What follows belongs to an exercise in optimizing a design on an open flow for small area and a short achievable clock period; a production flow would make more cautious choices.
At most, simulation tests tie the RTL to the original design; equivalence was not proved.
The series may have gaps, and a smaller design here may also do less where the tests do not look.
For runs 2, 5 and 6, only the layout was checked, not whether the RTL still works.

==> flow/design.v <==
module t2c_maze_explorer (
    input clk,
    input rst_n,
    input left,
    mid,
    right,   
    output reg [2:0] move
);
  parameter IDLE = 3'b000;
  parameter START = 3'b001;
  parameter MOVE = 3'b010;
  parameter DECIDE = 3'b011;
  parameter STOP = 3'b000;
  parameter FORWARD = 3'b001;
  parameter LEFT = 3'b010;
  parameter RIGHT = 3'b011;
  parameter U_TURN = 3'b100;
  reg [2:0] state, next_state;
  reg [1:0] flag;
  reg [80:0] mark;   
  function mk;
    input [3:0] x, y;
    begin
      if (x < 9 && y < 9) mk = mark[x*9+y];
      else mk = 1'b1;
    end
  endfunction
  reg [1:0] dirn;   
  reg [3:0] x_pos, y_pos, prev_x, prev_y;
  reg signed [3:0] dir_x[3:0], dir_y[3:0];
  reg [1:0] ways_blocked, ways;
  reg block;
  reg flag2;
  always @(posedge clk or negedge rst_n) begin
    if (!rst_n) begin
      state <= IDLE;
      mark <= 81'd0;   
      mark[4*9+8] <= 1;
      move <= STOP;
      dirn <= 2'b00;
      x_pos <= 4;
      y_pos <= 8;
      prev_x <= 4;
      prev_y <= 8;
      flag <= 0;
      flag2 <= 0;
    end else begin
      flag  <= flag + 1;
      state <= next_state;
      if (state == START) begin
        move <= STOP;
      end else if (state == DECIDE) begin
        prev_x <= x_pos;
        prev_y <= y_pos;
        if (mk(prev_x, prev_y) && block) begin
          if (x_pos < 9 && y_pos < 9) mark[x_pos*9+y_pos] <= 1;
        end
        flag <= 0;
        if (x_pos == 4 && y_pos == 0) begin
          if (!flag2) begin
            flag2 <= 1;
            if ((!left + !mid + !right == 1)) begin
              x_pos <= x_pos + dir_x[3];
              y_pos <= y_pos + dir_y[3];
              dirn  <= (dirn + 2) % 4;
              move  <= U_TURN;
            end else if (!left && dirn != 1 && !mk(x_pos+dir_x[0], y_pos+dir_y[0])) begin
              x_pos <= x_pos + dir_x[0];
              y_pos <= y_pos + dir_y[0];
              dirn  <= (dirn + 3) % 4;
              move  <= LEFT;
            end else if ( !mid && dirn != 0 && !mk(x_pos+dir_x[1], y_pos+dir_y[1])) begin
              x_pos <= x_pos + dir_x[1];
              y_pos <= y_pos + dir_y[1];
              move  <= FORWARD;
            end else if ( !right && dirn != 3 && !mk(x_pos+dir_x[2], y_pos+dir_y[2])) begin
              x_pos <= x_pos + dir_x[2];
              y_pos <= y_pos + dir_y[2];
              dirn  <= (dirn + 1) % 4;
              move  <= RIGHT;
            end
          end else if (!left && (x_pos + dir_x[0] == 4) && (y_pos + dir_y[0] == -1)) begin
            x_pos <= x_pos + dir_x[0];
            y_pos <= y_pos + dir_y[0];
            dirn  <= (dirn + 3) % 4;
            move  <= LEFT;
          end else if (!mid && (x_pos + dir_x[1] == 4) && (y_pos + dir_y[1] == -1)) begin
            x_pos <= x_pos + dir_x[1];
            y_pos <= y_pos + dir_y[1];
            move  <= FORWARD;
          end else if (!right && (x_pos + dir_x[2] == 4) && (y_pos + dir_y[2] == -1)) begin
            x_pos <= x_pos + dir_x[2];
            y_pos <= y_pos + dir_y[2];
            dirn  <= (dirn + 1) % 4;
            move  <= RIGHT;
          end else if (!left && !mk(x_pos+dir_x[0], y_pos+dir_y[0])) begin
            x_pos <= x_pos + dir_x[0];
            y_pos <= y_pos + dir_y[0];
            dirn  <= (dirn + 3) % 4;
            move  <= LEFT;
          end else if (!mid && !mk(x_pos+dir_x[1], y_pos+dir_y[1])) begin
            x_pos <= x_pos + dir_x[1];
            y_pos <= y_pos + dir_y[1];
            move  <= FORWARD;
          end else if (!right && !mk(x_pos+dir_x[2], y_pos+dir_y[2])) begin
            x_pos <= x_pos + dir_x[2];
            y_pos <= y_pos + dir_y[2];
            dirn  <= (dirn + 1) % 4;
            move  <= RIGHT;
          end
        end else if (!left && !mk(x_pos+dir_x[0], y_pos+dir_y[0])) begin
          x_pos <= x_pos + dir_x[0];
          y_pos <= y_pos + dir_y[0];
          dirn  <= (dirn + 3) % 4;
          move  <= LEFT;
        end else if (!mid && !mk(x_pos+dir_x[1], y_pos+dir_y[1])) begin
          x_pos <= x_pos + dir_x[1];
          y_pos <= y_pos + dir_y[1];
          move  <= FORWARD;
        end else if (!right && !mk(x_pos+dir_x[2], y_pos+dir_y[2])) begin
          x_pos <= x_pos + dir_x[2];
          y_pos <= y_pos + dir_y[2];
          dirn  <= (dirn + 1) % 4;
          move  <= RIGHT;
        end else begin
          x_pos <= x_pos + dir_x[3];
          y_pos <= y_pos + dir_y[3];
          if (x_pos < 9 && y_pos < 9) mark[x_pos*9+y_pos] <= 1;
          dirn <= (dirn + 2) % 4;
          move <= U_TURN;
        end
      end
    end
  end
  always @(*) begin
    case (dirn)
      2'b00: begin
        dir_x[0] = -1;
        dir_y[0] = 0;
        dir_x[1] = 0;
        dir_y[1] = -1;
        dir_x[2] = 1;
        dir_y[2] = 0;
        dir_x[3] = 0;
        dir_y[3] = 1;
      end
      2'b01: begin
        dir_x[0] = 0;
        dir_y[0] = -1;
        dir_x[1] = 1;
        dir_y[1] = 0;
        dir_x[2] = 0;
        dir_y[2] = 1;
        dir_x[3] = -1;
        dir_y[3] = 0;
      end
      2'b10: begin
        dir_x[0] = 1;
        dir_y[0] = 0;
        dir_x[1] = 0;
        dir_y[1] = 1;
        dir_x[2] = -1;
        dir_y[2] = 0;
        dir_x[3] = 0;
        dir_y[3] = -1;
      end
      2'b11: begin
        dir_x[0] = 0;
        dir_y[0] = 1;
        dir_x[1] = -1;
        dir_y[1] = 0;
        dir_x[2] = 0;
        dir_y[2] = -1;
        dir_x[3] = 1;
        dir_y[3] = 0;
      end
    endcase
    ways_blocked=(!left && mk(x_pos+dir_x[0], y_pos+dir_y[0])) +
    (!mid && mk(x_pos+dir_x[1], y_pos+dir_y[1])) + (!right && mk(x_pos+dir_x[2], y_pos+dir_y[2]));
    ways = !left + !mid + !right;
    block = (ways_blocked + 1 == ways);
    next_state = IDLE;
    case (state)
      IDLE: begin
        next_state = START;
      end
      START: begin
        if (flag == 2'b01) begin
          next_state = DECIDE;
        end else begin
          next_state = START;
        end
      end
      MOVE: begin
        next_state = DECIDE;
      end
      DECIDE: begin
        next_state = MOVE;
      end
    endcase
  end
endmodule
==> flow/run.sh <==
#!/bin/bash
# synth_recipe.tcl (not shown) runs the flow's synth.tcl, then flattens the netlist and writes it again
# the make line also repeats each setting of config.mk as NAME=value (left out here)
make -C /OpenROAD-flow-scripts/flow DESIGN_CONFIG=/design/flow/config.mk WORK_HOME=/design/flow/orfs CLKGATE_MAP_FILE= SYNTH_SCRIPT=/design/flow/synth_recipe.tcl finish
==> flow/config.mk <==
export PLATFORM = sky130hd
export DESIGN_NAME = t2c_maze_explorer
export DESIGN_NICKNAME = t2c_maze_explorer
export VERILOG_FILES = /design/flow/design.v
export SDC_FILE = /design/flow/constraint.sdc
export NUM_CORES = 4
export LEC_CHECK = 0
export CAP_MARGIN = 20
export CORE_MARGIN = 2
export CORE_UTILIZATION = 40
export SLEW_MARGIN = 20
==> flow/constraint.sdc <==
create_clock -name core_clock -period 9.0 [get_ports {clk}]
set_input_delay 1.8000 -clock core_clock [delete_from_list [all_inputs] [get_ports {clk}]]
set_output_delay 1.8000 -clock core_clock [all_outputs]
set_load 0.01 [all_outputs]
==> summary.md, run 1 <==
| Metric | Value |
|---|---|
| Grt peak-use layer | `met2` |
| M3 GR Usage | `0.04409` |
| Grt total ovfl | `0` |
| Outcome | `complete, no violations` |
| Drt first pass iters | `5` |
| First-pass GRT wire length | `51,320 um` |
| CP Launch Type | `flop` |
| Vias | `8,534` |
| Max layer used | `met4` |
| Post-CTS setup buffer count | `0` |
| Routed WL | `32,270 um` |
| Compound-Gate Fraction of Synth Area | `0.1846` |
| H-tree depth | `3` |
| Hold_sp | `flag[0]` |
| P&R area growth vs syn | `5.808%` |
| Main combinational cell family by area after synthesis | `multiplexers` |
| Average size of a mapped cell | `10.48 um2` |
| Via-to-Cell Ratio | `6.407` |
| Worst Clk Skew | `0.01508 ns` |
| Final net count | `1,105` |
| Final Max Slew Viols | `0` |
| Largest net degree at the start of global routing | `73` |
| Post-Synthesis Cells | `1,005` |
| Pre-CTS setup slack | `0.4215 ns` |
| Gpl congestion | `0.9432` |
| Hold depth | `1` |
| Post-synth ARST share | `1.000` |
| Slowest CP cell | `or4_1` |
| Final Instance Area | `0.01115 mm2` |
| Warnings from Yosys | `3` |
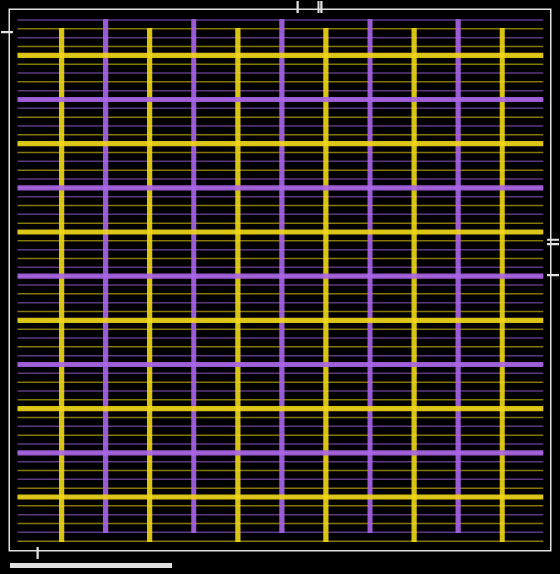
Fig. 1. Floorplan with the power grid (run 1).
Bar = 50 um. Pins as bars on the die edge.
| net | color |
|---|---|
| VDD | purple |
| VSS | yellow |
met5 straps: 11
rows: 59

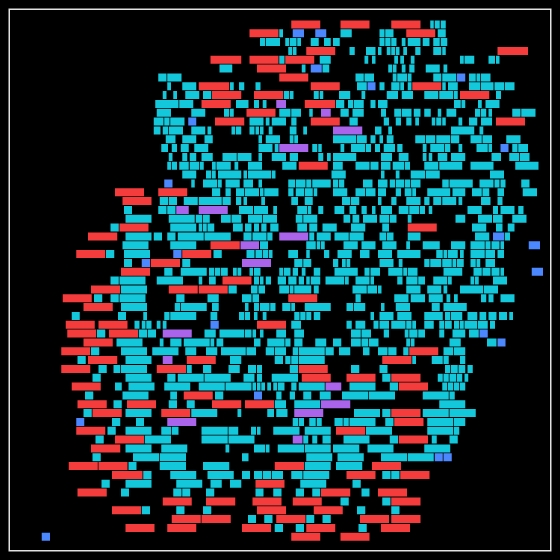
Fig. 2. Placed cells, one color a class (run 1).
| class | color | cells | share of their area |
|---|---|---|---|
| clock drivers and dummy loads | purple | 16 | 2.8% |
| registers | red | 107 | 25% |
| remaining buffers and delay cells | blue | 21 | 1.6% |
| remaining logic cells | cyan | 853 | 71% |

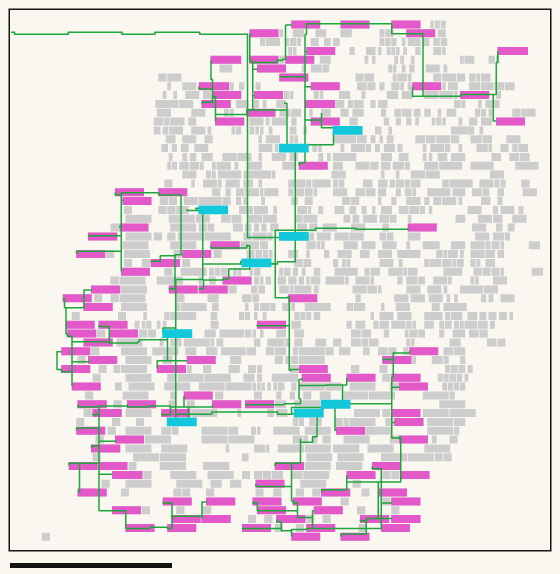
Fig. 3. Clock network drawn from the DEF (run 1).
Bar = 50 um.
[clock wires] green | length: 1,630 um
[clock-net drivers] cyan | count: 9
[flip-flops] magenta | count: 107
routed clock nets: 10

Fig. 4: run 1, signal wires by layer
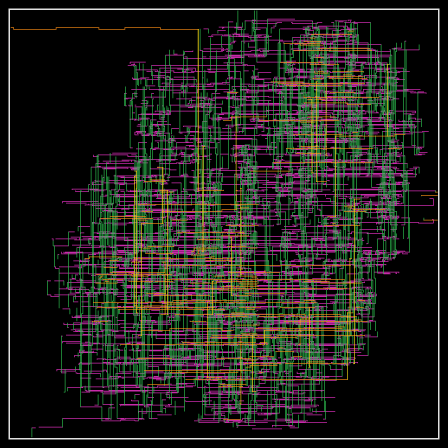

--- run 2 (diff from run 1) ---
==> flow/design.v (replaced) <==
module t2c_maze_explorer (
    input clk,
    input rst_n,
    input left,
    mid,
    right,   
    output reg [2:0] move
);
  reg [1:0] st;         
  reg [3:0] x_pos, y_pos;
  reg [1:0] dirn;       
  reg flag2;
  reg cm;               
  reg bm;               
  reg pm;               
  reg mL, mF, mR;       
  wire [80:0] mark;     
  wire idle = ~st[1] & ~st[0];
  wire decide = st[1] & ~st[0];
  wire [8:0] xh, yh;    
  genvar gi, gj;
  generate
    for (gi = 0; gi < 9; gi = gi + 1) begin : g_dec
      assign xh[gi] = (x_pos == gi);
      assign yh[gi] = (y_pos == gi);
    end
  endgenerate
  wire [8:0] col_y;     
  wire [8:0] row_x;     
  generate
    for (gi = 0; gi < 9; gi = gi + 1) begin : g_pl
      wire [8:0] a, b;
      for (gj = 0; gj < 9; gj = gj + 1) begin : g_t
        assign a[gj] = mark[gi*9+gj] & yh[gj];
        assign b[gj] = mark[gj*9+gi] & xh[gj];
      end
      assign col_y[gi] = |a;
      assign row_x[gi] = |b;
    end
  endgenerate
  wire x_out = ~|xh;
  wire y_out = ~|yh;
  wire mE = y_out | (|(col_y[8:1] & xh[7:0])) | (x_pos >= 4'd8 && x_pos != 4'd15) |
            (x_pos == 4'd15 && col_y[0]);
  wire mW = y_out | (|(col_y[7:0] & xh[8:1])) | (x_pos == 4'd0) | (x_pos >= 4'd10) |
            (x_pos == 4'd9 && col_y[8]);
  wire mS = x_out | (|(row_x[8:1] & yh[7:0])) | (y_pos >= 4'd8 && y_pos != 4'd15) |
            (y_pos == 4'd15 && row_x[0]);
  wire mN = x_out | (|(row_x[7:0] & yh[8:1])) | (y_pos == 4'd0) | (y_pos >= 4'd10) |
            (y_pos == 4'd9 && row_x[8]);
  wire [3:0] nb = {mW, mS, mE, mN};
  always @(posedge clk) begin
    mF <= nb[dirn];
    mR <= nb[dirn+2'd1];
    mL <= nb[dirn+2'd3];
  end
  wire fL = ~left & ~mL;
  wire fF = ~mid & ~mF;
  wire fR = ~right & ~mR;
  wire nof = ~fL & ~fF & ~fR;
  wire block = (fL ^ fF ^ fR) & ~(fL & fF & fR);
  wire ways1 = ~(left ^ mid ^ right) & (left | mid | right);   
  wire at40 = (x_pos == 4'd4) && (y_pos == 4'd0);
  wire uf = at40 & ~flag2 & ways1;    
  wire sL = ~uf & fL;
  wire sF = ~uf & ~fL & fF;
  wire sR = ~uf & ~fL & ~fF & fR;
  wire sU = uf | (nof & ~at40);
  wire go = sL | sF | sR | sU;
  wire we = (pm & block) | (nof & ~at40);
  wire [3:0] xp = x_pos + 4'd1, xm = x_pos - 4'd1;
  wire [3:0] yp = y_pos + 4'd1, ym = y_pos - 4'd1;
  wire [1:0] dL = dirn + 2'd3, dR = dirn + 2'd1, dU = dirn + 2'd2;
  wire [7:0] nxt[0:3];
  assign nxt[0] = {x_pos, ym};
  assign nxt[1] = {xp, y_pos};
  assign nxt[2] = {x_pos, yp};
  assign nxt[3] = {xm, y_pos};
  wire [7:0] pL = nxt[dL], pF = nxt[dirn], pR = nxt[dR], pU = nxt[dU];
  always @(posedge clk or negedge rst_n) begin
    if (!rst_n) begin
      st <= 2'b00;
      move <= 3'd0;
      dirn <= 2'd0;
      x_pos <= 4'd4;
      y_pos <= 4'd8;
      flag2 <= 1'b0;
      cm <= 1'b1;
      bm <= 1'b1;
      pm <= 1'b1;
    end else begin
      st <= {st[1] | st[0], ~st[0]};
      if (decide) begin
        pm <= cm | we;
        if (at40) flag2 <= 1'b1;
        if (go) begin
          move <= {sU, sL | sR, sF | sR};
          dirn <= ({2{sL}} & dL) | ({2{sF}} & dirn) | ({2{sR}} & dR) | ({2{sU}} & dU);
          {x_pos, y_pos} <= ({8{sL}} & pL) | ({8{sF}} & pF) | ({8{sR}} & pR) | ({8{sU}} & pU);
          bm <= cm | we;
          cm <= sU & bm;
        end
      end
    end
  end
  wire [8:0] wa = xh & {9{decide & pm}};
  wire [8:0] wb = xh & {9{decide & ~at40}};
  wire [8:0] wr = (wa & {9{block}}) | (wb & {9{nof}});
  generate
    for (gi = 0; gi < 9; gi = gi + 1) begin : g_wi
      for (gj = 0; gj < 9; gj = gj + 1) begin : g_wj
        if (gi == 4 && gj == 8) begin : g_start
          assign mark[gi*9+gj] = 1'b1;
        end else begin : g_cell
          reg m;
          always @(posedge clk) m <= (m & ~idle) | (wr[gi] & yh[gj]);
          assign mark[gi*9+gj] = m;
        end
      end
    end
  endgenerate
endmodule
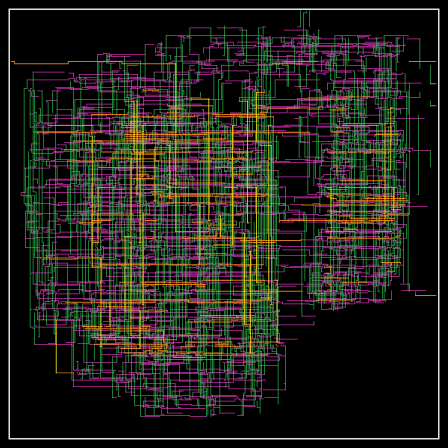
Fig. 5. Signal wires by layer (run 2).
| layer | color | wire length |
|---|---|---|
| M1 | magenta | 9,910 um |
| M3 | orange | 2,040 um |
| M4 | yellow | 838 um |
| M2 | green | 10,800 um |

==> run 2 against run 1 <==
- global-route usage up 2.7 points
- routed wire length shrank 27%
- critical path depth down 20
- first-iteration DRC count rose by 3.2%
- setup slack better by 3.8 ns
- critical endpoint is now x_pos[0]
==> summary.md, run 2 <==
| Metric | Value |
|---|---|
| First-pass GRT wire length | `36,770 um (was 51,320 um)` |
| Crit-path max FO | `12 (was 11)` |
| Post-CTS setup buffer count | `0 (unchanged)` |
| Final Instance Area | `0.006944 mm2 (was 0.01115 mm2)` |
| Grt peak-use layer | `met2 (unchanged)` |
| Post-Synthesis Cells | `850 (was 1,005)` |
| Largest net degree at the start of global routing | `79 (was 73)` |
| Cell family with the largest share of critical-path delay | `compound AO/OA/AOI/OAI gates (was adder cells)` |
| Grt total ovfl | `0 (unchanged)` |
| CP Launch Type | `input port (was flop)` |
| Gpl congestion | `0.9343 (was 0.9432)` |
| Slowest CP cell | `or3_1 (was or4_1)` |
| Well tap count | `216 (was 335)` |
| Warnings from Yosys | `1 (was 3)` |
| Max layer used | `met4 (unchanged)` |
| Cells after DPL | `1,006 (was 1,316)` |
| Main combinational cell family by area after synthesis | `compound AO/OA/AOI/OAI gates (was multiplexers)` |
| Outcome | `complete, no violations (unchanged)` |
| Pre-CTS setup slack | `4.009 ns (was 0.4215 ns)` |
| Average size of a mapped cell | `7.688 um2 (was 10.48 um2)` |
| Vias | `6,880 (was 8,534)` |
| M3 GR Usage | `0.04729 (was 0.04409)` |
| Reg2reg path depth | `10 (was 30)` |
| Post-synth ARST share | `0.1863 (was 1.000)` |
| Commonest cells in the synthesized netlist | `118 x nand2_1, 108 x o21ai_0, 83 x dfxtp_1 (was 102 x dfrtp_1, 92 x ha_1, 81 x mux4_2)` |
| Compound-Gate Fraction of Synth Area | `0.3433 (was 0.1846)` |
| H-tree depth | `3 (unchanged)` |
| Via-to-Cell Ratio | `6.725 (was 6.407)` |
| Drt first pass iters | `10 (was 5)` |
| Worst Clk Skew | `0.01303 ns (was 0.01508 ns)` |
| Routed WL | `23,570 um (was 32,270 um)` |
| Hold depth | `2 (was 1)` |
| Hold_sp | `move[1] (was flag[0])` |
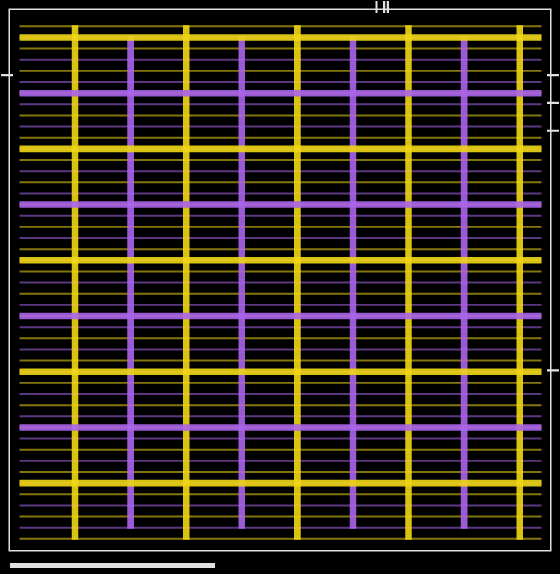
Fig. 6. Floorplan with the power grid (run 2).
Bar = 50 um. Pins as bars on the die edge.
| net | color |
|---|---|
| VDD | purple |
| VSS | yellow |
met4 straps: 9
rows: 46
met1 rails: 47
met5 straps: 9
signal pins: 8

Fig. 7: run 2, clock network drawn from the DEF
Bar = 50 um.
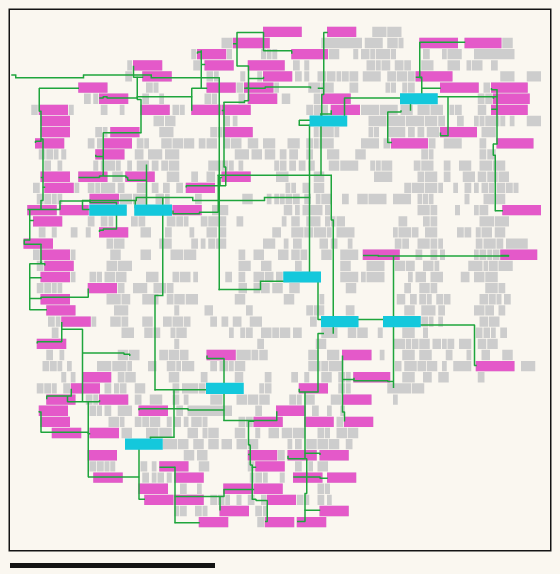

--- run 3 (diff from run 2) ---
--- a/flow/design.v
+++ b/flow/design.v
@@ -6,17 +6,21 @@
     right,   
     output reg [2:0] move
 );
+  localparam STOP = 3'b000;
+  localparam FORWARD = 3'b001;
+  localparam LEFT = 3'b010;
+  localparam RIGHT = 3'b011;
+  localparam U_TURN = 3'b100;
   reg [1:0] st;         
   reg [3:0] x_pos, y_pos;
   reg [1:0] dirn;       
   reg flag2;
   reg cm;               
-  reg bm;               
   reg pm;               
-  reg mL, mF, mR;       
+  reg mL, mF, mR, mB;   
   wire [80:0] mark;     
-  wire idle = ~st[1] & ~st[0];
-  wire decide = st[1] & ~st[0];
+  wire idle = (st == 2'b00);
+  wire decide = (st == 2'b10);
   wire [8:0] xh, yh;    
   genvar gi, gj;
   generate
@@ -52,41 +56,47 @@
   always @(posedge clk) begin
     mF <= nb[dirn];
     mR <= nb[dirn+2'd1];
+    mB <= nb[dirn+2'd2];
     mL <= nb[dirn+2'd3];
   end
   wire fL = ~left & ~mL;
   wire fF = ~mid & ~mF;
   wire fR = ~right & ~mR;
-  wire nof = ~fL & ~fF & ~fR;
+  wire nofree = ~fL & ~fF & ~fR;
   wire block = (fL ^ fF ^ fR) & ~(fL & fF & fR);
-  wire ways1 = ~(left ^ mid ^ right) & (left | mid | right);   
+  wire ways1 = (~left ^ ~mid ^ ~right) & ~(~left & ~mid & ~right);
   wire at40 = (x_pos == 4'd4) && (y_pos == 4'd0);
-  wire uf = at40 & ~flag2 & ways1;    
-  wire sL = ~uf & fL;
-  wire sF = ~uf & ~fL & fF;
-  wire sR = ~uf & ~fL & ~fF & fR;
-  wire sU = uf | (nof & ~at40);
-  wire go = sL | sF | sR | sU;
-  wire we = (pm & block) | (nof & ~at40);
-  wire [3:0] xp = x_pos + 4'd1, xm = x_pos - 4'd1;
-  wire [3:0] yp = y_pos + 4'd1, ym = y_pos - 4'd1;
-  wire [1:0] dL = dirn + 2'd3, dR = dirn + 2'd1, dU = dirn + 2'd2;
-  wire [7:0] nxt[0:3];
-  assign nxt[0] = {x_pos, ym};
-  assign nxt[1] = {xp, y_pos};
-  assign nxt[2] = {x_pos, yp};
-  assign nxt[3] = {xm, y_pos};
-  wire [7:0] pL = nxt[dL], pF = nxt[dirn], pR = nxt[dR], pU = nxt[dU];
+  reg go;               
+  reg [1:0] turn;       
+  always @(*) begin
+    go = 1'b1;
+    turn = 2'd2;
+    if (at40 && !flag2) begin
+      if (ways1) turn = 2'd2;
+      else if (fL && dirn != 2'd1) turn = 2'd3;
+      else if (fF && dirn != 2'd0) turn = 2'd0;
+      else if (fR && dirn != 2'd3) turn = 2'd1;
+      else go = 1'b0;
+    end else begin
+      if (fL) turn = 2'd3;
+      else if (fF) turn = 2'd0;
+      else if (fR) turn = 2'd1;
+      else if (at40) go = 1'b0;
+    end
+  end
+  wire we = (pm & block) | (nofree & ~at40);
+  wire [1:0] nd = dirn + turn;
+  wire [2:0] mv = (turn == 2'd0) ? FORWARD : (turn == 2'd1) ? RIGHT :
+                  (turn == 2'd2) ? U_TURN : LEFT;
   always @(posedge clk or negedge rst_n) begin
     if (!rst_n) begin
       st <= 2'b00;
-      move <= 3'd0;
+      move <= STOP;
       dirn <= 2'd0;
       x_pos <= 4'd4;
       y_pos <= 4'd8;
       flag2 <= 1'b0;
       cm <= 1'b1;
-      bm <= 1'b1;
       pm <= 1'b1;
     end else begin
       st <= {st[1] | st[0], ~st[0]};
@@ -94,18 +104,20 @@
         pm <= cm | we;
         if (at40) flag2 <= 1'b1;
         if (go) begin
-          move <= {sU, sL | sR, sF | sR};
-          dirn <= ({2{sL}} & dL) | ({2{sF}} & dirn) | ({2{sR}} & dR) | ({2{sU}} & dU);
-          {x_pos, y_pos} <= ({8{sL}} & pL) | ({8{sF}} & pF) | ({8{sR}} & pR) | ({8{sU}} & pU);
-          bm <= cm | we;
-          cm <= sU & bm;
+          move <= mv;
+          dirn <= nd;
+          cm <= (turn == 2'd2) ? mB : 1'b0;
+          case (nd)
+            2'd0: y_pos <= y_pos - 4'd1;
+            2'd1: x_pos <= x_pos + 4'd1;
+            2'd2: y_pos <= y_pos + 4'd1;
+            2'd3: x_pos <= x_pos - 4'd1;
+          endcase
         end
       end
     end
   end
-  wire [8:0] wa = xh & {9{decide & pm}};
-  wire [8:0] wb = xh & {9{decide & ~at40}};
-  wire [8:0] wr = (wa & {9{block}}) | (wb & {9{nof}});
+  wire [8:0] wr = xh & {9{we & decide}};
   generate
     for (gi = 0; gi < 9; gi = gi + 1) begin : g_wi
       for (gj = 0; gj < 9; gj = gj + 1) begin : g_wj
--- a/flow/config.mk
+++ b/flow/config.mk
@@ -8,4 +8,5 @@
 export CAP_MARGIN = 20
 export CORE_MARGIN = 2
 export CORE_UTILIZATION = 40
+export SETUP_SLACK_MARGIN = 5
 export SLEW_MARGIN = 20
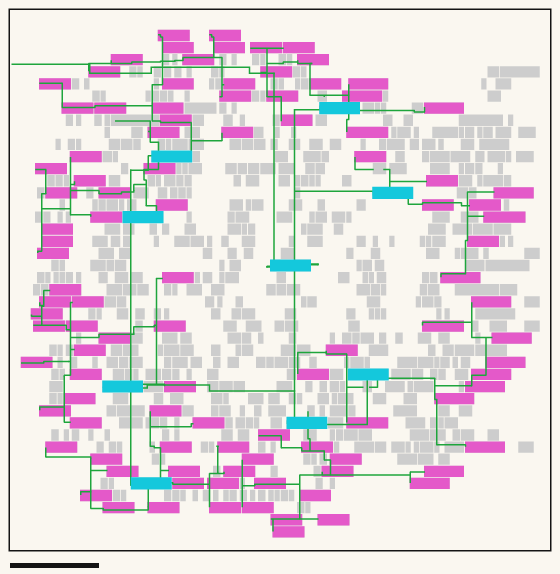
Fig. 8. Clock network drawn from the DEF (run 3).
Bar = 20 um.
[clock wires] green | length: 1,240 um
[clock-net drivers] cyan | count: 9
[flip-flops] magenta | count: 102
routed clock nets: 10

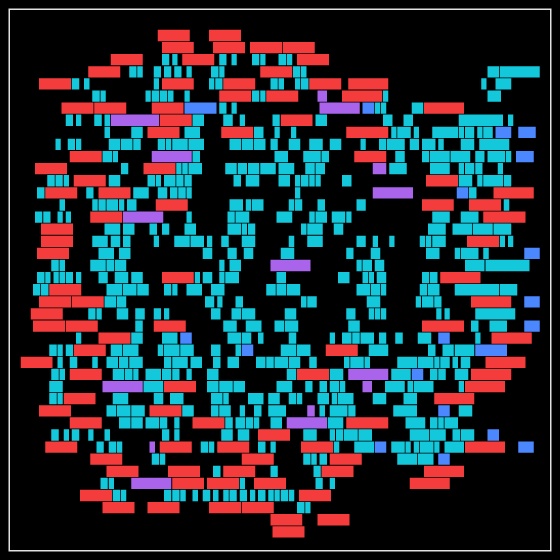
Fig. 9. Placed cells, one color a class (run 3).
| class | color | cells | share of their area |
|---|---|---|---|
| clock drivers and dummy loads | purple | 15 | 4.8% |
| registers | red | 102 | 36% |
| remaining buffers and delay cells | blue | 19 | 3.2% |
| remaining logic cells | cyan | 518 | 56% |

==> run 3 against run 2 <==
- critical path depth is 1 higher
- utilization is 2.6 points higher
- still clean on timing, DRC and antenna
- highest routed layer unchanged
- first-iteration DRC count is 25% lower
- final cell count is 19% lower
- largest cell class unchanged
==> summary.md, run 3 <==
| Metric | Value |
|---|---|
| P&R area growth vs syn | `11.95% (was 6.261%)` |
| Pre-CTS setup slack | `4.079 ns (was 4.009 ns)` |
| Final net count | `672 (was 827)` |
| Main combinational cell family by area after synthesis | `compound AO/OA/AOI/OAI gates (unchanged)` |
| Post-synth ARST share | `0.1765 (was 0.1863)` |
| Max layer used | `met4 (unchanged)` |
| Crit-path max FO | `9 (was 12)` |
| Worst Clk Skew | `0.01094 ns (was 0.01303 ns)` |
| Compound-Gate Fraction of Synth Area | `0.2843 (was 0.3433)` |
| Fraction of area in multi-input gates | `0.5245 (was 0.5665)` |
| Cells after DPL | `809 (was 1,006)` |
| Routed WL | `18,920 um (was 23,570 um)` |
| Drt first pass iters | `5 (was 10)` |
| Post-Synthesis Cells | `666 (was 850)` |
| First-pass GRT wire length | `29,170 um (was 36,770 um)` |
| Grt peak-use layer | `met2 (unchanged)` |
| Average size of a mapped cell | `8.268 um2 (was 7.688 um2)` |
| Warnings from Yosys | `1 (unchanged)` |
| H-tree depth | `3 (unchanged)` |
| CP Launch Type | `input port (unchanged)` |
| Hold depth | `2 (unchanged)` |
| Initial antenna violation count | `0 (unchanged)` |
| Gpl congestion | `0.9673 (was 0.9343)` |
| Final Max Slew Viols | `0 (unchanged)` |
| Fin crit share | `0.4355 (was 0.5190)` |
| Worst-skew pair later-pin latency | `0.36 ns (was 0.37 ns)` |
| Final Instance Area | `0.006165 mm2 (was 0.006944 mm2)` |
| Well tap count | `176 (was 216)` |
| Grt total ovfl | `0 (unchanged)` |
| Hold_sp | `mB (was move[1])` |
| Outcome | `complete, no violations (unchanged)` |
| Slowest CP cell | `ha_1 (was or3_1)` |
| Post-CTS setup buffer count | `4 (was 0)` |
Fig. 10: run 3, floorplan with the power grid
Bar = 20 um. Pins as bars on the die edge.
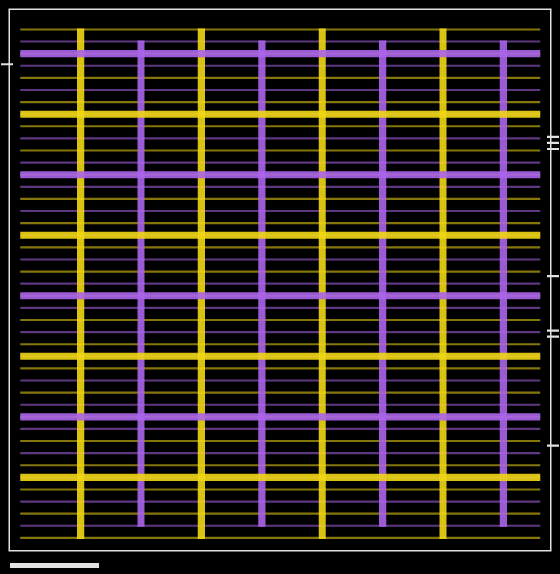

--- run 4 (diff from run 3) ---
--- a/flow/config.mk
+++ b/flow/config.mk
@@ -8,5 +8,4 @@
 export CAP_MARGIN = 20
 export CORE_MARGIN = 2
 export CORE_UTILIZATION = 40
-export SETUP_SLACK_MARGIN = 5
 export SLEW_MARGIN = 20
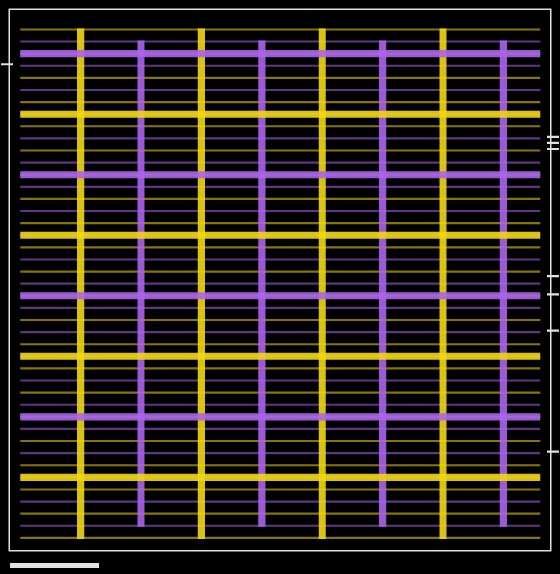
Fig. 11. Floorplan with the power grid (run 4).
Bar = 20 um. Pins as bars on the die edge.
| net | color |
|---|---|
| VSS | yellow |
| VDD | purple |
rows: 42
signal pins: 8
met4 straps: 8
met5 straps: 8
met1 rails: 43

==> run 4 against run 3 <==
- maximum frequency fell by 16%
- global-route usage rose by 0.32 points
- non-clock buffer count fell by 5
- register-to-register slack got worse by 0.32 ns
==> summary.md, run 4 <==
| Metric | Value |
|---|---|
| Drt first pass iters | `8 (was 5)` |
| Setup TNS Final | `0 ns (unchanged)` |
| Post-synth ARST share | `0.1765 (unchanged)` |
| Detailed router's first-iteration violation count | `573 (was 722)` |
| Gpl congestion | `0.9872 (was 0.9673)` |
| End-of-flow core utilization | `0.4450 (was 0.4618)` |
| Max layer used | `met4 (unchanged)` |
| Cell family with the largest share of critical-path delay | `simple AND/OR/NAND/NOR gates (unchanged)` |
| Commonest cells in the synthesized netlist | `108 x nand2_1, 89 x o21ai_0, 84 x dfxtp_1 (unchanged)` |
| Hold_sp | `mB (unchanged)` |
| CP Launch Type | `input port (unchanged)` |
| Hold depth | `2 (unchanged)` |
| Vias | `5,343 (was 5,332)` |
| Commonest cells after routing, fill and taps aside | `108 x nand2_1, 89 x o21ai_0, 84 x dfxtp_1 (was 108 x nand2_1, 84 x dfxtp_1, 64 x o21ai_0)` |
| Fraction of area in multi-input gates | `0.5197 (was 0.5245)` |
| FF-to-FF End | `x_pos[3] (unchanged)` |
| Worst Clk Skew | `0.01264 ns (was 0.01094 ns)` |
| Fin crit share | `0.5165 (was 0.4355)` |
| M3 GR Usage | `0.06297 (was 0.05122)` |
| Multi-input logic area | `0.003087 mm2 (was 0.003233 mm2)` |
| Reg2reg path depth | `13 (was 12)` |
| Via-to-Cell Ratio | `6.476 (was 6.424)` |
| Routed WL | `19,050 um (was 18,920 um)` |
| M1 GR Usage | `0.3421 (was 0.3445)` |
| Setup ws final | `4.352 ns (was 5.081 ns)` |
| Crit-path max FO | `9 (unchanged)` |
| Outcome | `complete, no violations (unchanged)` |
| Antenna viol nets, final | `0 (unchanged)` |
| Final net count | `667 (was 672)` |
| Warnings from Yosys | `1 (unchanged)` |
| Post-Synthesis Cells | `666 (unchanged)` |
| Grt total ovfl | `0 (unchanged)` |
| Grt peak-use layer | `met2 (unchanged)` |
| #MultiIn Comb | `491 (unchanged)` |
| Die area | `0.01472 mm2 (unchanged)` |
| Initial antenna violation count | `0 (unchanged)` |
| First-pass GRT wire length | `29,310 um (was 29,170 um)` |
| Main combinational cell family by area after synthesis | `compound AO/OA/AOI/OAI gates (unchanged)` |
| Largest net degree at the start of global routing | `75 (was 41)` |
| Slowest CP cell | `clkdlybuf4s50_1 (was ha_1)` |
| Clk tree area frac | `0.04571 (was 0.04628)` |
| CP required | `9.27 ns (about the same)` |
| CP most frequent cell | `xnor2_1` |
| Final Max Slew Viols | `0 (unchanged)` |
| Compound-Gate Fraction of Synth Area | `0.2843 (unchanged)` |
| Worst-skew pair later-pin latency | `0.36 ns (about the same)` |
| Final std cells w/o fill | `825 (was 830)` |
| Well tap count | `176 (unchanged)` |
| Cells after DPL | `810 (was 809)` |
| Register area | `0.002137 mm2 (unchanged)` |
| Final Instance Area | `0.005939 mm2 (was 0.006165 mm2)` |
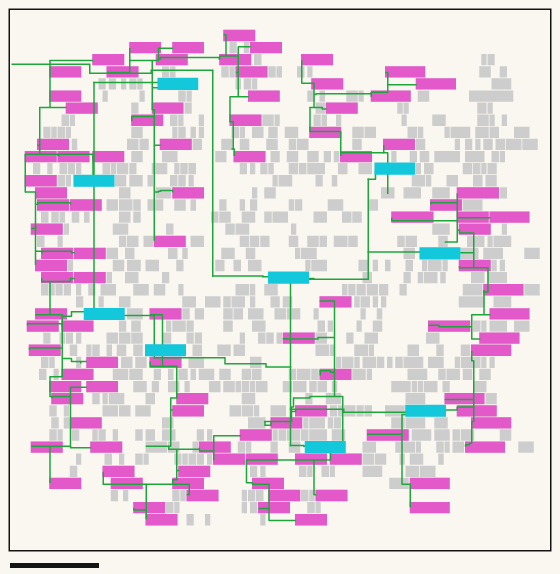
Fig. 12. Clock network drawn from the DEF (run 4).
Bar = 20 um.
[clock-net drivers] cyan | count: 9
[clock wires] green | length: 1,250 um
[flip-flops] magenta | count: 102
flops lie: widely spread

Fig. 13: run 4, placed cells, one color a class
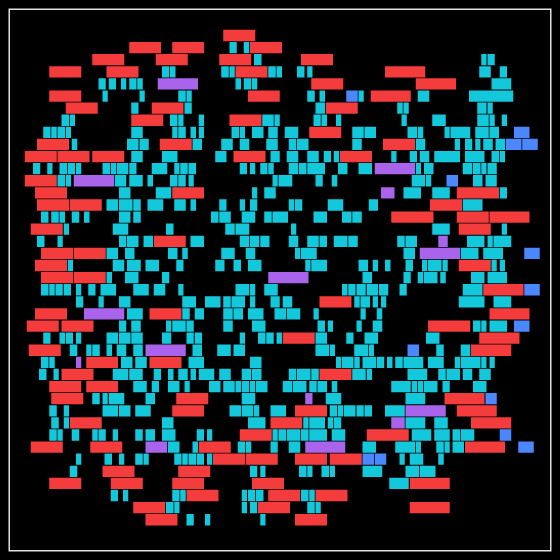

==> run 5: a larger rewrite; changed files in full <==
removed: flow/run.sh
==> flow/design.v <==
module t2c_maze_explorer (
    input clk,
    input rst_n,
    input left,
    mid,
    right,   
    output reg [2:0] move
);
  reg [1:0] st;         
  reg [3:0] x_pos, y_pos;
  reg [1:0] dirn;       
  reg flag2;
  reg cm;               
  reg bm;               
  reg pm;               
  reg mL, mF, mR;       
  wire [80:0] mark;     
  wire idle = ~st[1] & ~st[0];
  wire decide = st[1] & ~st[0];
  wire [15:0] xa, ya;   
  genvar gi, gj;
  generate
    for (gi = 0; gi < 16; gi = gi + 1) begin : g_dec
      assign xa[gi] = (x_pos == gi);
      assign ya[gi] = (y_pos == gi);
    end
  endgenerate
  wire [8:0] xh = xa[8:0], yh = ya[8:0];
  wire [8:0] col_y;     
  wire [8:0] row_x;     
  generate
    for (gi = 0; gi < 9; gi = gi + 1) begin : g_pl
      wire [8:0] a, b;
      for (gj = 0; gj < 9; gj = gj + 1) begin : g_t
        assign a[gj] = mark[gi*9+gj] & yh[gj];
        assign b[gj] = mark[gj*9+gi] & xh[gj];
      end
      assign col_y[gi] = |a;
      assign row_x[gi] = |b;
    end
  endgenerate
  wire x_out = |xa[15:9];
  wire y_out = |ya[15:9];
  wire mE = y_out | (|(col_y[8:1] & xa[7:0])) | (|xa[14:8]) | (xa[15] & col_y[0]);
  wire mW = y_out | (|(col_y[8:0] & xa[9:1])) | xa[0] | (|xa[15:10]);
  wire mS = x_out | (|(row_x[8:1] & ya[7:0])) | (|ya[14:8]) | (ya[15] & row_x[0]);
  wire mN = x_out | (|(row_x[8:0] & ya[9:1])) | ya[0] | (|ya[15:10]);
  always @(posedge clk) begin
    case (dirn)
      2'd0: {mL, mF, mR} <= {mW, mN, mE};
      2'd1: {mL, mF, mR} <= {mN, mE, mS};
      2'd2: {mL, mF, mR} <= {mE, mS, mW};
      default: {mL, mF, mR} <= {mS, mW, mN};
    endcase
  end
  wire fL = ~left & ~mL;
  wire fF = ~mid & ~mF;
  wire fR = ~right & ~mR;
  wire nof = ~fL & ~fF & ~fR;
  wire block = (fL ^ fF ^ fR) & ~(fL & fF & fR);
  wire ways1 = ~(left ^ mid ^ right) & (left | mid | right);   
  wire at40 = xa[4] & ya[0];
  wire uf = at40 & ~flag2 & ways1;    
  wire sL = ~uf & fL;
  wire sF = ~uf & ~fL & fF;
  wire sR = ~uf & ~fL & ~fF & fR;
  wire sU = uf | (nof & ~at40);
  wire go = sL | sF | sR | sU;
  wire we = (pm & block) | (nof & ~at40);
  wire [1:0] turn = {sU | sL, sR | sL};
  wire [1:0] nd = {dirn[1] ^ turn[1] ^ (dirn[0] & turn[0]), dirn[0] ^ turn[0]};
  wire [3:0] xp = {x_pos[3] ^ (&x_pos[2:0]), x_pos[2] ^ (&x_pos[1:0]), x_pos[1] ^ x_pos[0], ~x_pos[0]};
  wire [3:0] xm = {x_pos[3] ^ ~(|x_pos[2:0]), x_pos[2] ^ ~(|x_pos[1:0]), x_pos[1] ^ ~x_pos[0], ~x_pos[0]};
  wire [3:0] yp = {y_pos[3] ^ (&y_pos[2:0]), y_pos[2] ^ (&y_pos[1:0]), y_pos[1] ^ y_pos[0], ~y_pos[0]};
  wire [3:0] ym = {y_pos[3] ^ ~(|y_pos[2:0]), y_pos[2] ^ ~(|y_pos[1:0]), y_pos[1] ^ ~y_pos[0], ~y_pos[0]};
  always @(posedge clk or negedge rst_n) begin
    if (!rst_n) begin
      st <= 2'b00;
      move <= 3'd0;
      dirn <= 2'd0;
      x_pos <= 4'd4;
      y_pos <= 4'd8;
      flag2 <= 1'b0;
      cm <= 1'b1;
      bm <= 1'b1;
      pm <= 1'b1;
    end else begin
      st <= {st[1] | st[0], ~st[0]};
      if (decide) begin
        pm <= cm | we;
        if (at40) flag2 <= 1'b1;
        if (go) begin
          move <= {sU, sL | sR, sF | sR};
          dirn <= nd;
          bm <= cm | we;
          cm <= sU & bm;
          case (nd)
            2'd0: y_pos <= ym;
            2'd1: x_pos <= xp;
            2'd2: y_pos <= yp;
            default: x_pos <= xm;
          endcase
        end
      end
    end
  end
  wire [8:0] wr = xh & {9{decide & we}};
  generate
    for (gi = 0; gi < 9; gi = gi + 1) begin : g_wi
      for (gj = 0; gj < 9; gj = gj + 1) begin : g_wj
        if (gi == 4 && gj == 8) begin : g_start
          assign mark[gi*9+gj] = 1'b1;
        end else begin : g_cell
          reg m_n;   
          always @(posedge clk) m_n <= (m_n | idle) & ~(wr[gi] & yh[gj]);
          assign mark[gi*9+gj] = ~m_n;
        end
      end
    end
  endgenerate
endmodule
==> flow/flow/run.sh <==
#!/bin/bash
# Own layout flow: the standard flow, except that the synthesised netlist
# comes from the same synthesis script with a different ABC mapping script
# (flow/area.abc) and without the adder-cell mapping.  Registers (names and
# cell types) are those of the standard synthesis; this is checked below.
set -euo pipefail
W=$PWD
F=$W/flow
R=$W/orfs/results/$FLOW_PLATFORM/t2c_maze_explorer/base

bash standard.sh synth > $W/log_std_synth.txt 2>&1
cp $R/1_2_yosys.v $W/std_1_2_yosys.v

# 2. own synthesis in a separate ORFS work folder
MY_ABC_SCRIPT=$F/area.abc make -C $FLOW_HOME DESIGN_CONFIG=$W/config.mk WORK_HOME=$W/own \
  CLKGATE_MAP_FILE= SYNTH_SCRIPT=$F/mysynth.tcl synth > $W/log_own_synth.txt 2>&1
OWN=$W/own/results/$FLOW_PLATFORM/t2c_maze_explorer/base/1_2_yosys.v

regs() { grep -E '^ *sky130_fd_sc_hd__(df|ed|sd)[a-z]*_[0-9]+ ' "$1" | awk '{print $1, $2}' | sed 's/_[0-9]* / /' | sort; }
regs $R/1_2_yosys.v > $W/regs_std.txt
regs $OWN > $W/regs_own.txt
if cmp -s $W/regs_std.txt $W/regs_own.txt; then
  cp $OWN $R/1_2_yosys.v
  echo "own synthesis used" > $W/log_synth_choice.txt
else
  echo "register mismatch; keeping the standard synthesis" > $W/log_synth_choice.txt
fi

# 3. the rest of the standard flow on that netlist
bash standard.sh > $W/log_flow.txt 2>&1
==> flow/flow/area.abc <==
strash; dch -f; amap; topo
==> flow/flow/mysynth.tcl <==
proc synth {args} { yosys synth -nofsm -noshare {*}$args }
set ::env(ADDER_MAP_FILE) ""
proc abc {args} {
  set i [lsearch -exact $args -script]
  if {$i >= 0} {
    if {[info exists ::env(MY_ABC_SCRIPT)] && $::env(MY_ABC_SCRIPT) ne ""} {
      set args [lreplace $args $i [expr {$i+1}] -script $::env(MY_ABC_SCRIPT)]
    } else {
      set args [lreplace $args $i [expr {$i+1}]]
    }
  }
  if {[info exists ::env(MY_ABC_NOD)]} {
    set j [lsearch -exact $args -D]
    if {$j >= 0} { set args [lreplace $args $j [expr {$j+1}]] }
  }
  puts "my abc: $args"
  yosys abc {*}$args
}
source $::env(SCRIPTS_DIR)/synth.tcl
# left out here: clear keep_hierarchy, flatten, clean up, hide names made inside functions, write 1_2_yosys.v
==> flow/standard.sh <==
#!/bin/bash
# synth_recipe.tcl (not shown) runs the flow's synth.tcl, then flattens the netlist and writes it again
# the make line also repeats each setting of config.mk as NAME=value (left out here)
make -C /OpenROAD-flow-scripts/flow DESIGN_CONFIG=/design/flow/config.mk WORK_HOME=/design/flow/orfs CLKGATE_MAP_FILE= SYNTH_SCRIPT=/design/flow/synth_recipe.tcl "${@:-finish}"
==> flow/config.mk <==
export PLATFORM = sky130hd
export DESIGN_NAME = t2c_maze_explorer
export DESIGN_NICKNAME = t2c_maze_explorer
export VERILOG_FILES = /design/flow/design.v
export SDC_FILE = /design/flow/constraint.sdc
export NUM_CORES = 4
export LEC_CHECK = 0
export CAP_MARGIN = 20
export CORE_MARGIN = 2
export CORE_UTILIZATION = 40
export SETUP_SLACK_MARGIN = 5
export SLEW_MARGIN = 20
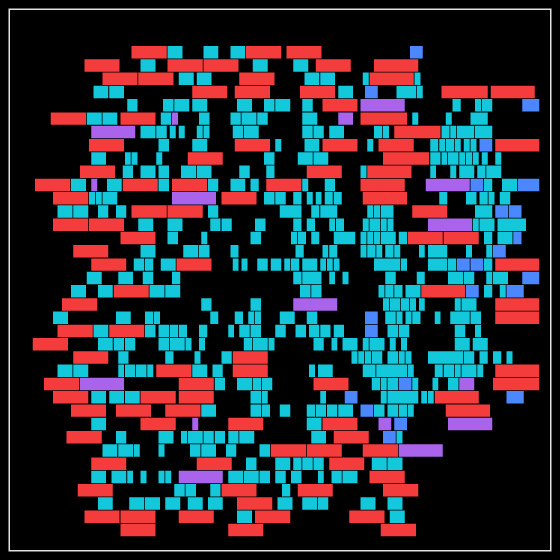
Fig. 14. Placed cells, one color a class (run 5).
| class | color | cells | share of their area |
|---|---|---|---|
| registers | red | 102 | 41% |
| remaining logic cells | cyan | 409 | 50% |
| remaining buffers and delay cells | blue | 23 | 3.6% |
| clock drivers and dummy loads | purple | 16 | 5.5% |

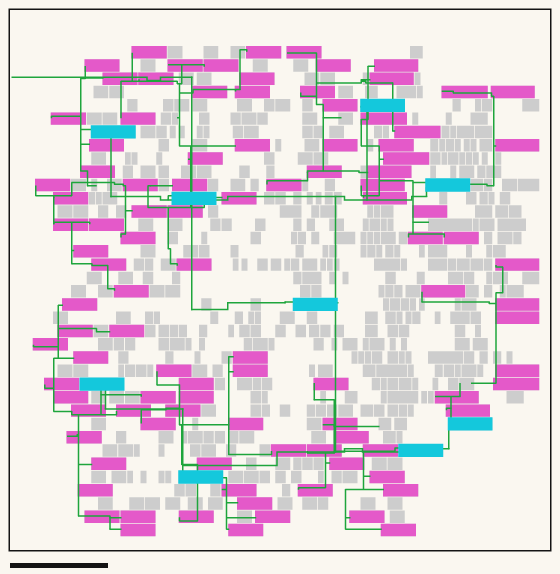
Fig. 15. Clock network drawn from the DEF (run 5).
Bar = 20 um.
[clock wires] green | length: 1,250 um
[flip-flops] magenta | count: 102
[clock-net drivers] cyan | count: 9
flops lie: widely spread

==> run 5 against run 4 <==
- die area shrank 17%
- final area down 9.5%
- setup slack better by 0.79 ns
- count of clock-buffer cells in the layout grew 2
- critical endpoint is now mR
- register-to-register slack gained 0.19 ns
- sequential cell count did not move
- still clean on timing, DRC and antenna
- clock skew shrank 0.0019 ns
- utilization grew 4.5 points
- first-iteration DRC count shrank 30%
- critical path type is now reg -> reg
- final cell count is 16% lower
==> summary.md, run 5 <==
| Metric | Value |
|---|---|
| Post-CTS setup buffer count | `5 (was 0)` |
| CP required | `9.22 ns (was 9.27 ns)` |
| Antenna viol nets, final | `0 (unchanged)` |
| Clk tree area frac | `0.05329 (was 0.04571)` |
| #MultiIn Comb | `371 (was 491)` |
| Hold depth | `2 (unchanged)` |
| Setup ws final | `5.144 ns (was 4.352 ns)` |
| Post-Synthesis Cells | `511 (was 666)` |
| Slowest CP cell | `nor4_1 (was clkdlybuf4s50_1)` |
| Largest net degree at the start of global routing | `82 (was 75)` |
| Cells after DPL | `664 (was 810)` |
| Worst Clk Skew | `0.01075 ns (was 0.01264 ns)` |
| Outcome | `complete, no violations (unchanged)` |
| FF-to-FF End | `mR (was x_pos[3])` |
| M1 GR Usage | `0.3050 (was 0.3421)` |
| Die area | `0.01225 mm2 (was 0.01472 mm2)` |
| Average size of a mapped cell | `8.905 um2 (was 8.268 um2)` |
| M3 GR Usage | `0.05413 (was 0.06297)` |
| Routed WL | `13,910 um (was 19,050 um)` |
| Worst-skew pair later-pin latency | `0.36 ns (about the same)` |
| Max layer used | `met4 (unchanged)` |
| Via-to-Cell Ratio | `6.361 (was 6.476)` |
| Hold_sp | `bm (was mB)` |
| Grt total ovfl | `0 (unchanged)` |
| Vias | `4,389 (was 5,343)` |
| P&R area growth vs syn | `18.15% (was 7.862%)` |
| H-tree depth | `3 (unchanged)` |
| Grt peak-use layer | `met2 (unchanged)` |
| CP Launch Type | `flop (was input port)` |
| Well tap count | `140 (was 176)` |
Fig. 16: run 5, floorplan with the power grid
Bar = 20 um. Pins as bars on the die edge.
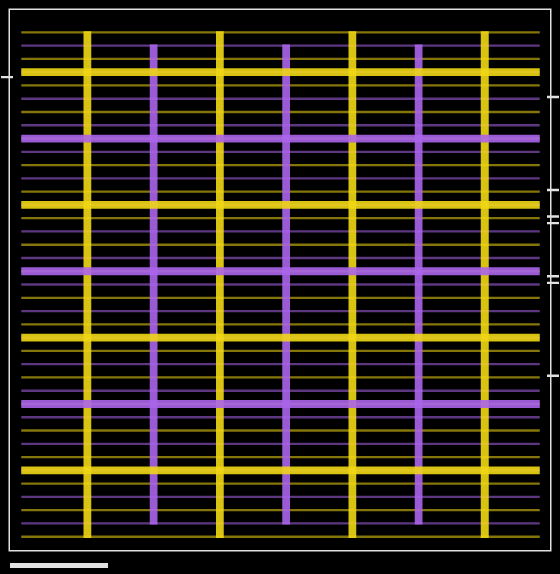

--- run 6 (diff from run 5) ---
--- a/flow/flow/run.sh
+++ b/flow/flow/run.sh
@@ -27,4 +27,5 @@
 fi
 
 # 3. the rest of the standard flow on that netlist
+export SETUP_SLACK_MARGIN=6.5
 bash standard.sh > $W/log_flow.txt 2>&1
--- a/flow/config.mk
+++ b/flow/config.mk
@@ -8,5 +8,4 @@
 export CAP_MARGIN = 20
 export CORE_MARGIN = 2
 export CORE_UTILIZATION = 40
-export SETUP_SLACK_MARGIN = 5
 export SLEW_MARGIN = 20
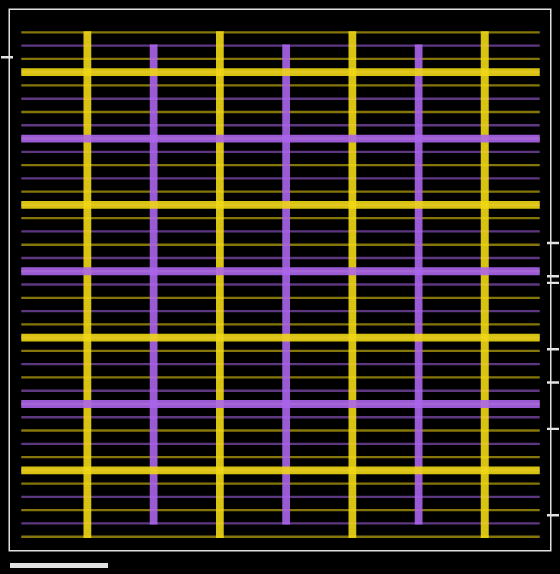
Fig. 17. Floorplan with the power grid (run 6).
Bar = 20 um. Pins as bars on the die edge.
| net | color |
|---|---|
| VSS | yellow |
| VDD | purple |
met5 straps: 7
met1 rails: 39
signal pins: 8

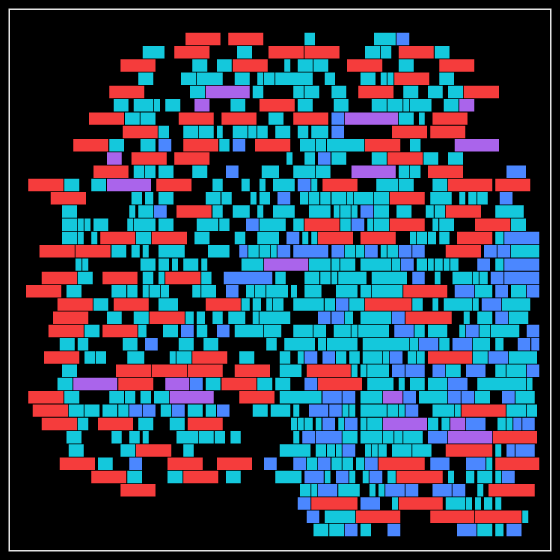
Fig. 18. Placed cells, one color a class (run 6).
| class | color | cells | share of their area |
|---|---|---|---|
| remaining logic cells | cyan | 419 | 49% |
| clock drivers and dummy loads | purple | 16 | 4.7% |
| remaining buffers and delay cells | blue | 112 | 15% |
| registers | red | 102 | 32% |

==> run 6 against run 5 <==
- register-to-register slack gained 0.20 ns
- final cell count grew 14%
- synthesized area is the same
- global-route usage grew 6.1 points
- sequential share of layout area shrank 8.8 points
- maximum frequency shrank 0.35%
- hold slack gained 0.0045 ns
- routed wire length grew 37%
- critical path depth grew 8
==> summary.md, run 6 <==
| Metric | Value |
|---|---|
| Final Instance Area | `0.006918 mm2 (was 0.005376 mm2)` |
| Well tap count | `140 (unchanged)` |
| Cell family with the largest share of critical-path delay | `compound AO/OA/AOI/OAI gates (was simple AND/OR/NAND/NOR gates)` |
| CP Launch Type | `input port (was flop)` |
| Grt total ovfl | `0 (unchanged)` |
| Fraction of area in multi-input gates | `0.4422 (was 0.4492)` |
| Multi-input logic area | `0.003059 mm2 (was 0.002415 mm2)` |
| Setup ws final | `5.130 ns (was 5.144 ns)` |
| Final net count | `649 (was 550)` |
| Post-Synthesis Cells | `511 (unchanged)` |
| Largest net degree at the start of global routing | `82 (unchanged)` |
| Grt peak-use layer | `met2 (unchanged)` |
| Routed WL | `19,040 um (was 13,910 um)` |
| Final std cells w/o fill | `789 (was 690)` |
| Buf/Inv on CP | `6 (was 2)` |
| Commonest cells after routing, fill and taps aside | `84 x o22a_1, 83 x dfxtp_1, 77 x buf_4 (was 84 x o22a_1, 83 x dfxtp_1, 71 x nor2_1)` |
| Register area | `0.002147 mm2 (was 0.002143 mm2)` |
| Vias | `5,315 (was 4,389)` |
| Layout cell share with drive strength beyond 1 | `0.4083 (was 0.1309)` |
| Drt first pass iters | `5 (unchanged)` |
| Detailed router's first-iteration violation count | `515 (was 400)` |
| H-tree depth | `3 (unchanged)` |
| Pre-CTS setup slack | `4.088 ns (was 3.991 ns)` |
| Via-to-Cell Ratio | `6.736 (was 6.361)` |
| Worst-skew pair later-pin latency | `0.36 ns (about the same)` |
| Cells after DPL | `664 (unchanged)` |
| FF-to-FF End | `y_pos[1] (was mR)` |
| Outcome | `complete, no violations (unchanged)` |
| First-pass GRT wire length | `27,410 um (was 21,670 um)` |
| Max layer used | `met4 (unchanged)` |
| CP most frequent cell | `buf_6` |
| Slowest CP cell | `nor3_2 (was nor4_1)` |
| Hold depth | `2 (unchanged)` |
| Initial antenna violation count | `0 (unchanged)` |
| M3 GR Usage | `0.08147 (was 0.05413)` |
| #MultiIn Comb | `381 (was 371)` |
| P&R area growth vs syn | `52.02% (was 18.15%)` |
| Final Max Slew Viols | `0 (unchanged)` |
| Fin crit share | `0.4300 (was 0.4285)` |
| Reg2reg path depth | `21 (was 13)` |
| Warnings from Yosys | `1 (unchanged)` |
| Post-CTS setup buffer count | `62 (was 5)` |
| Antenna viol nets, final | `0 (unchanged)` |
| CP required | `9.24 ns (was 9.22 ns)` |
| Die area | `0.01225 mm2 (unchanged)` |
| Clk tree area frac | `0.04558 (was 0.05329)` |
| Hold_sp | `bm (unchanged)` |
Fig. 19: run 6, signal wires by layer
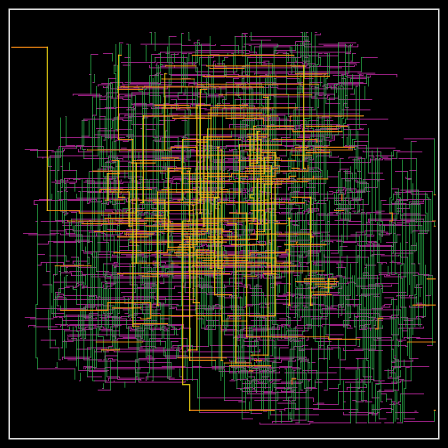

## Run 7: files that changed since run 6, shown whole
==> flow/design.v <==
module t2c_late (
    input left, mid, right,    
    input mL, mF, mR,          
    input [3:0] dh,            
    input decide,              
    input at40,                
    input sp,                  
    input pm, cm, bm,          
    input [2:0] move,
    input [1:0] dirn, dL, dR, dU,        
    input [3:0] x, xp, xm, y, yp, ym,    
    input [8:0] xh,                      
    output [2:0] move_d,
    output [1:0] dirn_d,
    output [3:0] x_d, y_d,
    output pm_d, bm_d, cm_d,
    output [8:0] wr                      
);
  wire fL = ~left & ~mL;
  wire fF = ~mid & ~mF;
  wire fR = ~right & ~mR;
  wire nof = ~(fL | fF | fR);
  wire block = (fL & ~fF & ~fR) | (~fL & fF & ~fR) | (~fL & ~fF & fR);
  wire uf = sp & ((left & mid & ~right) | (left & ~mid & right) | (~left & mid & right));
  wire sL = decide & ~uf & fL;
  wire sF = decide & ~uf & ~fL & fF;
  wire sR = decide & ~uf & ~fL & ~fF & fR;
  wire sU = decide & (uf | (nof & ~at40));
  wire hold = ~(sL | sF | sR | sU);
  wire selN = dh[0] & sF | dh[1] & sL | dh[2] & sU | dh[3] & sR;
  wire selE = dh[0] & sR | dh[1] & sF | dh[2] & sL | dh[3] & sU;
  wire selS = dh[0] & sU | dh[1] & sR | dh[2] & sF | dh[3] & sL;
  wire selW = dh[0] & sL | dh[1] & sU | dh[2] & sR | dh[3] & sF;
  wire holdx = ~(selE | selW);
  wire holdy = ~(selN | selS);
  wire wm = decide & (pm & block | nof & ~at40);    
  assign move_d = ({3{sL}} & 3'd2) | ({3{sF}} & 3'd1) | ({3{sR}} & 3'd3) | ({3{sU}} & 3'd4) |
                  ({3{hold}} & move);
  assign dirn_d = ({2{sL}} & dL) | ({2{sF}} & dirn) | ({2{sR}} & dR) | ({2{sU}} & dU) |
                  ({2{hold}} & dirn);
  assign x_d = ({4{selE}} & xp) | ({4{selW}} & xm) | ({4{holdx}} & x);
  assign y_d = ({4{selS}} & yp) | ({4{selN}} & ym) | ({4{holdy}} & y);
  assign pm_d = decide ? (cm | wm) : pm;
  assign bm_d = hold ? bm : (cm | wm);
  assign cm_d = hold ? cm : (sU & bm);
  assign wr = xh & {9{wm}};
endmodule
module t2c_maze_explorer (
    input clk,
    input rst_n,
    input left,
    mid,
    right,   
    output reg [2:0] move
);
  reg [1:0] st;         
  reg [3:0] x_pos, y_pos;
  reg [1:0] dirn;       
  reg flag2;
  reg cm;               
  reg bm;               
  reg pm;               
  reg mN, mE, mS, mW;   
  wire [80:0] mark;     
  wire idle = ~st[1] & ~st[0];
  wire decide = st[1] & ~st[0];
  wire [15:0] xa, ya;   
  genvar gi, gj;
  generate
    for (gi = 0; gi < 16; gi = gi + 1) begin : g_dec
      assign xa[gi] = (x_pos == gi);
      assign ya[gi] = (y_pos == gi);
    end
  endgenerate
  wire [8:0] xh = xa[8:0], yh = ya[8:0];
  wire [8:0] col_y;     
  wire [8:0] row_x;     
  generate
    for (gi = 0; gi < 9; gi = gi + 1) begin : g_pl
      wire [8:0] a, b;
      for (gj = 0; gj < 9; gj = gj + 1) begin : g_t
        assign a[gj] = mark[gi*9+gj] & yh[gj];
        assign b[gj] = mark[gj*9+gi] & xh[gj];
      end
      assign col_y[gi] = |a;
      assign row_x[gi] = |b;
    end
  endgenerate
  wire x_out = |xa[15:9];
  wire y_out = |ya[15:9];
  always @(posedge clk) begin
    mE <= y_out | (|(col_y[8:1] & xa[7:0])) | (|xa[14:8]) | (xa[15] & col_y[0]);
    mW <= y_out | (|(col_y[8:0] & xa[9:1])) | xa[0] | (|xa[15:10]);
    mS <= x_out | (|(row_x[8:1] & ya[7:0])) | (|ya[14:8]) | (ya[15] & row_x[0]);
    mN <= x_out | (|(row_x[8:0] & ya[9:1])) | ya[0] | (|ya[15:10]);
  end
  wire [3:0] dh = {dirn == 2'd3, dirn == 2'd2, dirn == 2'd1, dirn == 2'd0};
  wire mL = dh[0] & mW | dh[1] & mN | dh[2] & mE | dh[3] & mS;
  wire mF = dh[0] & mN | dh[1] & mE | dh[2] & mS | dh[3] & mW;
  wire mR = dh[0] & mE | dh[1] & mS | dh[2] & mW | dh[3] & mN;
  wire at40 = xa[4] & ya[0];
  wire sp = at40 & ~flag2;
  wire [3:0] xp = {x_pos[3] ^ (&x_pos[2:0]), x_pos[2] ^ (&x_pos[1:0]), x_pos[1] ^ x_pos[0], ~x_pos[0]};
  wire [3:0] xm = {x_pos[3] ^ ~(|x_pos[2:0]), x_pos[2] ^ ~(|x_pos[1:0]), x_pos[1] ^ ~x_pos[0], ~x_pos[0]};
  wire [3:0] yp = {y_pos[3] ^ (&y_pos[2:0]), y_pos[2] ^ (&y_pos[1:0]), y_pos[1] ^ y_pos[0], ~y_pos[0]};
  wire [3:0] ym = {y_pos[3] ^ ~(|y_pos[2:0]), y_pos[2] ^ ~(|y_pos[1:0]), y_pos[1] ^ ~y_pos[0], ~y_pos[0]};
  wire [1:0] dL = {dirn[1] ^ ~dirn[0], ~dirn[0]};
  wire [1:0] dR = {dirn[1] ^ dirn[0], ~dirn[0]};
  wire [1:0] dU = {~dirn[1], dirn[0]};
  wire [2:0] move_d;
  wire [1:0] dirn_d;
  wire [3:0] x_d, y_d;
  wire pm_d, bm_d, cm_d;
  wire [8:0] wr;
  t2c_late u_late (
      .left(left), .mid(mid), .right(right), .mL(mL), .mF(mF), .mR(mR), .dh(dh),
      .decide(decide), .at40(at40), .sp(sp), .pm(pm), .cm(cm), .bm(bm), .move(move),
      .dirn(dirn), .dL(dL), .dR(dR), .dU(dU), .x(x_pos), .xp(xp), .xm(xm),
      .y(y_pos), .yp(yp), .ym(ym), .xh(xh),
      .move_d(move_d), .dirn_d(dirn_d), .x_d(x_d), .y_d(y_d),
      .pm_d(pm_d), .bm_d(bm_d), .cm_d(cm_d), .wr(wr));
  always @(posedge clk or negedge rst_n) begin
    if (!rst_n) begin
      st <= 2'b00;
      move <= 3'd0;
      dirn <= 2'd0;
      x_pos <= 4'd4;
      y_pos <= 4'd8;
      flag2 <= 1'b0;
      cm <= 1'b1;
      bm <= 1'b1;
      pm <= 1'b1;
    end else begin
      st <= {st[1] | st[0], ~st[0]};
      if (decide && at40) flag2 <= 1'b1;
      move <= move_d;
      dirn <= dirn_d;
      x_pos <= x_d;
      y_pos <= y_d;
      pm <= pm_d;
      bm <= bm_d;
      cm <= cm_d;
    end
  end
  generate
    for (gi = 0; gi < 9; gi = gi + 1) begin : g_wi
      for (gj = 0; gj < 9; gj = gj + 1) begin : g_wj
        if (gi == 4 && gj == 8) begin : g_start
          assign mark[gi*9+gj] = 1'b1;
        end else begin : g_cell
          reg m_n;   
          always @(posedge clk) m_n <= (m_n | idle) & ~(wr[gi] & yh[gj]);
          assign mark[gi*9+gj] = ~m_n;
        end
      end
    end
  endgenerate
endmodule
==> flow/flow/run.sh <==
#!/bin/bash
# Own layout flow: the standard flow, except that the synthesised netlist
# comes from the same synthesis script with different ABC mapping (see
# flow/mysynth.tcl and flow/settings.sh) and without the adder-cell mapping.
# Registers (names and cell types) are those of the standard synthesis; this
# is checked below, and the standard netlist is used if they differ.
set -euo pipefail
W=$PWD
F=$W/flow
R=$W/orfs/results/$FLOW_PLATFORM/t2c_maze_explorer/base
source $F/settings.sh

bash standard.sh synth > $W/log_std_synth.txt 2>&1
cp $R/1_2_yosys.v $W/std_1_2_yosys.v

# 2. own synthesis in a separate ORFS work folder
make -C $FLOW_HOME DESIGN_CONFIG=$W/config.mk WORK_HOME=$W/own \
  CLKGATE_MAP_FILE= SYNTH_SCRIPT=$F/mysynth.tcl synth > $W/log_own_synth.txt 2>&1
OWN=$W/own/results/$FLOW_PLATFORM/t2c_maze_explorer/base/1_2_yosys.v

regs() { grep -E '^ *sky130_fd_sc_hd__(df|ed|sd)[a-z]*_[0-9]+ ' "$1" | awk '{print $1, $2}' | sed 's/_[0-9]* / /' | sort; }
regs $R/1_2_yosys.v > $W/regs_std.txt
regs $OWN > $W/regs_own.txt
if cmp -s $W/regs_std.txt $W/regs_own.txt; then
  cp $OWN $R/1_2_yosys.v
  echo "own synthesis used" > $W/log_synth_choice.txt
else
  echo "register mismatch; keeping the standard synthesis" > $W/log_synth_choice.txt
fi

# 3. the rest of the standard flow on that netlist
export SETUP_SLACK_MARGIN=$FLOW_SETUP_MARGIN
bash standard.sh > $W/log_flow.txt 2>&1
==> flow/flow/mysynth.tcl <==
proc synth {args} { yosys synth -nofsm -noshare {*}$args }
set ::env(ADDER_MAP_FILE) ""
proc abc {args} {
  set i [lsearch -exact $args -script]
  if {$i >= 0} {
    if {[info exists ::env(MY_ABC_SCRIPT)] && $::env(MY_ABC_SCRIPT) ne ""} {
      set args [lreplace $args $i [expr {$i+1}] -script $::env(MY_ABC_SCRIPT)]
    } else {
      set args [lreplace $args $i [expr {$i+1}]]
    }
  }
  set j [lsearch -exact $args -D]
  if {$j >= 0} { set args [lreplace $args $j [expr {$j+1}]] }
  if {[info exists ::env(MY_ABC_D)] && $::env(MY_ABC_D) ne ""} {
    lappend args -D $::env(MY_ABC_D)
  }
  if {[info exists ::env(MY_LATE_D)] && $::env(MY_LATE_D) ne ""} {
    # speed-map the logic cone of the sensor inputs first (up to the flip-flops)
    set stop {}
    foreach c [split [string trim [tee -q -s result.string select -list-mod =A:liberty_cell]] "\n"] {
      if {[regexp {__(df|ed|sd)} $c]} { lappend stop $c }
    }
    yosys select -set late {*}$::env(MY_LATE_FROM) %co*:-[join $stop ,]
    set sargs $args
    set k [lsearch -exact $sargs -script]
    if {$k >= 0} { set sargs [lreplace $sargs $k [expr {$k+1}]] }
    if {[info exists ::env(MY_LATE_SCRIPT)] && $::env(MY_LATE_SCRIPT) ne ""} { lappend sargs -script $::env(MY_LATE_SCRIPT) }
    set k [lsearch -exact $sargs -D]
    if {$k >= 0} { set sargs [lreplace $sargs $k [expr {$k+1}]] }
    lappend sargs -D $::env(MY_LATE_D)
    puts "my late abc: $sargs"
    yosys abc {*}$sargs @late
    yosys select -clear
  }
  if {[info exists ::env(MY_KEEP)]} {
    set kargs $args
    set k [lsearch -exact $kargs -script]
    if {$k >= 0} { set kargs [lreplace $kargs $k [expr {$k+1}]] }
    set k [lsearch -exact $kargs -D]
    if {$k >= 0} { set kargs [lreplace $kargs $k [expr {$k+1}]] }
    if {[info exists ::env(MY_KEEP_SCRIPT)] && $::env(MY_KEEP_SCRIPT) ne ""} { lappend kargs -script $::env(MY_KEEP_SCRIPT) }
    lappend kargs -D $::env(MY_KEEP_D)
    foreach m $::env(MY_KEEP) {
      puts "my keep abc ($m): $kargs"
      yosys abc {*}$kargs $m
    }
    yosys abc {*}$args $::env(DESIGN_NAME)
    return
  }
  puts "my abc: $args"
  yosys abc {*}$args
}
# modules named in MY_KEEP keep their own hierarchy until after ABC, which maps
# them on their own with yosys's default (delay-driven) script and -D MY_KEEP_D
proc hierarchy {args} {
  yosys hierarchy {*}$args
  if {[info exists ::env(MY_KEEP)]} {
    foreach m $::env(MY_KEEP) { yosys setattr -mod -set keep_hierarchy 1 $m }
  }
}
source $::env(SCRIPTS_DIR)/synth.tcl
# left out here: clear keep_hierarchy, flatten, clean up, hide names made inside functions, write 1_2_yosys.v
==> flow/flow/settings.sh <==
# settings for flow/run.sh
export MY_ABC_SCRIPT=$F/area.abc   # ABC script for the design
export MY_KEEP=t2c_late            # module mapped on its own, delay-driven
export MY_KEEP_D=300               # its ABC delay target (ps)
export FLOW_SETUP_MARGIN=6.0       # repair_timing setup margin (ns)
==> flow/config.mk <==
export PLATFORM = sky130hd
export DESIGN_NAME = t2c_maze_explorer
export DESIGN_NICKNAME = t2c_maze_explorer
export VERILOG_FILES = /design/flow/design.v
export SDC_FILE = /design/flow/constraint.sdc
export NUM_CORES = 4
export LEC_CHECK = 0
export CAP_MARGIN = 20
export CORE_MARGIN = 2
export CORE_UTILIZATION = 55
export SLEW_MARGIN = 20
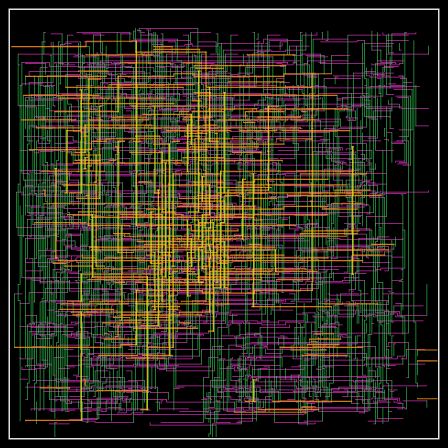
Fig. 20. Signal wires by layer (run 7).
| layer | color | wire length |
|---|---|---|
| M4 | yellow | 1,220 um |
| M2 | green | 10,500 um |
| M3 | orange | 2,800 um |
| M1 | magenta | 8,750 um |

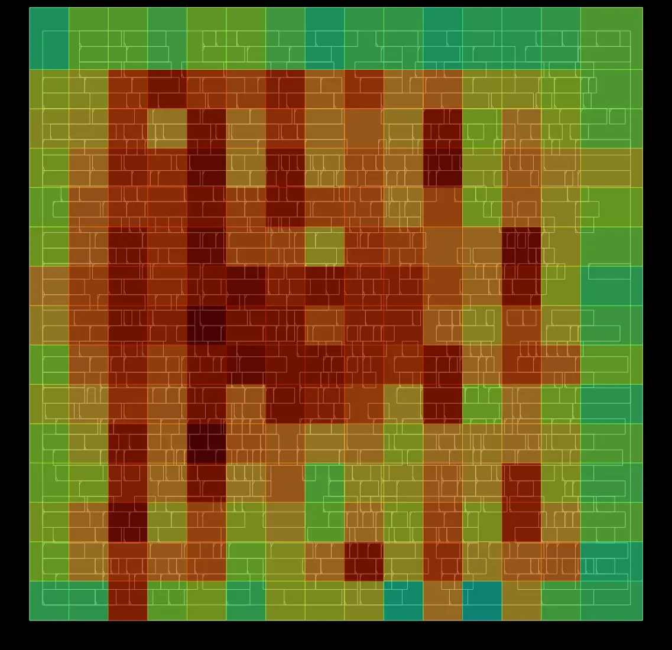
Fig. 21. Congestion heat map (run 7).
M1 GR Usage: 0.5258
grt peak-use layer: met2

==> run 7 against run 6 <==
- synthesized cell count grew 22%
- hold slack gained 0.019 ns
- global-route usage grew 12 points
- non-clock buffer count shrank 39
- first-iteration DRC count grew 99%
- still clean on timing, DRC and antenna
- critical path depth shrank 12
- setup slack gained 0.66 ns
- sequential share of layout area shrank 2.8 points
==> summary.md, run 7 <==
| Metric | Value |
|---|---|
| Gpl congestion | `1.011 (was 0.8910)` |
| Reg2reg path depth | `7 (was 21)` |
| Well tap count | `136 (was 140)` |
| CP required | `9.30 ns (was 9.24 ns)` |
| FF-to-FF End | `mW (was y_pos[1])` |
| Largest net degree at the start of global routing | `81 (was 82)` |
| Cell family with the largest share of critical-path delay | `compound AO/OA/AOI/OAI gates (unchanged)` |
| CP Launch Type | `input port (unchanged)` |
| Via-to-Cell Ratio | `7.693 (was 6.736)` |
| Layout cell share with drive strength beyond 1 | `0.3160 (was 0.4083)` |
| Post-Synthesis Cells | `622 (was 511)` |
| Fraction of area in multi-input gates | `0.5503 (was 0.4422)` |
| Hold_sp | `move[1] (was bm)` |
| Initial antenna violation count | `1 (was 0)` |
| Buf/Inv on CP | `2 (was 6)` |
| Crit-path max FO | `6 (was 3)` |
| Final Instance Area | `0.007685 mm2 (was 0.006918 mm2)` |
| Slowest CP cell | `a31oi_4 (was nor3_2)` |
| Worst-skew pair later-pin latency | `0.42 ns (was 0.36 ns)` |
| M3 GR Usage | `0.1320 (was 0.08147)` |
| Vias | `6,085 (was 5,315)` |
| CP most frequent cell | `a211oi_4 (was buf_6)` |
| Outcome | `complete, no violations (unchanged)` |
| Setup TNS Final | `0 ns (unchanged)` |
| Average size of a mapped cell | `9.466 um2 (was 8.905 um2)` |
| Warnings from Yosys | `1 (unchanged)` |
| End-of-flow core utilization | `0.7411 (was 0.6299)` |
| Final net count | `671 (was 649)` |
| H-tree depth | `3 (unchanged)` |
Fig. 22: run 7, placed cells, one color a class
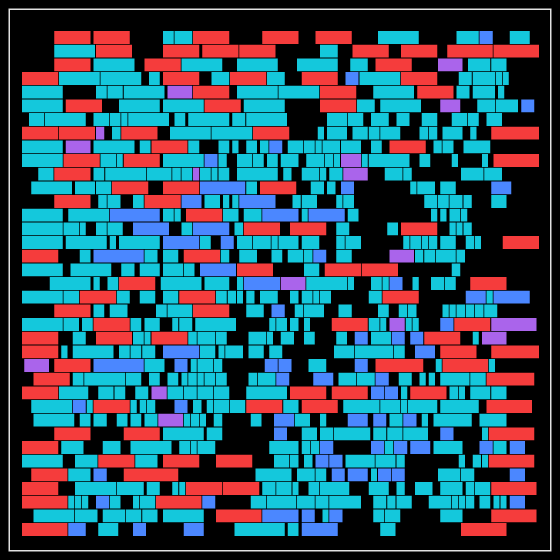

--- run 8 (diff from run 7) ---
==> flow/flow/settings.sh (replaced) <==
# settings for flow/run.sh
export MY_ABC_SCRIPT=$F/area.abc   # ABC script for the design
export FLOW_SETUP_MARGIN=6.0       # repair_timing setup margin (ns)
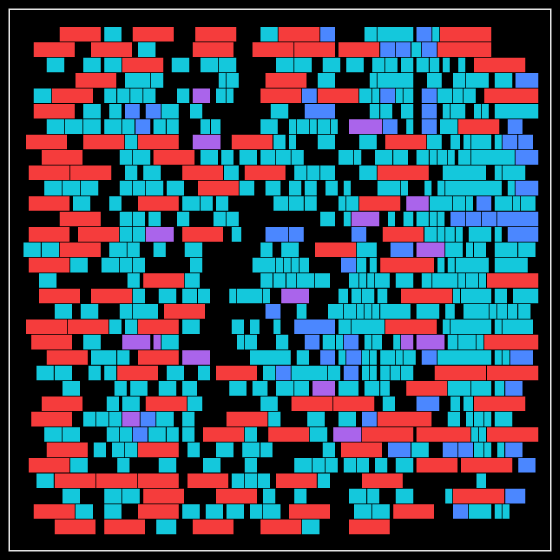
Fig. 23. Placed cells, one color a class (run 8).
| class | color | cells | share of their area |
|---|---|---|---|
| clock drivers and dummy loads | purple | 16 | 3.3% |
| remaining logic cells | cyan | 407 | 51% |
| registers | red | 103 | 38% |
| remaining buffers and delay cells | blue | 54 | 8.4% |

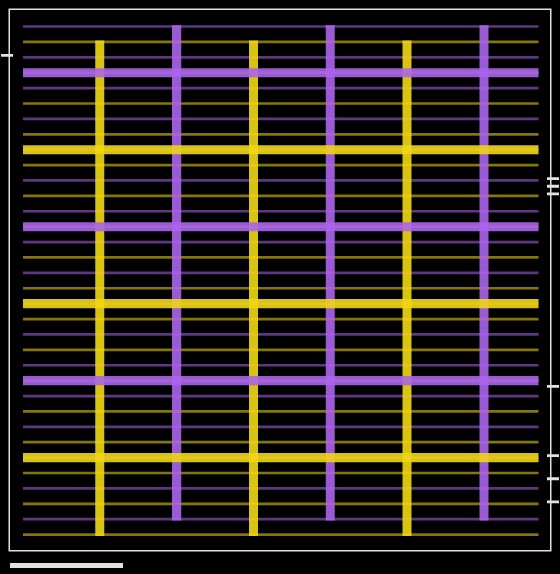
Fig. 24. Floorplan with the power grid (run 8).
Bar = 20 um. Pins as bars on the die edge.
| net | color |
|---|---|
| VDD | purple |
| VSS | yellow |
met4 straps: 6
rows: 33
signal pins: 8
met1 rails: 34
met5 straps: 6

==> run 8 against run 7 <==
- still clean on timing, DRC and antenna
- setup slack got worse by 0.13 ns
- count of clock-buffer cells in the layout fell by 1
- hold slack better by 0.0066 ns
- register-to-register slack worse by 0.14 ns
- synthesized cell count fell by 19%
- sequential cell count stayed put
- routed wire length shrank 32%
- critical path type unchanged
==> summary.md, run 8 <==
| Metric | Value |
|---|---|
| Grt total ovfl | `0 (unchanged)` |
| Routed WL | `15,830 um (was 23,300 um)` |
| Final std cells w/o fill | `685 (was 791)` |
| Buf/Inv on CP | `2 (unchanged)` |
| Register area | `0.002165 mm2 (was 0.002167 mm2)` |
| Average size of a mapped cell | `9.116 um2 (was 9.466 um2)` |
| Cells after DPL | `619 (was 712)` |
| Max layer used | `met4 (unchanged)` |
| Worst-skew pair later-pin latency | `0.38 ns (was 0.42 ns)` |
| Warnings from Yosys | `1 (unchanged)` |
| Setup ws final | `5.663 ns (was 5.795 ns)` |
| Largest net degree at the start of global routing | `82 (was 81)` |
| M3 GR Usage | `0.06640 (was 0.1320)` |
| Post-CTS setup buffer count | `22 (was 40)` |
| #MultiIn Comb | `365 (was 438)` |
| P&R area growth vs syn | `27.78% (was 30.51%)` |
| Slowest CP cell | `or3_4 (was a31oi_4)` |
| Cell family with the largest share of critical-path delay | `compound AO/OA/AOI/OAI gates (unchanged)` |
| Worst Clk Skew | `0.01554 ns (was 0.01412 ns)` |
| Gpl congestion | `0.9271 (was 1.011)` |
| Via-to-Cell Ratio | `7.031 (was 7.693)` |
| Layout cell share with drive strength beyond 1 | `0.2483 (was 0.3160)` |
| Hold_sp | `bm (was move[1])` |
| End-of-flow core utilization | `0.7181 (was 0.7411)` |
| Pre-CTS setup slack | `4.318 ns (was 4.385 ns)` |
| H-tree depth | `3 (unchanged)` |
| Grt peak-use layer | `met2 (unchanged)` |
| Antenna viol nets, final | `0 (unchanged)` |
| Fraction of area in multi-input gates | `0.4604 (was 0.5503)` |
| Setup TNS Final | `0 ns (unchanged)` |
| Multi-input logic area | `0.002703 mm2 (was 0.004229 mm2)` |
| Detailed router's first-iteration violation count | `418 (was 1,026)` |
| CP required | `9.30 ns (about the same)` |
| M1 GR Usage | `0.4219 (was 0.5258)` |
| Die area | `0.009100 mm2 (was 0.01155 mm2)` |
| Outcome | `complete, no violations (unchanged)` |
| Initial antenna violation count | `0 (was 1)` |
| Vias | `4,816 (was 6,085)` |
Fig. 25: run 8, signal wires by layer
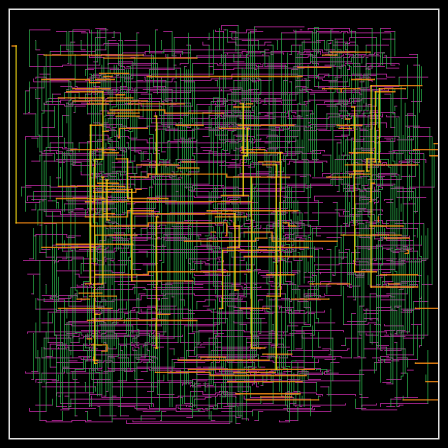

--- run 9 (diff from run 8) ---
--- a/flow/design.v
+++ b/flow/design.v
@@ -6,14 +6,15 @@
     input at40,                
     input sp,                  
     input pm, cm, bm,          
-    input [2:0] move,
     input [1:0] dirn, dL, dR, dU,        
-    input [3:0] x, xp, xm, y, yp, ym,    
+    input [3:0] xp, xm, yp, ym,          
     input [8:0] xh,                      
-    output [2:0] move_d,
-    output [1:0] dirn_d,
-    output [3:0] x_d, y_d,
-    output pm_d, bm_d, cm_d,
+    output go,                           
+    output [2:0] move_n,
+    output [1:0] dirn_n,
+    output ex, ey,                       
+    output [3:0] x_n, y_n,
+    output pm_n, bm_n, cm_n,
     output [8:0] wr                      
 );
   wire fL = ~left & ~mL;
@@ -34,15 +35,16 @@
   wire holdx = ~(selE | selW);
   wire holdy = ~(selN | selS);
   wire wm = decide & (pm & block | nof & ~at40);    
-  assign move_d = ({3{sL}} & 3'd2) | ({3{sF}} & 3'd1) | ({3{sR}} & 3'd3) | ({3{sU}} & 3'd4) |
-                  ({3{hold}} & move);
-  assign dirn_d = ({2{sL}} & dL) | ({2{sF}} & dirn) | ({2{sR}} & dR) | ({2{sU}} & dU) |
-                  ({2{hold}} & dirn);
-  assign x_d = ({4{selE}} & xp) | ({4{selW}} & xm) | ({4{holdx}} & x);
-  assign y_d = ({4{selS}} & yp) | ({4{selN}} & ym) | ({4{holdy}} & y);
-  assign pm_d = decide ? (cm | wm) : pm;
-  assign bm_d = hold ? bm : (cm | wm);
-  assign cm_d = hold ? cm : (sU & bm);
+  assign go = ~hold;
+  assign move_n = ({3{sL}} & 3'd2) | ({3{sF}} & 3'd1) | ({3{sR}} & 3'd3) | ({3{sU}} & 3'd4);
+  assign dirn_n = ({2{sL}} & dL) | ({2{sF}} & dirn) | ({2{sR}} & dR) | ({2{sU}} & dU);
+  assign ex = ~holdx;
+  assign ey = ~holdy;
+  assign x_n = ({4{selE}} & xp) | ({4{selW}} & xm);
+  assign y_n = ({4{selS}} & yp) | ({4{selN}} & ym);
+  assign pm_n = cm | wm;
+  assign bm_n = cm | wm;
+  assign cm_n = sU & bm;
   assign wr = xh & {9{wm}};
 endmodule
 module t2c_maze_explorer (
@@ -107,18 +109,18 @@
   wire [1:0] dL = {dirn[1] ^ ~dirn[0], ~dirn[0]};
   wire [1:0] dR = {dirn[1] ^ dirn[0], ~dirn[0]};
   wire [1:0] dU = {~dirn[1], dirn[0]};
-  wire [2:0] move_d;
-  wire [1:0] dirn_d;
-  wire [3:0] x_d, y_d;
-  wire pm_d, bm_d, cm_d;
+  wire go, ex, ey;
+  wire [2:0] move_n;
+  wire [1:0] dirn_n;
+  wire [3:0] x_n, y_n;
+  wire pm_n, bm_n, cm_n;
   wire [8:0] wr;
   t2c_late u_late (
       .left(left), .mid(mid), .right(right), .mL(mL), .mF(mF), .mR(mR), .dh(dh),
-      .decide(decide), .at40(at40), .sp(sp), .pm(pm), .cm(cm), .bm(bm), .move(move),
-      .dirn(dirn), .dL(dL), .dR(dR), .dU(dU), .x(x_pos), .xp(xp), .xm(xm),
-      .y(y_pos), .yp(yp), .ym(ym), .xh(xh),
-      .move_d(move_d), .dirn_d(dirn_d), .x_d(x_d), .y_d(y_d),
-      .pm_d(pm_d), .bm_d(bm_d), .cm_d(cm_d), .wr(wr));
+      .decide(decide), .at40(at40), .sp(sp), .pm(pm), .cm(cm), .bm(bm),
+      .dirn(dirn), .dL(dL), .dR(dR), .dU(dU), .xp(xp), .xm(xm), .yp(yp), .ym(ym), .xh(xh),
+      .go(go), .move_n(move_n), .dirn_n(dirn_n), .ex(ex), .ey(ey), .x_n(x_n), .y_n(y_n),
+      .pm_n(pm_n), .bm_n(bm_n), .cm_n(cm_n), .wr(wr));
   always @(posedge clk or negedge rst_n) begin
     if (!rst_n) begin
       st <= 2'b00;
@@ -133,13 +135,15 @@
     end else begin
       st <= {st[1] | st[0], ~st[0]};
       if (decide && at40) flag2 <= 1'b1;
-      move <= move_d;
-      dirn <= dirn_d;
-      x_pos <= x_d;
-      y_pos <= y_d;
-      pm <= pm_d;
-      bm <= bm_d;
-      cm <= cm_d;
+      if (decide) pm <= pm_n;
+      if (go) begin
+        move <= move_n;
+        dirn <= dirn_n;
+        bm <= bm_n;
+        cm <= cm_n;
+      end
+      if (ex) x_pos <= x_n;
+      if (ey) y_pos <= y_n;
     end
   end
   generate
--- a/flow/flow/mysynth.tcl
+++ b/flow/flow/mysynth.tcl
@@ -1,4 +1,14 @@
-proc synth {args} { yosys synth -nofsm -noshare {*}$args }
+proc synth {args} {
+
+  yosys synth -nofsm -noshare {*}$args
+  if {[lsearch -exact $args fine:] >= 0 && [info exists ::env(MY_LATE_OUTS)] && $::env(MY_LATE_OUTS) ne ""} {
+    # mark the cells between the wires MY_LATE_INS and MY_LATE_OUTS
+    yosys select -set lo {*}$::env(MY_LATE_OUTS) %ci*
+    yosys select -set li {*}$::env(MY_LATE_INS) %ci*
+    yosys setattr -set my_late 1 @lo @li %d
+    yosys select -clear
+  }
+}
 set ::env(ADDER_MAP_FILE) ""
 proc abc {args} {
   set i [lsearch -exact $args -script]
@@ -20,7 +30,12 @@
     foreach c [split [string trim [tee -q -s result.string select -list-mod =A:liberty_cell]] "\n"] {
       if {[regexp {__(df|ed|sd)} $c]} { lappend stop $c }
     }
-    yosys select -set late {*}$::env(MY_LATE_FROM) %co*:-[join $stop ,]
+    if {[info exists ::env(MY_LATE_OUTS)] && $::env(MY_LATE_OUTS) ne ""} {
+      yosys select -set late a:my_late
+    } else {
+      yosys select -set late {*}$::env(MY_LATE_FROM) %co*:-[join $stop ,]
+    }
+    yosys tee -o $::env(REPORTS_DIR)/late_stat.txt stat @late
     set sargs $args
     set k [lsearch -exact $sargs -script]
     if {$k >= 0} { set sargs [lreplace $sargs $k [expr {$k+1}]] }
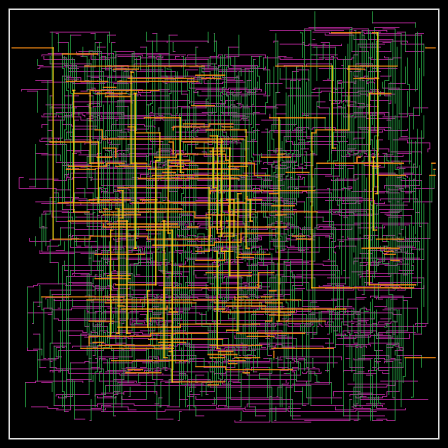
Fig. 26. Signal wires by layer (run 9).
| layer | color | wire length |
|---|---|---|
| M3 | orange | 1,520 um |
| M4 | yellow | 771 um |
| M2 | green | 7,730 um |
| M1 | magenta | 6,620 um |

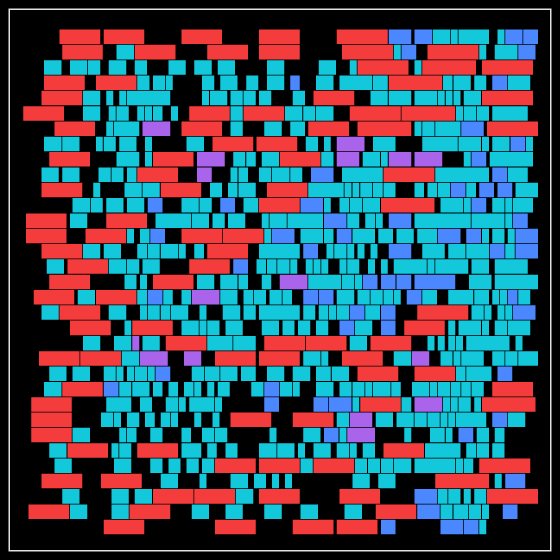
Fig. 27. Placed cells, one color a class (run 9).
| class | color | cells | share of their area |
|---|---|---|---|
| registers | red | 103 | 36% |
| clock drivers and dummy loads | purple | 16 | 3.1% |
| remaining buffers and delay cells | blue | 65 | 9.3% |
| remaining logic cells | cyan | 440 | 52% |

==> run 9 against run 8 <==
- still clean
- first-iteration DRC count grew 35%
- synthesized cell count rose by 6.3%
- via count grew 6.7%
- non-clock buffer count rose by 11
- utilization grew 3.7 points
- global-route usage fell by 0.74 points
- clock skew fell by 0.0033 ns
- synthesized area grew 1.1%
- critical endpoint is now dirn[0]
==> summary.md, run 9 <==
| Metric | Value |
|---|---|
| Grt peak-use layer | `met2 (unchanged)` |
| Final Instance Area | `0.006205 mm2 (was 0.005871 mm2)` |
| Drt first pass iters | `6 (was 5)` |
| RSZ-0062 raised after global routing | `yes (unchanged)` |
| Reg2reg path depth | `15 (was 10)` |
| Final std cells w/o fill | `729 (was 685)` |
| Routed WL | `16,640 um (was 15,830 um)` |
| Buf/Inv on CP | `4 (was 2)` |
| Well tap count | `105 (unchanged)` |
| Layout cell share with drive strength beyond 1 | `0.2949 (was 0.2483)` |
| FF-to-FF End | `dirn[0] (was mN)` |
| Largest net degree at the start of global routing | `82 (unchanged)` |
| Grt total ovfl | `0 (unchanged)` |
| Max layer used | `met4 (unchanged)` |
| Worst-skew pair later-pin latency | `0.38 ns (about the same)` |
| Hold_sp | `cm (was bm)` |
| Crit-path max FO | `5 (was 4)` |
| M1 GR Usage | `0.4077 (was 0.4219)` |
| Vias | `5,139 (was 4,816)` |
| Cells after DPL | `654 (was 619)` |
| Final Max Slew Viols | `0 (unchanged)` |
| Outcome | `complete, no violations (unchanged)` |
| Initial antenna violation count | `0 (unchanged)` |
| Post-Synthesis Cells | `536 (was 504)` |
| Root Driver | `clkbuf_8 (unchanged)` |
| Setup ws final | `5.544 ns (was 5.663 ns)` |
| H-tree depth | `3 (unchanged)` |
| End-of-flow core utilization | `0.7551 (was 0.7181)` |
| Clk tree area frac | `0.03005 (was 0.03240)` |
| Pre-CTS setup slack | `4.491 ns (was 4.318 ns)` |
| CP Launch Type | `input port (unchanged)` |
| Die area | `0.009193 mm2 (was 0.009100 mm2)` |
| Via-to-Cell Ratio | `7.049 (was 7.031)` |
| Register area | `0.002166 mm2 (was 0.002165 mm2)` |
| Fraction of area in multi-input gates | `0.4727 (was 0.4604)` |
| Detailed router's first-iteration violation count | `565 (was 418)` |
| Final net count | `624 (was 580)` |
| Post-CTS setup buffer count | `22 (unchanged)` |
| Commonest cells after routing, fill and taps aside | `84 x dfxtp_1, 82 x o22a_1, 74 x nor2_1 (was 84 x o22ai_1, 84 x dfxtp_1, 80 x o22a_1)` |
| Gpl congestion | `0.9071 (was 0.9271)` |
| Cell family with the largest share of critical-path delay | `simple AND/OR/NAND/NOR gates (was compound AO/OA/AOI/OAI gates)` |
| Warnings from Yosys | `1 (unchanged)` |
| First-pass GRT wire length | `22,870 um (about the same)` |
| #MultiIn Comb | `398 (was 365)` |
| P&R area growth vs syn | `33.63% (was 27.78%)` |
| M3 GR Usage | `0.06656 (was 0.06640)` |
| Hold depth | `2 (unchanged)` |
Fig. 28: run 9, floorplan with the power grid
Bar = 20 um. Pins as bars on the die edge.
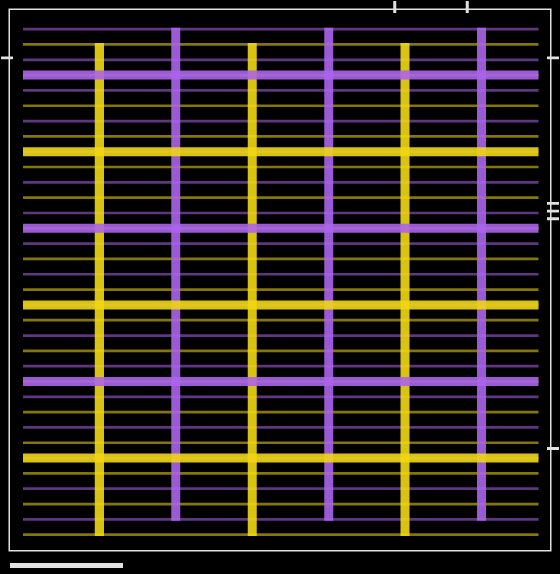

--- run 10 (diff from run 9) ---
==> flow/flow/settings.sh (replaced) <==
# settings for flow/run.sh
export MY_ABC_SCRIPT=$F/area.abc   # ABC script for the design
export MY_KEEP=t2c_late            # module mapped on its own, delay-driven
export MY_KEEP_D=300               # its ABC delay target (ps)
export FLOW_SETUP_MARGIN=6.0       # repair_timing setup margin (ns)
export BUFFER_PORTS_ARGS="-buffer_cell sky130_fd_sc_hd__buf_2"   # port buffers
--- a/flow/config.mk
+++ b/flow/config.mk
@@ -7,5 +7,5 @@
 export LEC_CHECK = 0
 export CAP_MARGIN = 20
 export CORE_MARGIN = 2
-export CORE_UTILIZATION = 55
+export CORE_UTILIZATION = 70
 export SLEW_MARGIN = 20
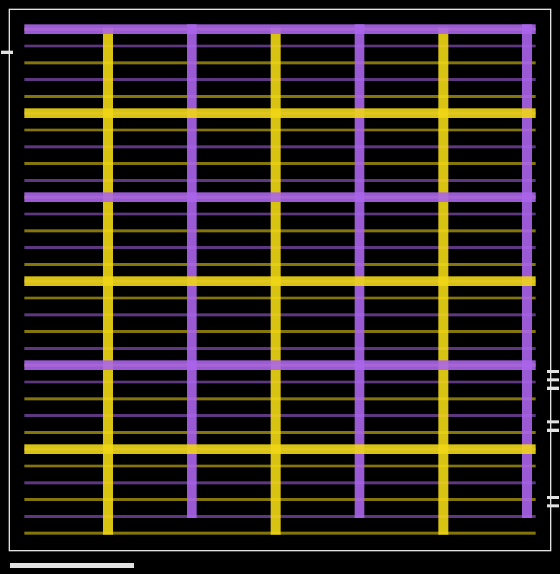
Fig. 29. Floorplan with the power grid (run 10).
Bar = 20 um. Pins as bars on the die edge.
| net | color |
|---|---|
| VDD | purple |
| VSS | yellow |
met4 straps: 6
signal pins: 8
met5 straps: 6
met1 rails: 31
rows: 30

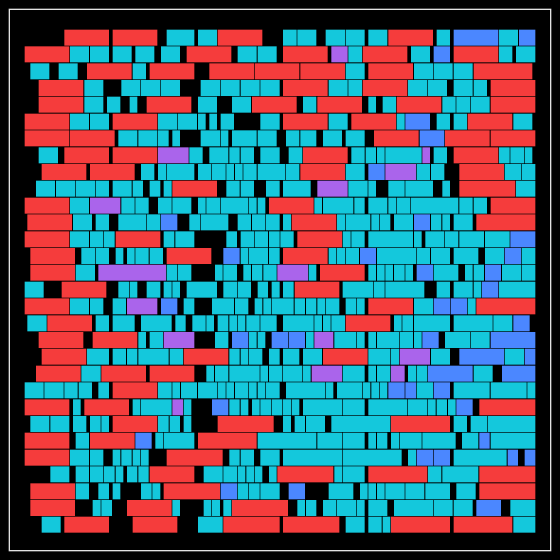
Fig. 30. Placed cells, one color a class (run 10).
| class | color | cells | share of their area |
|---|---|---|---|
| registers | red | 103 | 36% |
| remaining buffers and delay cells | blue | 42 | 6.2% |
| remaining logic cells | cyan | 456 | 55% |
| clock drivers and dummy loads | purple | 15 | 3.1% |

==> run 10 against run 9 <==
- routed wire length up 24%
- highest routed layer unchanged
- still clean
- clock skew up 0.0055 ns
- setup slack better by 0.096 ns
- final cell count down 4.4%
- synthesized area up 4.9%
- final area down 1.1%
- count of clock-buffer cells in the layout unchanged
==> summary.md, run 10 <==
| Metric | Value |
|---|---|
| Final Instance Area | `0.006137 mm2 (was 0.006205 mm2)` |
| Register area | `0.002167 mm2 (was 0.002166 mm2)` |
| End-of-flow core utilization | `0.9083 (was 0.7551)` |
| Hold_sp | `st[0] (was cm)` |
| Hold depth | `1 (was 2)` |
| Worst-skew pair later-pin latency | `0.37 ns (was 0.38 ns)` |
| H-tree depth | `3 (unchanged)` |
| #MultiIn Comb | `404 (was 398)` |
| Post-Synthesis Cells | `558 (was 536)` |
| Warnings from Yosys | `1 (unchanged)` |
| Initial antenna violation count | `1 (was 0)` |
| Well tap count | `80 (was 105)` |
| Outcome | `complete, no violations (unchanged)` |
| Largest net degree at the start of global routing | `82 (unchanged)` |
| Buf/Inv on CP | `3 (was 4)` |
| Reg2reg path depth | `11 (was 15)` |
| Gpl congestion | `0.9952 (was 0.9071)` |
| M1 GR Usage | `0.5412 (was 0.4077)` |
| Cell family with the largest share of critical-path delay | `simple AND/OR/NAND/NOR gates (unchanged)` |
| Commonest cells after routing, fill and taps aside | `84 x dfxtp_1, 78 x o22a_1, 67 x o22ai_1 (was 84 x dfxtp_1, 82 x o22a_1, 74 x nor2_1)` |
| First-pass GRT wire length | `25,700 um (was 22,870 um)` |
| Final net count | `617 (was 624)` |
| RSZ-0062 raised after global routing | `yes (unchanged)` |
| Vias | `5,904 (was 5,139)` |
| Cells after DPL | `648 (was 654)` |
| Detailed router's first-iteration violation count | `1,579 (was 565)` |
| Multi-input logic area | `0.003050 mm2 (was 0.002933 mm2)` |
| Slowest CP cell | `dfstp_2 (was nor4_2)` |
| P&R area growth vs syn | `25.96% (was 33.63%)` |
| Layout cell share with drive strength beyond 1 | `0.2662 (was 0.2949)` |
| Fin crit share | `0.3734 (was 0.3840)` |
| Fraction of area in multi-input gates | `0.4970 (was 0.4727)` |
| CP Launch Type | `flop (was input port)` |
| Average size of a mapped cell | `8.731 um2 (was 8.663 um2)` |
| Grt total ovfl | `0 (unchanged)` |
| Final std cells w/o fill | `697 (was 729)` |
| Setup ws final | `5.640 ns (was 5.544 ns)` |
| Final Max Slew Viols | `0 (unchanged)` |
| Drt first pass iters | `24 (was 6)` |
| CP required | `9.20 ns (was 9.25 ns)` |
| Via-to-Cell Ratio | `8.471 (was 7.049)` |
| Die area | `0.007644 mm2 (was 0.009193 mm2)` |
| Grt peak-use layer | `met2 (unchanged)` |
| Post-CTS setup buffer count | `11 (was 22)` |
| Worst Clk Skew | `0.01773 ns (was 0.01223 ns)` |
| Pre-CTS setup slack | `5.114 ns (was 4.491 ns)` |
Fig. 31: run 10, signal wires by layer
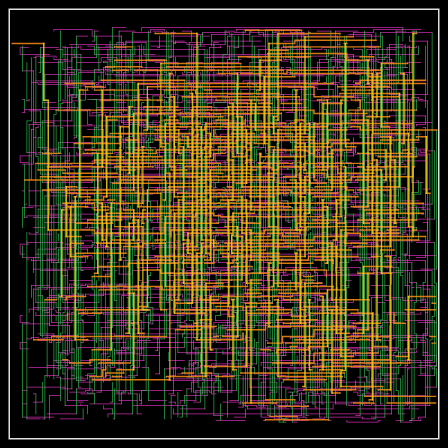

--- run 11 (diff from run 10) ---
--- a/flow/config.mk
+++ b/flow/config.mk
@@ -7,5 +7,5 @@
 export LEC_CHECK = 0
 export CAP_MARGIN = 20
 export CORE_MARGIN = 2
-export CORE_UTILIZATION = 70
+export CORE_UTILIZATION = 60
 export SLEW_MARGIN = 20
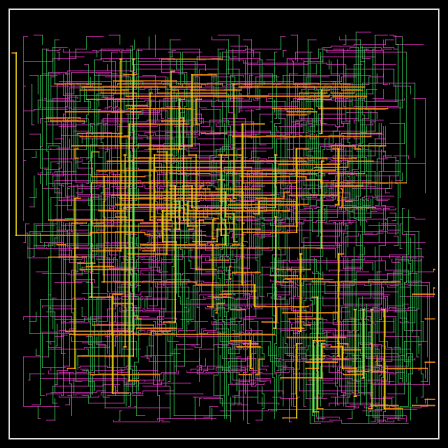
Fig. 32. Signal wires by layer (run 11).
| layer | color | wire length |
|---|---|---|
| M1 | magenta | 6,280 um |
| M2 | green | 7,410 um |
| M3 | orange | 1,830 um |
| M4 | yellow | 1,010 um |

==> run 11 against run 10 <==
- routed wire length shrank 20%
- synthesized area is the same
- utilization shrank 13 points
- setup slack gained 0.15 ns
- synthesized cell count is the same
- via count shrank 11%
- still clean on timing, DRC and antenna
- non-clock buffer count grew 1
- largest cell class unchanged
==> summary.md, run 11 <==
| Metric | Value |
|---|---|
| Outcome | `complete, no violations (unchanged)` |
| CP required | `9.31 ns (was 9.20 ns)` |
| Via-to-Cell Ratio | `7.346 (was 8.471)` |
| Crit-path max FO | `8 (was 11)` |
| Drt first pass iters | `13 (was 24)` |
| Well tap count | `102 (was 80)` |
| Final Max Slew Viols | `0 (unchanged)` |
| Register area | `0.002167 mm2 (unchanged)` |
| FF-to-FF End | `y_pos[1] (was mN)` |
| Grt peak-use layer | `met2 (unchanged)` |
| Hold depth | `1 (unchanged)` |
| Crit-path cells | `buf_12, o22ai_4, nor4b_4, buf_4, a21oi_4, buf_6, o2111ai_4, or2_1, inv_4, nor2_1, a21oi_1 (was clkinv_1, nand2_1, nor2_1, inv_2, o22ai_1, nor4_2, o22ai_1, nor4_2, clkinv_1, a2111oi_1, o21ai_0)` |
| Grt total ovfl | `0 (unchanged)` |
| Commonest cells after routing, fill and taps aside | `84 x dfxtp_1, 78 x o22a_1, 67 x o22ai_1 (unchanged)` |
| Gpl congestion | `0.9860 (was 0.9952)` |
| Antenna viol nets, final | `0 (unchanged)` |
| Largest net degree at the start of global routing | `82 (unchanged)` |
| Layout cell share with drive strength beyond 1 | `0.2577 (was 0.2662)` |
| Reg2reg path depth | `15 (was 11)` |
| H-tree depth | `3 (unchanged)` |
| Cell family with the largest share of critical-path delay | `compound AO/OA/AOI/OAI gates (was simple AND/OR/NAND/NOR gates)` |
| Fin crit share | `0.3569 (was 0.3734)` |
| Vias | `5,282 (was 5,904)` |
| Die area | `0.008857 mm2 (was 0.007644 mm2)` |
| CP Launch Type | `input port (was flop)` |
| Initial antenna violation count | `0 (was 1)` |
| Setup TNS Final | `0 ns (unchanged)` |
| Clock transition at the registers of the reported paths | `0.11 ns (was 0.09 ns)` |
| RSZ-0062 raised after global routing | `yes (unchanged)` |
| M1 GR Usage | `0.4578 (was 0.5412)` |
| Setup ws final | `5.788 ns (was 5.640 ns)` |
| P&R area growth vs syn | `24.99% (was 25.96%)` |
| Final Instance Area | `0.006090 mm2 (was 0.006137 mm2)` |
| Final std cells w/o fill | `719 (was 697)` |
| Warnings from Yosys | `1 (unchanged)` |
| Post-CTS setup buffer count | `17 (was 11)` |
| Clk tree area frac | `0.03637 (was 0.03017)` |
| M3 GR Usage | `0.1083 (was 0.1327)` |
| Root Driver | `clkbuf_8 (unchanged)` |
| Pre-CTS setup slack | `5.027 ns (was 5.114 ns)` |
| Worst Clk Skew | `0.01006 ns (was 0.01773 ns)` |
| Slowest CP cell | `or2_1 (was dfstp_2)` |
| Worst-skew pair later-pin latency | `0.38 ns (was 0.37 ns)` |
| Buf/Inv on CP | `4 (was 3)` |
| Detailed router's first-iteration violation count | `612 (was 1,579)` |
| Average size of a mapped cell | `8.731 um2 (unchanged)` |
| Final net count | `617 (unchanged)` |
| Max layer used | `met4 (unchanged)` |
| Fraction of area in multi-input gates | `0.4853 (was 0.4970)` |
| Cells after DPL | `670 (was 648)` |
| First-pass GRT wire length | `24,320 um (was 25,700 um)` |
| CLK BUF | `9 (was 10)` |
| Post-Synthesis Cells | `558 (unchanged)` |
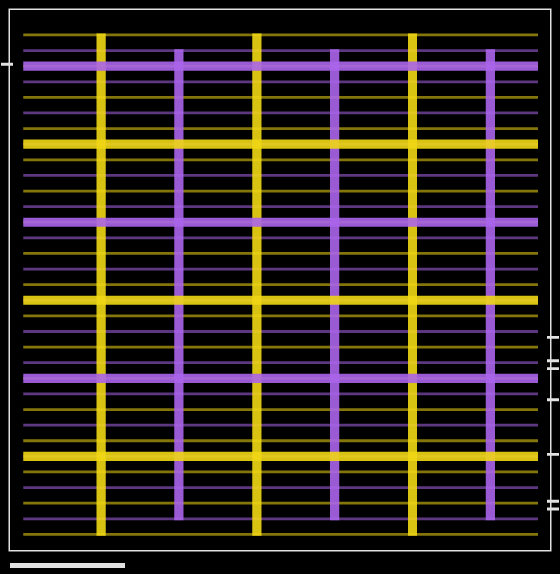
Fig. 33. Floorplan with the power grid (run 11).
Bar = 20 um. Pins as bars on the die edge.
| net | color |
|---|---|
| VSS | yellow |
| VDD | purple |
rows: 32
met1 rails: 33
met5 straps: 6
signal pins: 8

Fig. 34: run 11, clock network drawn from the DEF
Bar = 20 um.
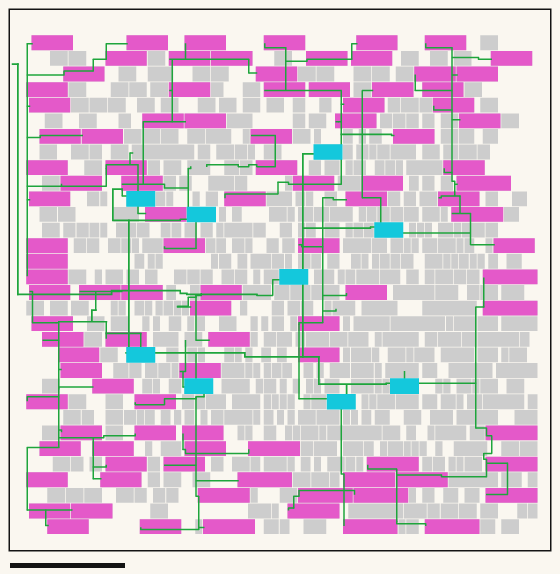

--- run 12 (diff from run 11) ---
==> flow/flow/settings.sh (replaced) <==
# settings for flow/run.sh
export MY_ABC_SCRIPT=$F/area.abc   # ABC script for the design
export MY_KEEP=t2c_late            # module mapped on its own, delay-driven
export MY_KEEP_D=300               # its ABC delay target (ps)
export FLOW_SETUP_MARGIN=6.0       # repair_timing setup margin (ns)
--- a/flow/config.mk
+++ b/flow/config.mk
@@ -7,5 +7,5 @@
 export LEC_CHECK = 0
 export CAP_MARGIN = 20
 export CORE_MARGIN = 2
-export CORE_UTILIZATION = 60
+export CORE_UTILIZATION = 55
 export SLEW_MARGIN = 20
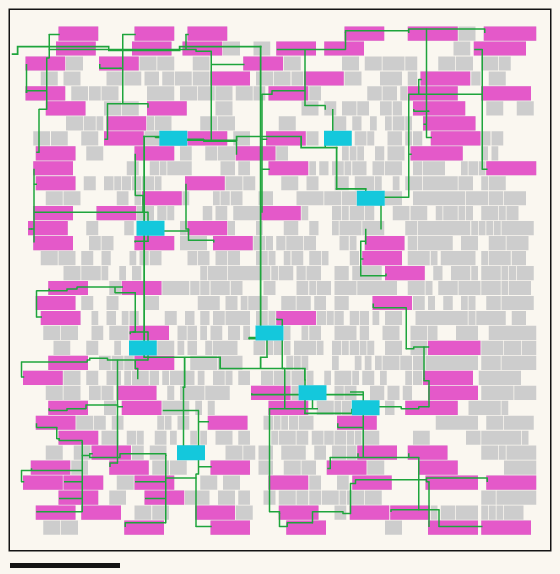
Fig. 35. Clock network drawn from the DEF (run 12).
Bar = 20 um.
[flip-flops] magenta | count: 103
[clock wires] green | length: 1,200 um
[clock-net drivers] cyan | count: 9
flops lie: widely spread
routed clock nets: 10

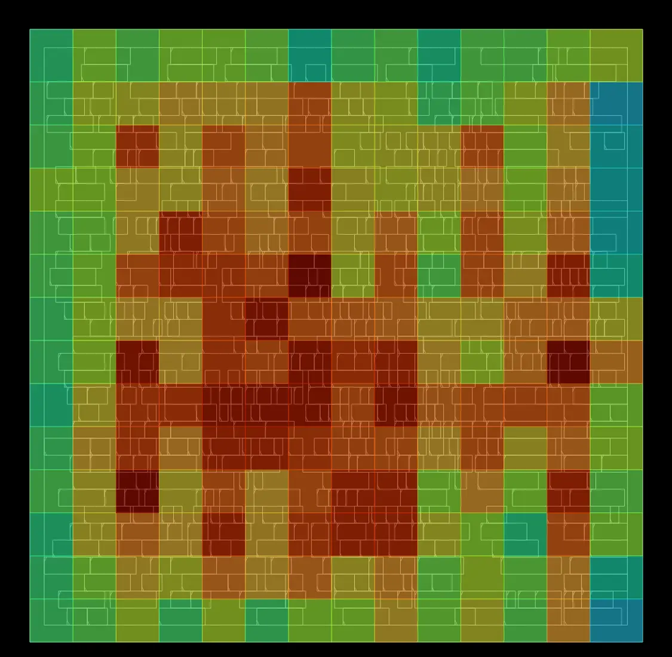
Fig. 36. Congestion heat map (run 12).
GRT met2 Usage: 0.5137
Total Routing Usage GR: 0.3210
M1 GR Usage: 0.4254
end-of-flow core utilization: 0.7114
Avg WL per Cell: 22.03 um

==> run 12 against run 11 <==
- still clean on timing, DRC and antenna
- synthesized cell count is the same
- via count shrank 3.3%
- synthesized area is the same
- sequential share of layout area shrank 0.31 points
- routed wire length shrank 2.6%
- critical path type unchanged
- largest cell class unchanged
- highest routed layer unchanged
==> summary.md, run 12 <==
| Metric | Value |
|---|---|
| Outcome | `complete, no violations (unchanged)` |
| Crit-path max FO | `4 (was 8)` |
| Setup TNS Final | `0 ns (unchanged)` |
| Max layer used | `met4 (unchanged)` |
| Final net count | `622 (was 617)` |
| Hold depth | `1 (unchanged)` |
| Final Max Slew Viols | `0 (unchanged)` |
| Cells after DPL | `678 (was 670)` |
| Multi-input logic area | `0.002989 mm2 (was 0.002955 mm2)` |
| Initial antenna violation count | `0 (unchanged)` |
| Drt first pass iters | `5 (was 13)` |
| Gpl congestion | `0.9612 (was 0.9860)` |
| Clock transition at the registers of the reported paths | `0.10 ns (was 0.11 ns)` |
| Worst Clk Skew | `0.01300 ns (was 0.01006 ns)` |
| CLK BUF | `10 (was 9)` |
| Worst-skew pair later-pin latency | `0.38 ns (about the same)` |
| Clk tree area frac | `0.03055 (was 0.03637)` |
| Final std cells w/o fill | `730 (was 719)` |
| Fraction of area in multi-input gates | `0.4866 (was 0.4853)` |
| M3 GR Usage | `0.05512 (was 0.1083)` |
| Antenna viol nets, final | `0 (unchanged)` |
| Crit-path cells | `buf_8, buf_6, nor2_4, nor4b_4, a21oi_4, buf_6, o2111ai_4, buf_6, a22o_1, nor2_2, a21oi_1 (was buf_12, o22ai_4, nor4b_4, buf_4, a21oi_4, buf_6, o2111ai_4, or2_1, inv_4, nor2_1, a21oi_1)` |
| H-tree depth | `3 (unchanged)` |
| Pre-CTS setup slack | `4.709 ns (was 5.027 ns)` |
| CP Launch Type | `input port (unchanged)` |
| RSZ-0062 raised after global routing | `yes (unchanged)` |
| Fin crit share | `0.3397 (was 0.3569)` |
| Die area | `0.009628 mm2 (was 0.008857 mm2)` |
| Setup ws final | `5.943 ns (was 5.788 ns)` |
| Grt total ovfl | `0 (unchanged)` |
| #MultiIn Comb | `403 (was 402)` |
| Buf/Inv on CP | `4 (unchanged)` |
| Warnings from Yosys | `1 (unchanged)` |
| CP most frequent cell | `buf_6` |
| Well tap count | `108 (was 102)` |
| P&R area growth vs syn | `26.09% (was 24.99%)` |
| Reg2reg path depth | `13 (was 15)` |
| Routed WL | `16,080 um (was 16,520 um)` |
| CP required | `9.30 ns (was 9.31 ns)` |
| FF-to-FF End | `y_pos[0] (was y_pos[1])` |
| Vias | `5,108 (was 5,282)` |
| Min Clock Period, post-route | `3.057 ns (was 3.212 ns)` |
| Slowest CP cell | `nor4b_4 (was or2_1)` |
| Post-Synthesis Cells | `558 (unchanged)` |
| Detailed router's first-iteration violation count | `605 (was 612)` |
| Final Instance Area | `0.006143 mm2 (was 0.006090 mm2)` |
| Largest net degree at the start of global routing | `82 (unchanged)` |
Fig. 37: run 12, cell outlines without signal wires
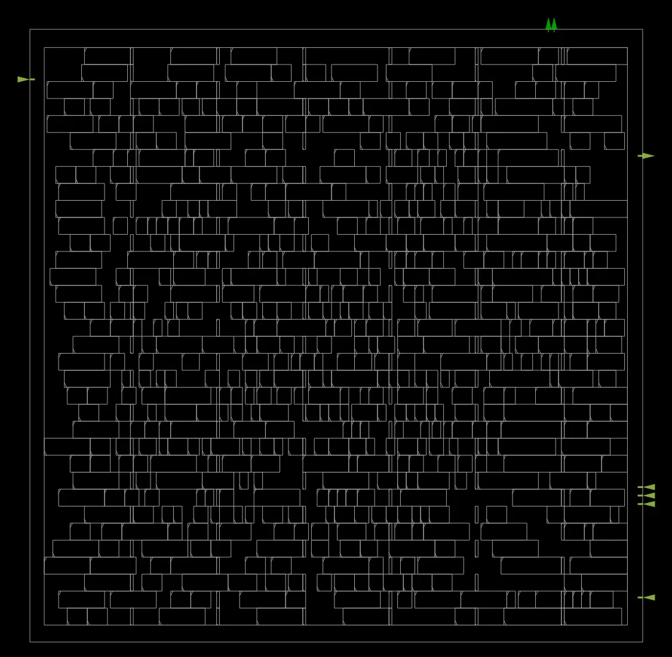

--- run 13 (diff from run 12) ---
==> flow/flow/settings.sh (replaced) <==
# settings for flow/run.sh
export MY_ABC_SCRIPT=$F/area.abc   # ABC script for the design
export MY_KEEP=t2c_late            # module mapped on its own, delay-driven
export MY_KEEP_D=300               # its ABC delay target (ps)
export FLOW_SETUP_MARGIN=5.5       # repair_timing setup margin (ns)
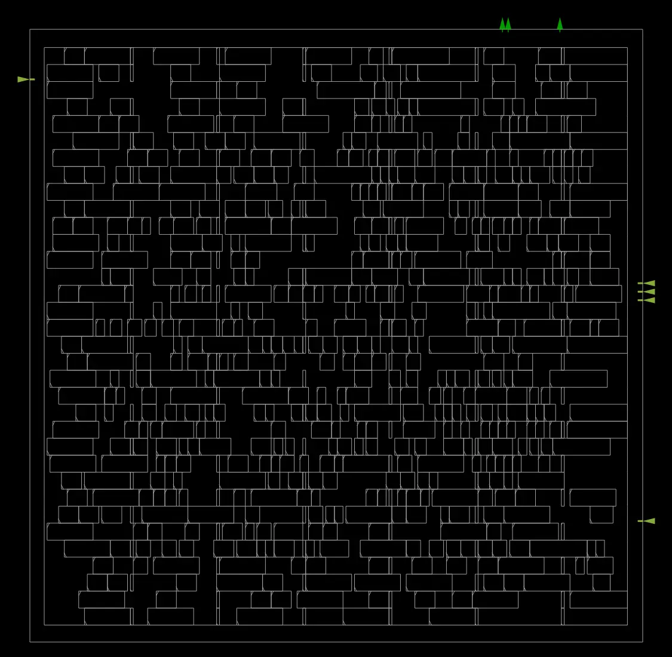
Fig. 38. Cell outlines without signal wires (run 13).
FFs & Latches: 103
final std cells w/o fill: 698

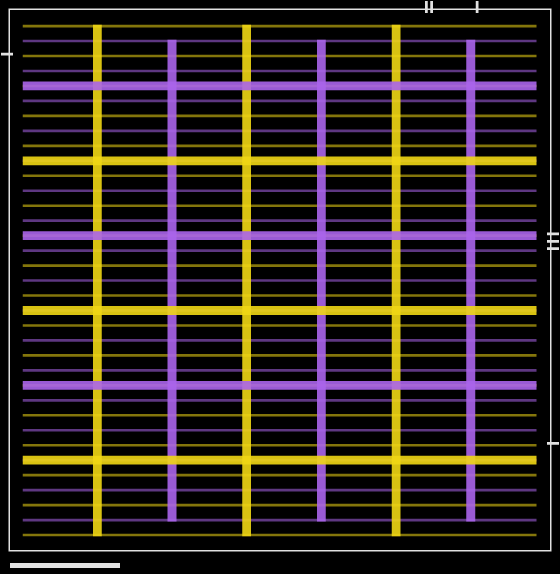
Fig. 39. Floorplan with the power grid (run 13).
Bar = 20 um. Pins as bars on the die edge.
| net | color |
|---|---|
| VDD | purple |
| VSS | yellow |
met4 straps: 6
met5 straps: 6
rows: 34
met1 rails: 35
signal pins: 8

==> run 13 against run 12 <==
- die area unchanged
- non-clock buffer count is 29 lower
- clock skew up 0.0082 ns
- final cell count shrank 4.4%
- still clean
- routed wire length fell by 9.2%
==> summary.md, run 13 <==
| Metric | Value |
|---|---|
| CP Launch Type | `flop (was input port)` |
| M3 GR Usage | `0.06084 (was 0.05512)` |
| Crit-path max FO | `11 (was 4)` |
| Via-to-Cell Ratio | `6.870 (was 6.997)` |
| Largest net degree at the start of global routing | `82 (unchanged)` |
| Min Clock Period, post-route | `3.451 ns (was 3.057 ns)` |
| End-of-flow core utilization | `0.6369 (was 0.7114)` |
| Worst-skew pair later-pin latency | `0.38 ns (about the same)` |
| M1 GR Usage | `0.4284 (was 0.4254)` |
| CP required | `9.22 ns (was 9.30 ns)` |
| Detailed router's first-iteration violation count | `456 (was 605)` |
| Register area | `0.002163 mm2 (was 0.002167 mm2)` |
| RSZ-0062 raised after global routing | `yes (unchanged)` |
| Cells after DPL | `675 (was 678)` |
| Drt first pass iters | `5 (unchanged)` |
| Antenna viol nets, final | `0 (unchanged)` |
| Final Instance Area | `0.005500 mm2 (was 0.006143 mm2)` |
| Outcome | `complete, no violations (unchanged)` |
| Hold_sp | `flag2 (unchanged)` |
| Gpl congestion | `0.9548 (was 0.9612)` |
| Max layer used | `met4 (unchanged)` |
| FF-to-FF End | `mN (was y_pos[0])` |
| Routed WL | `14,600 um (was 16,080 um)` |
| Grt total ovfl | `0 (unchanged)` |

==> screenshots <==
Congestion heat map.
picture 1
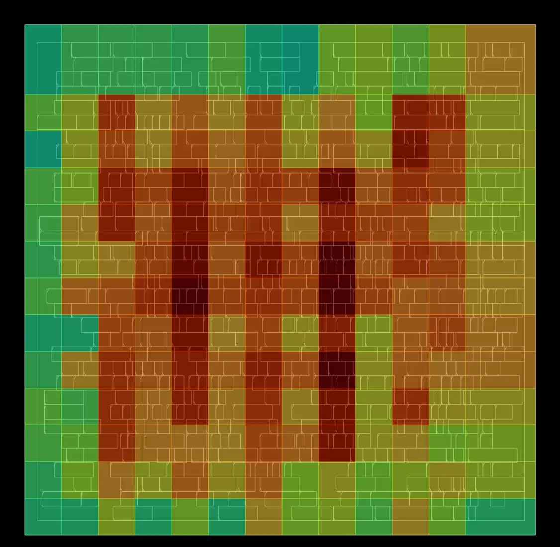
picture 2
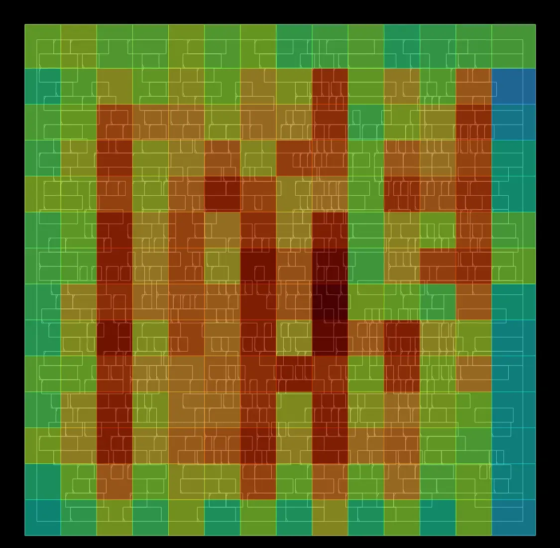
picture 3
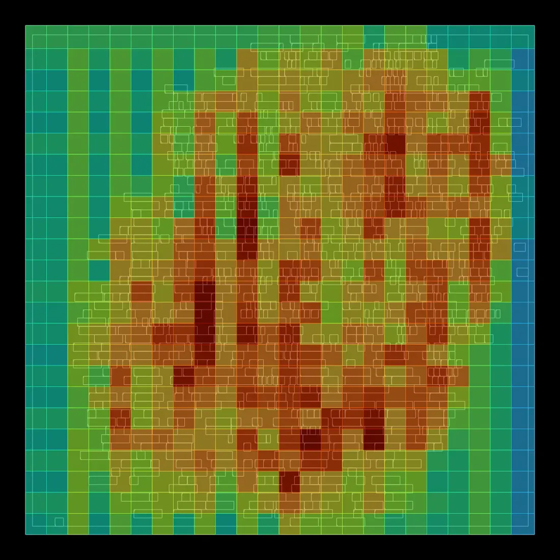
picture 4
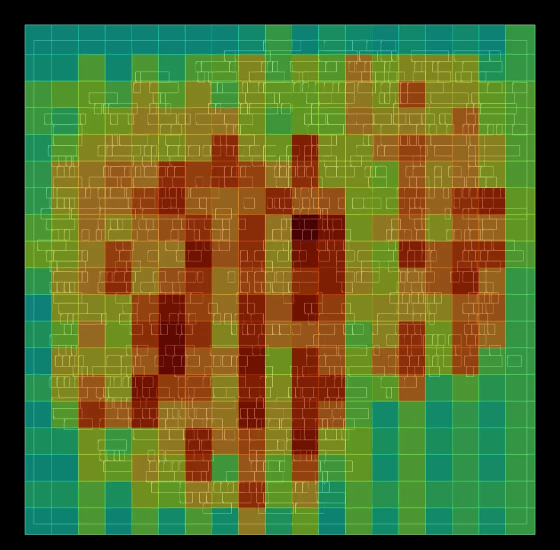
- picture 1 = run 9
- picture 2 = run 13
- picture 4 = run 2
- picture 3 = run 1
The one with the highest utilization is picture 1.


==> notes/layouts.md <==
Pictures saved along the way, in no particular order.

Signal wires by layer.
image #1
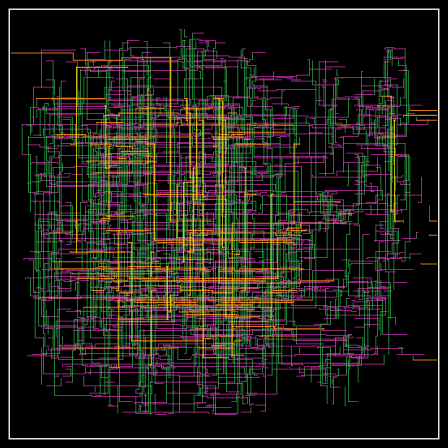
image #2
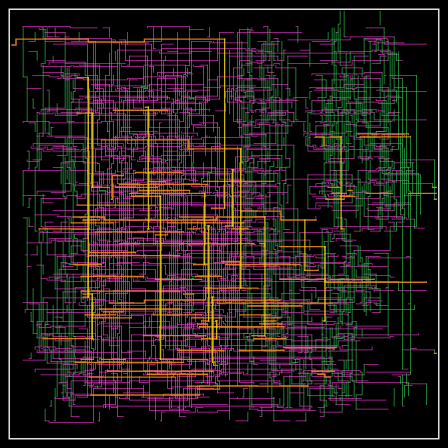
image #3
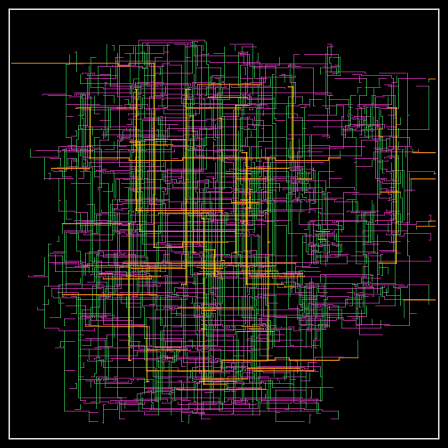
image #4
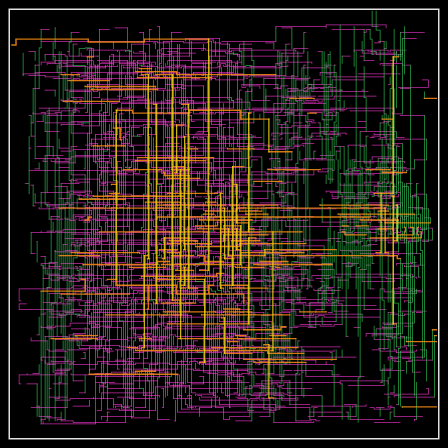
For run 13, see image #2.
For run 5, see image #3.
For run 4, see image #1.
For run 12, see image #4.
The one with the most wire is image #1.

Key to image #2:
| layer | color | wire length |
|---|---|---|
| M2 | green | 6,810 um |
| M3 | orange | 1,080 um |
| M1 | magenta | 6,350 um |
| M4 | yellow | 360 um |

==> what the ideal ports hide <==
No port has a modelled driver above. Below, the same layouts with a new extraction and two added sets of constraints.
Step 1 sets driving cells, clkbuf_16 on the clock port and buf_2 on the other inputs (assumed; they add their load-dependent delay and slew).
Step 2, shift: input delay + t, output delay - t, t = (earliest + latest rising clock arrival at the registers) / 2. This alone moves slack from input paths to output paths.
a / b / c = no drivers / after step 1 / after step 2; a / b = the first two.
| run | t (ns) | slack for setup (ns) | latest minus earliest clock arrival (ns) | slew at the worst register clock pin (ns) |
|---|---|---|---|---|
| run 1 | 0.406 | 0.563 / 0.563 / 0.563 | 0.015 / 0.015 | 0.09 / 0.09 |
| run 2 | 0.407 | 4.329 / 4.352 / 3.945 | 0.013 / 0.014 | 0.09 / 0.09 |
| run 3 | 0.399 | 5.081 / 5.097 / 4.698 | 0.011 / 0.011 | 0.07 / 0.07 |
| run 4 | 0.394 | 4.352 / 4.369 / 3.975 | 0.013 / 0.012 | 0.07 / 0.07 |
| run 5 | 0.395 | 5.144 / 5.144 / 4.816 | 0.010 / 0.011 | 0.07 / 0.07 |
| run 6 | 0.397 | 5.130 / 5.107 / 4.710 | 0.008 / 0.009 | 0.08 / 0.08 |
| run 7 | 0.456 | 5.795 / 5.786 / 5.330 | 0.016 / 0.015 | 0.11 / 0.11 |
| run 8 | 0.406 | 5.663 / 5.659 / 5.252 | 0.015 / 0.015 | 0.11 / 0.11 |
| run 9 | 0.413 | 5.544 / 5.536 / 5.123 | 0.012 / 0.012 | 0.11 / 0.11 |
| run 10 | 0.402 | 5.640 / 5.640 / 5.348 | 0.018 / 0.018 | 0.11 / 0.11 |
| run 11 | 0.406 | 5.788 / 5.773 / 5.367 | 0.011 / 0.012 | 0.11 / 0.11 |
| run 12 | 0.408 | 5.943 / 5.923 / 5.515 | 0.015 / 0.015 | 0.11 / 0.11 |
| run 13 | 0.403 | 5.549 / 5.549 / 5.207 | 0.021 / 0.021 | 0.12 / 0.12 |
After both steps every run listed still meets setup and hold. For run 7, which loses most, drivers alone change the setup slack by -0.009 ns; drivers and shift together by -0.465 ns.
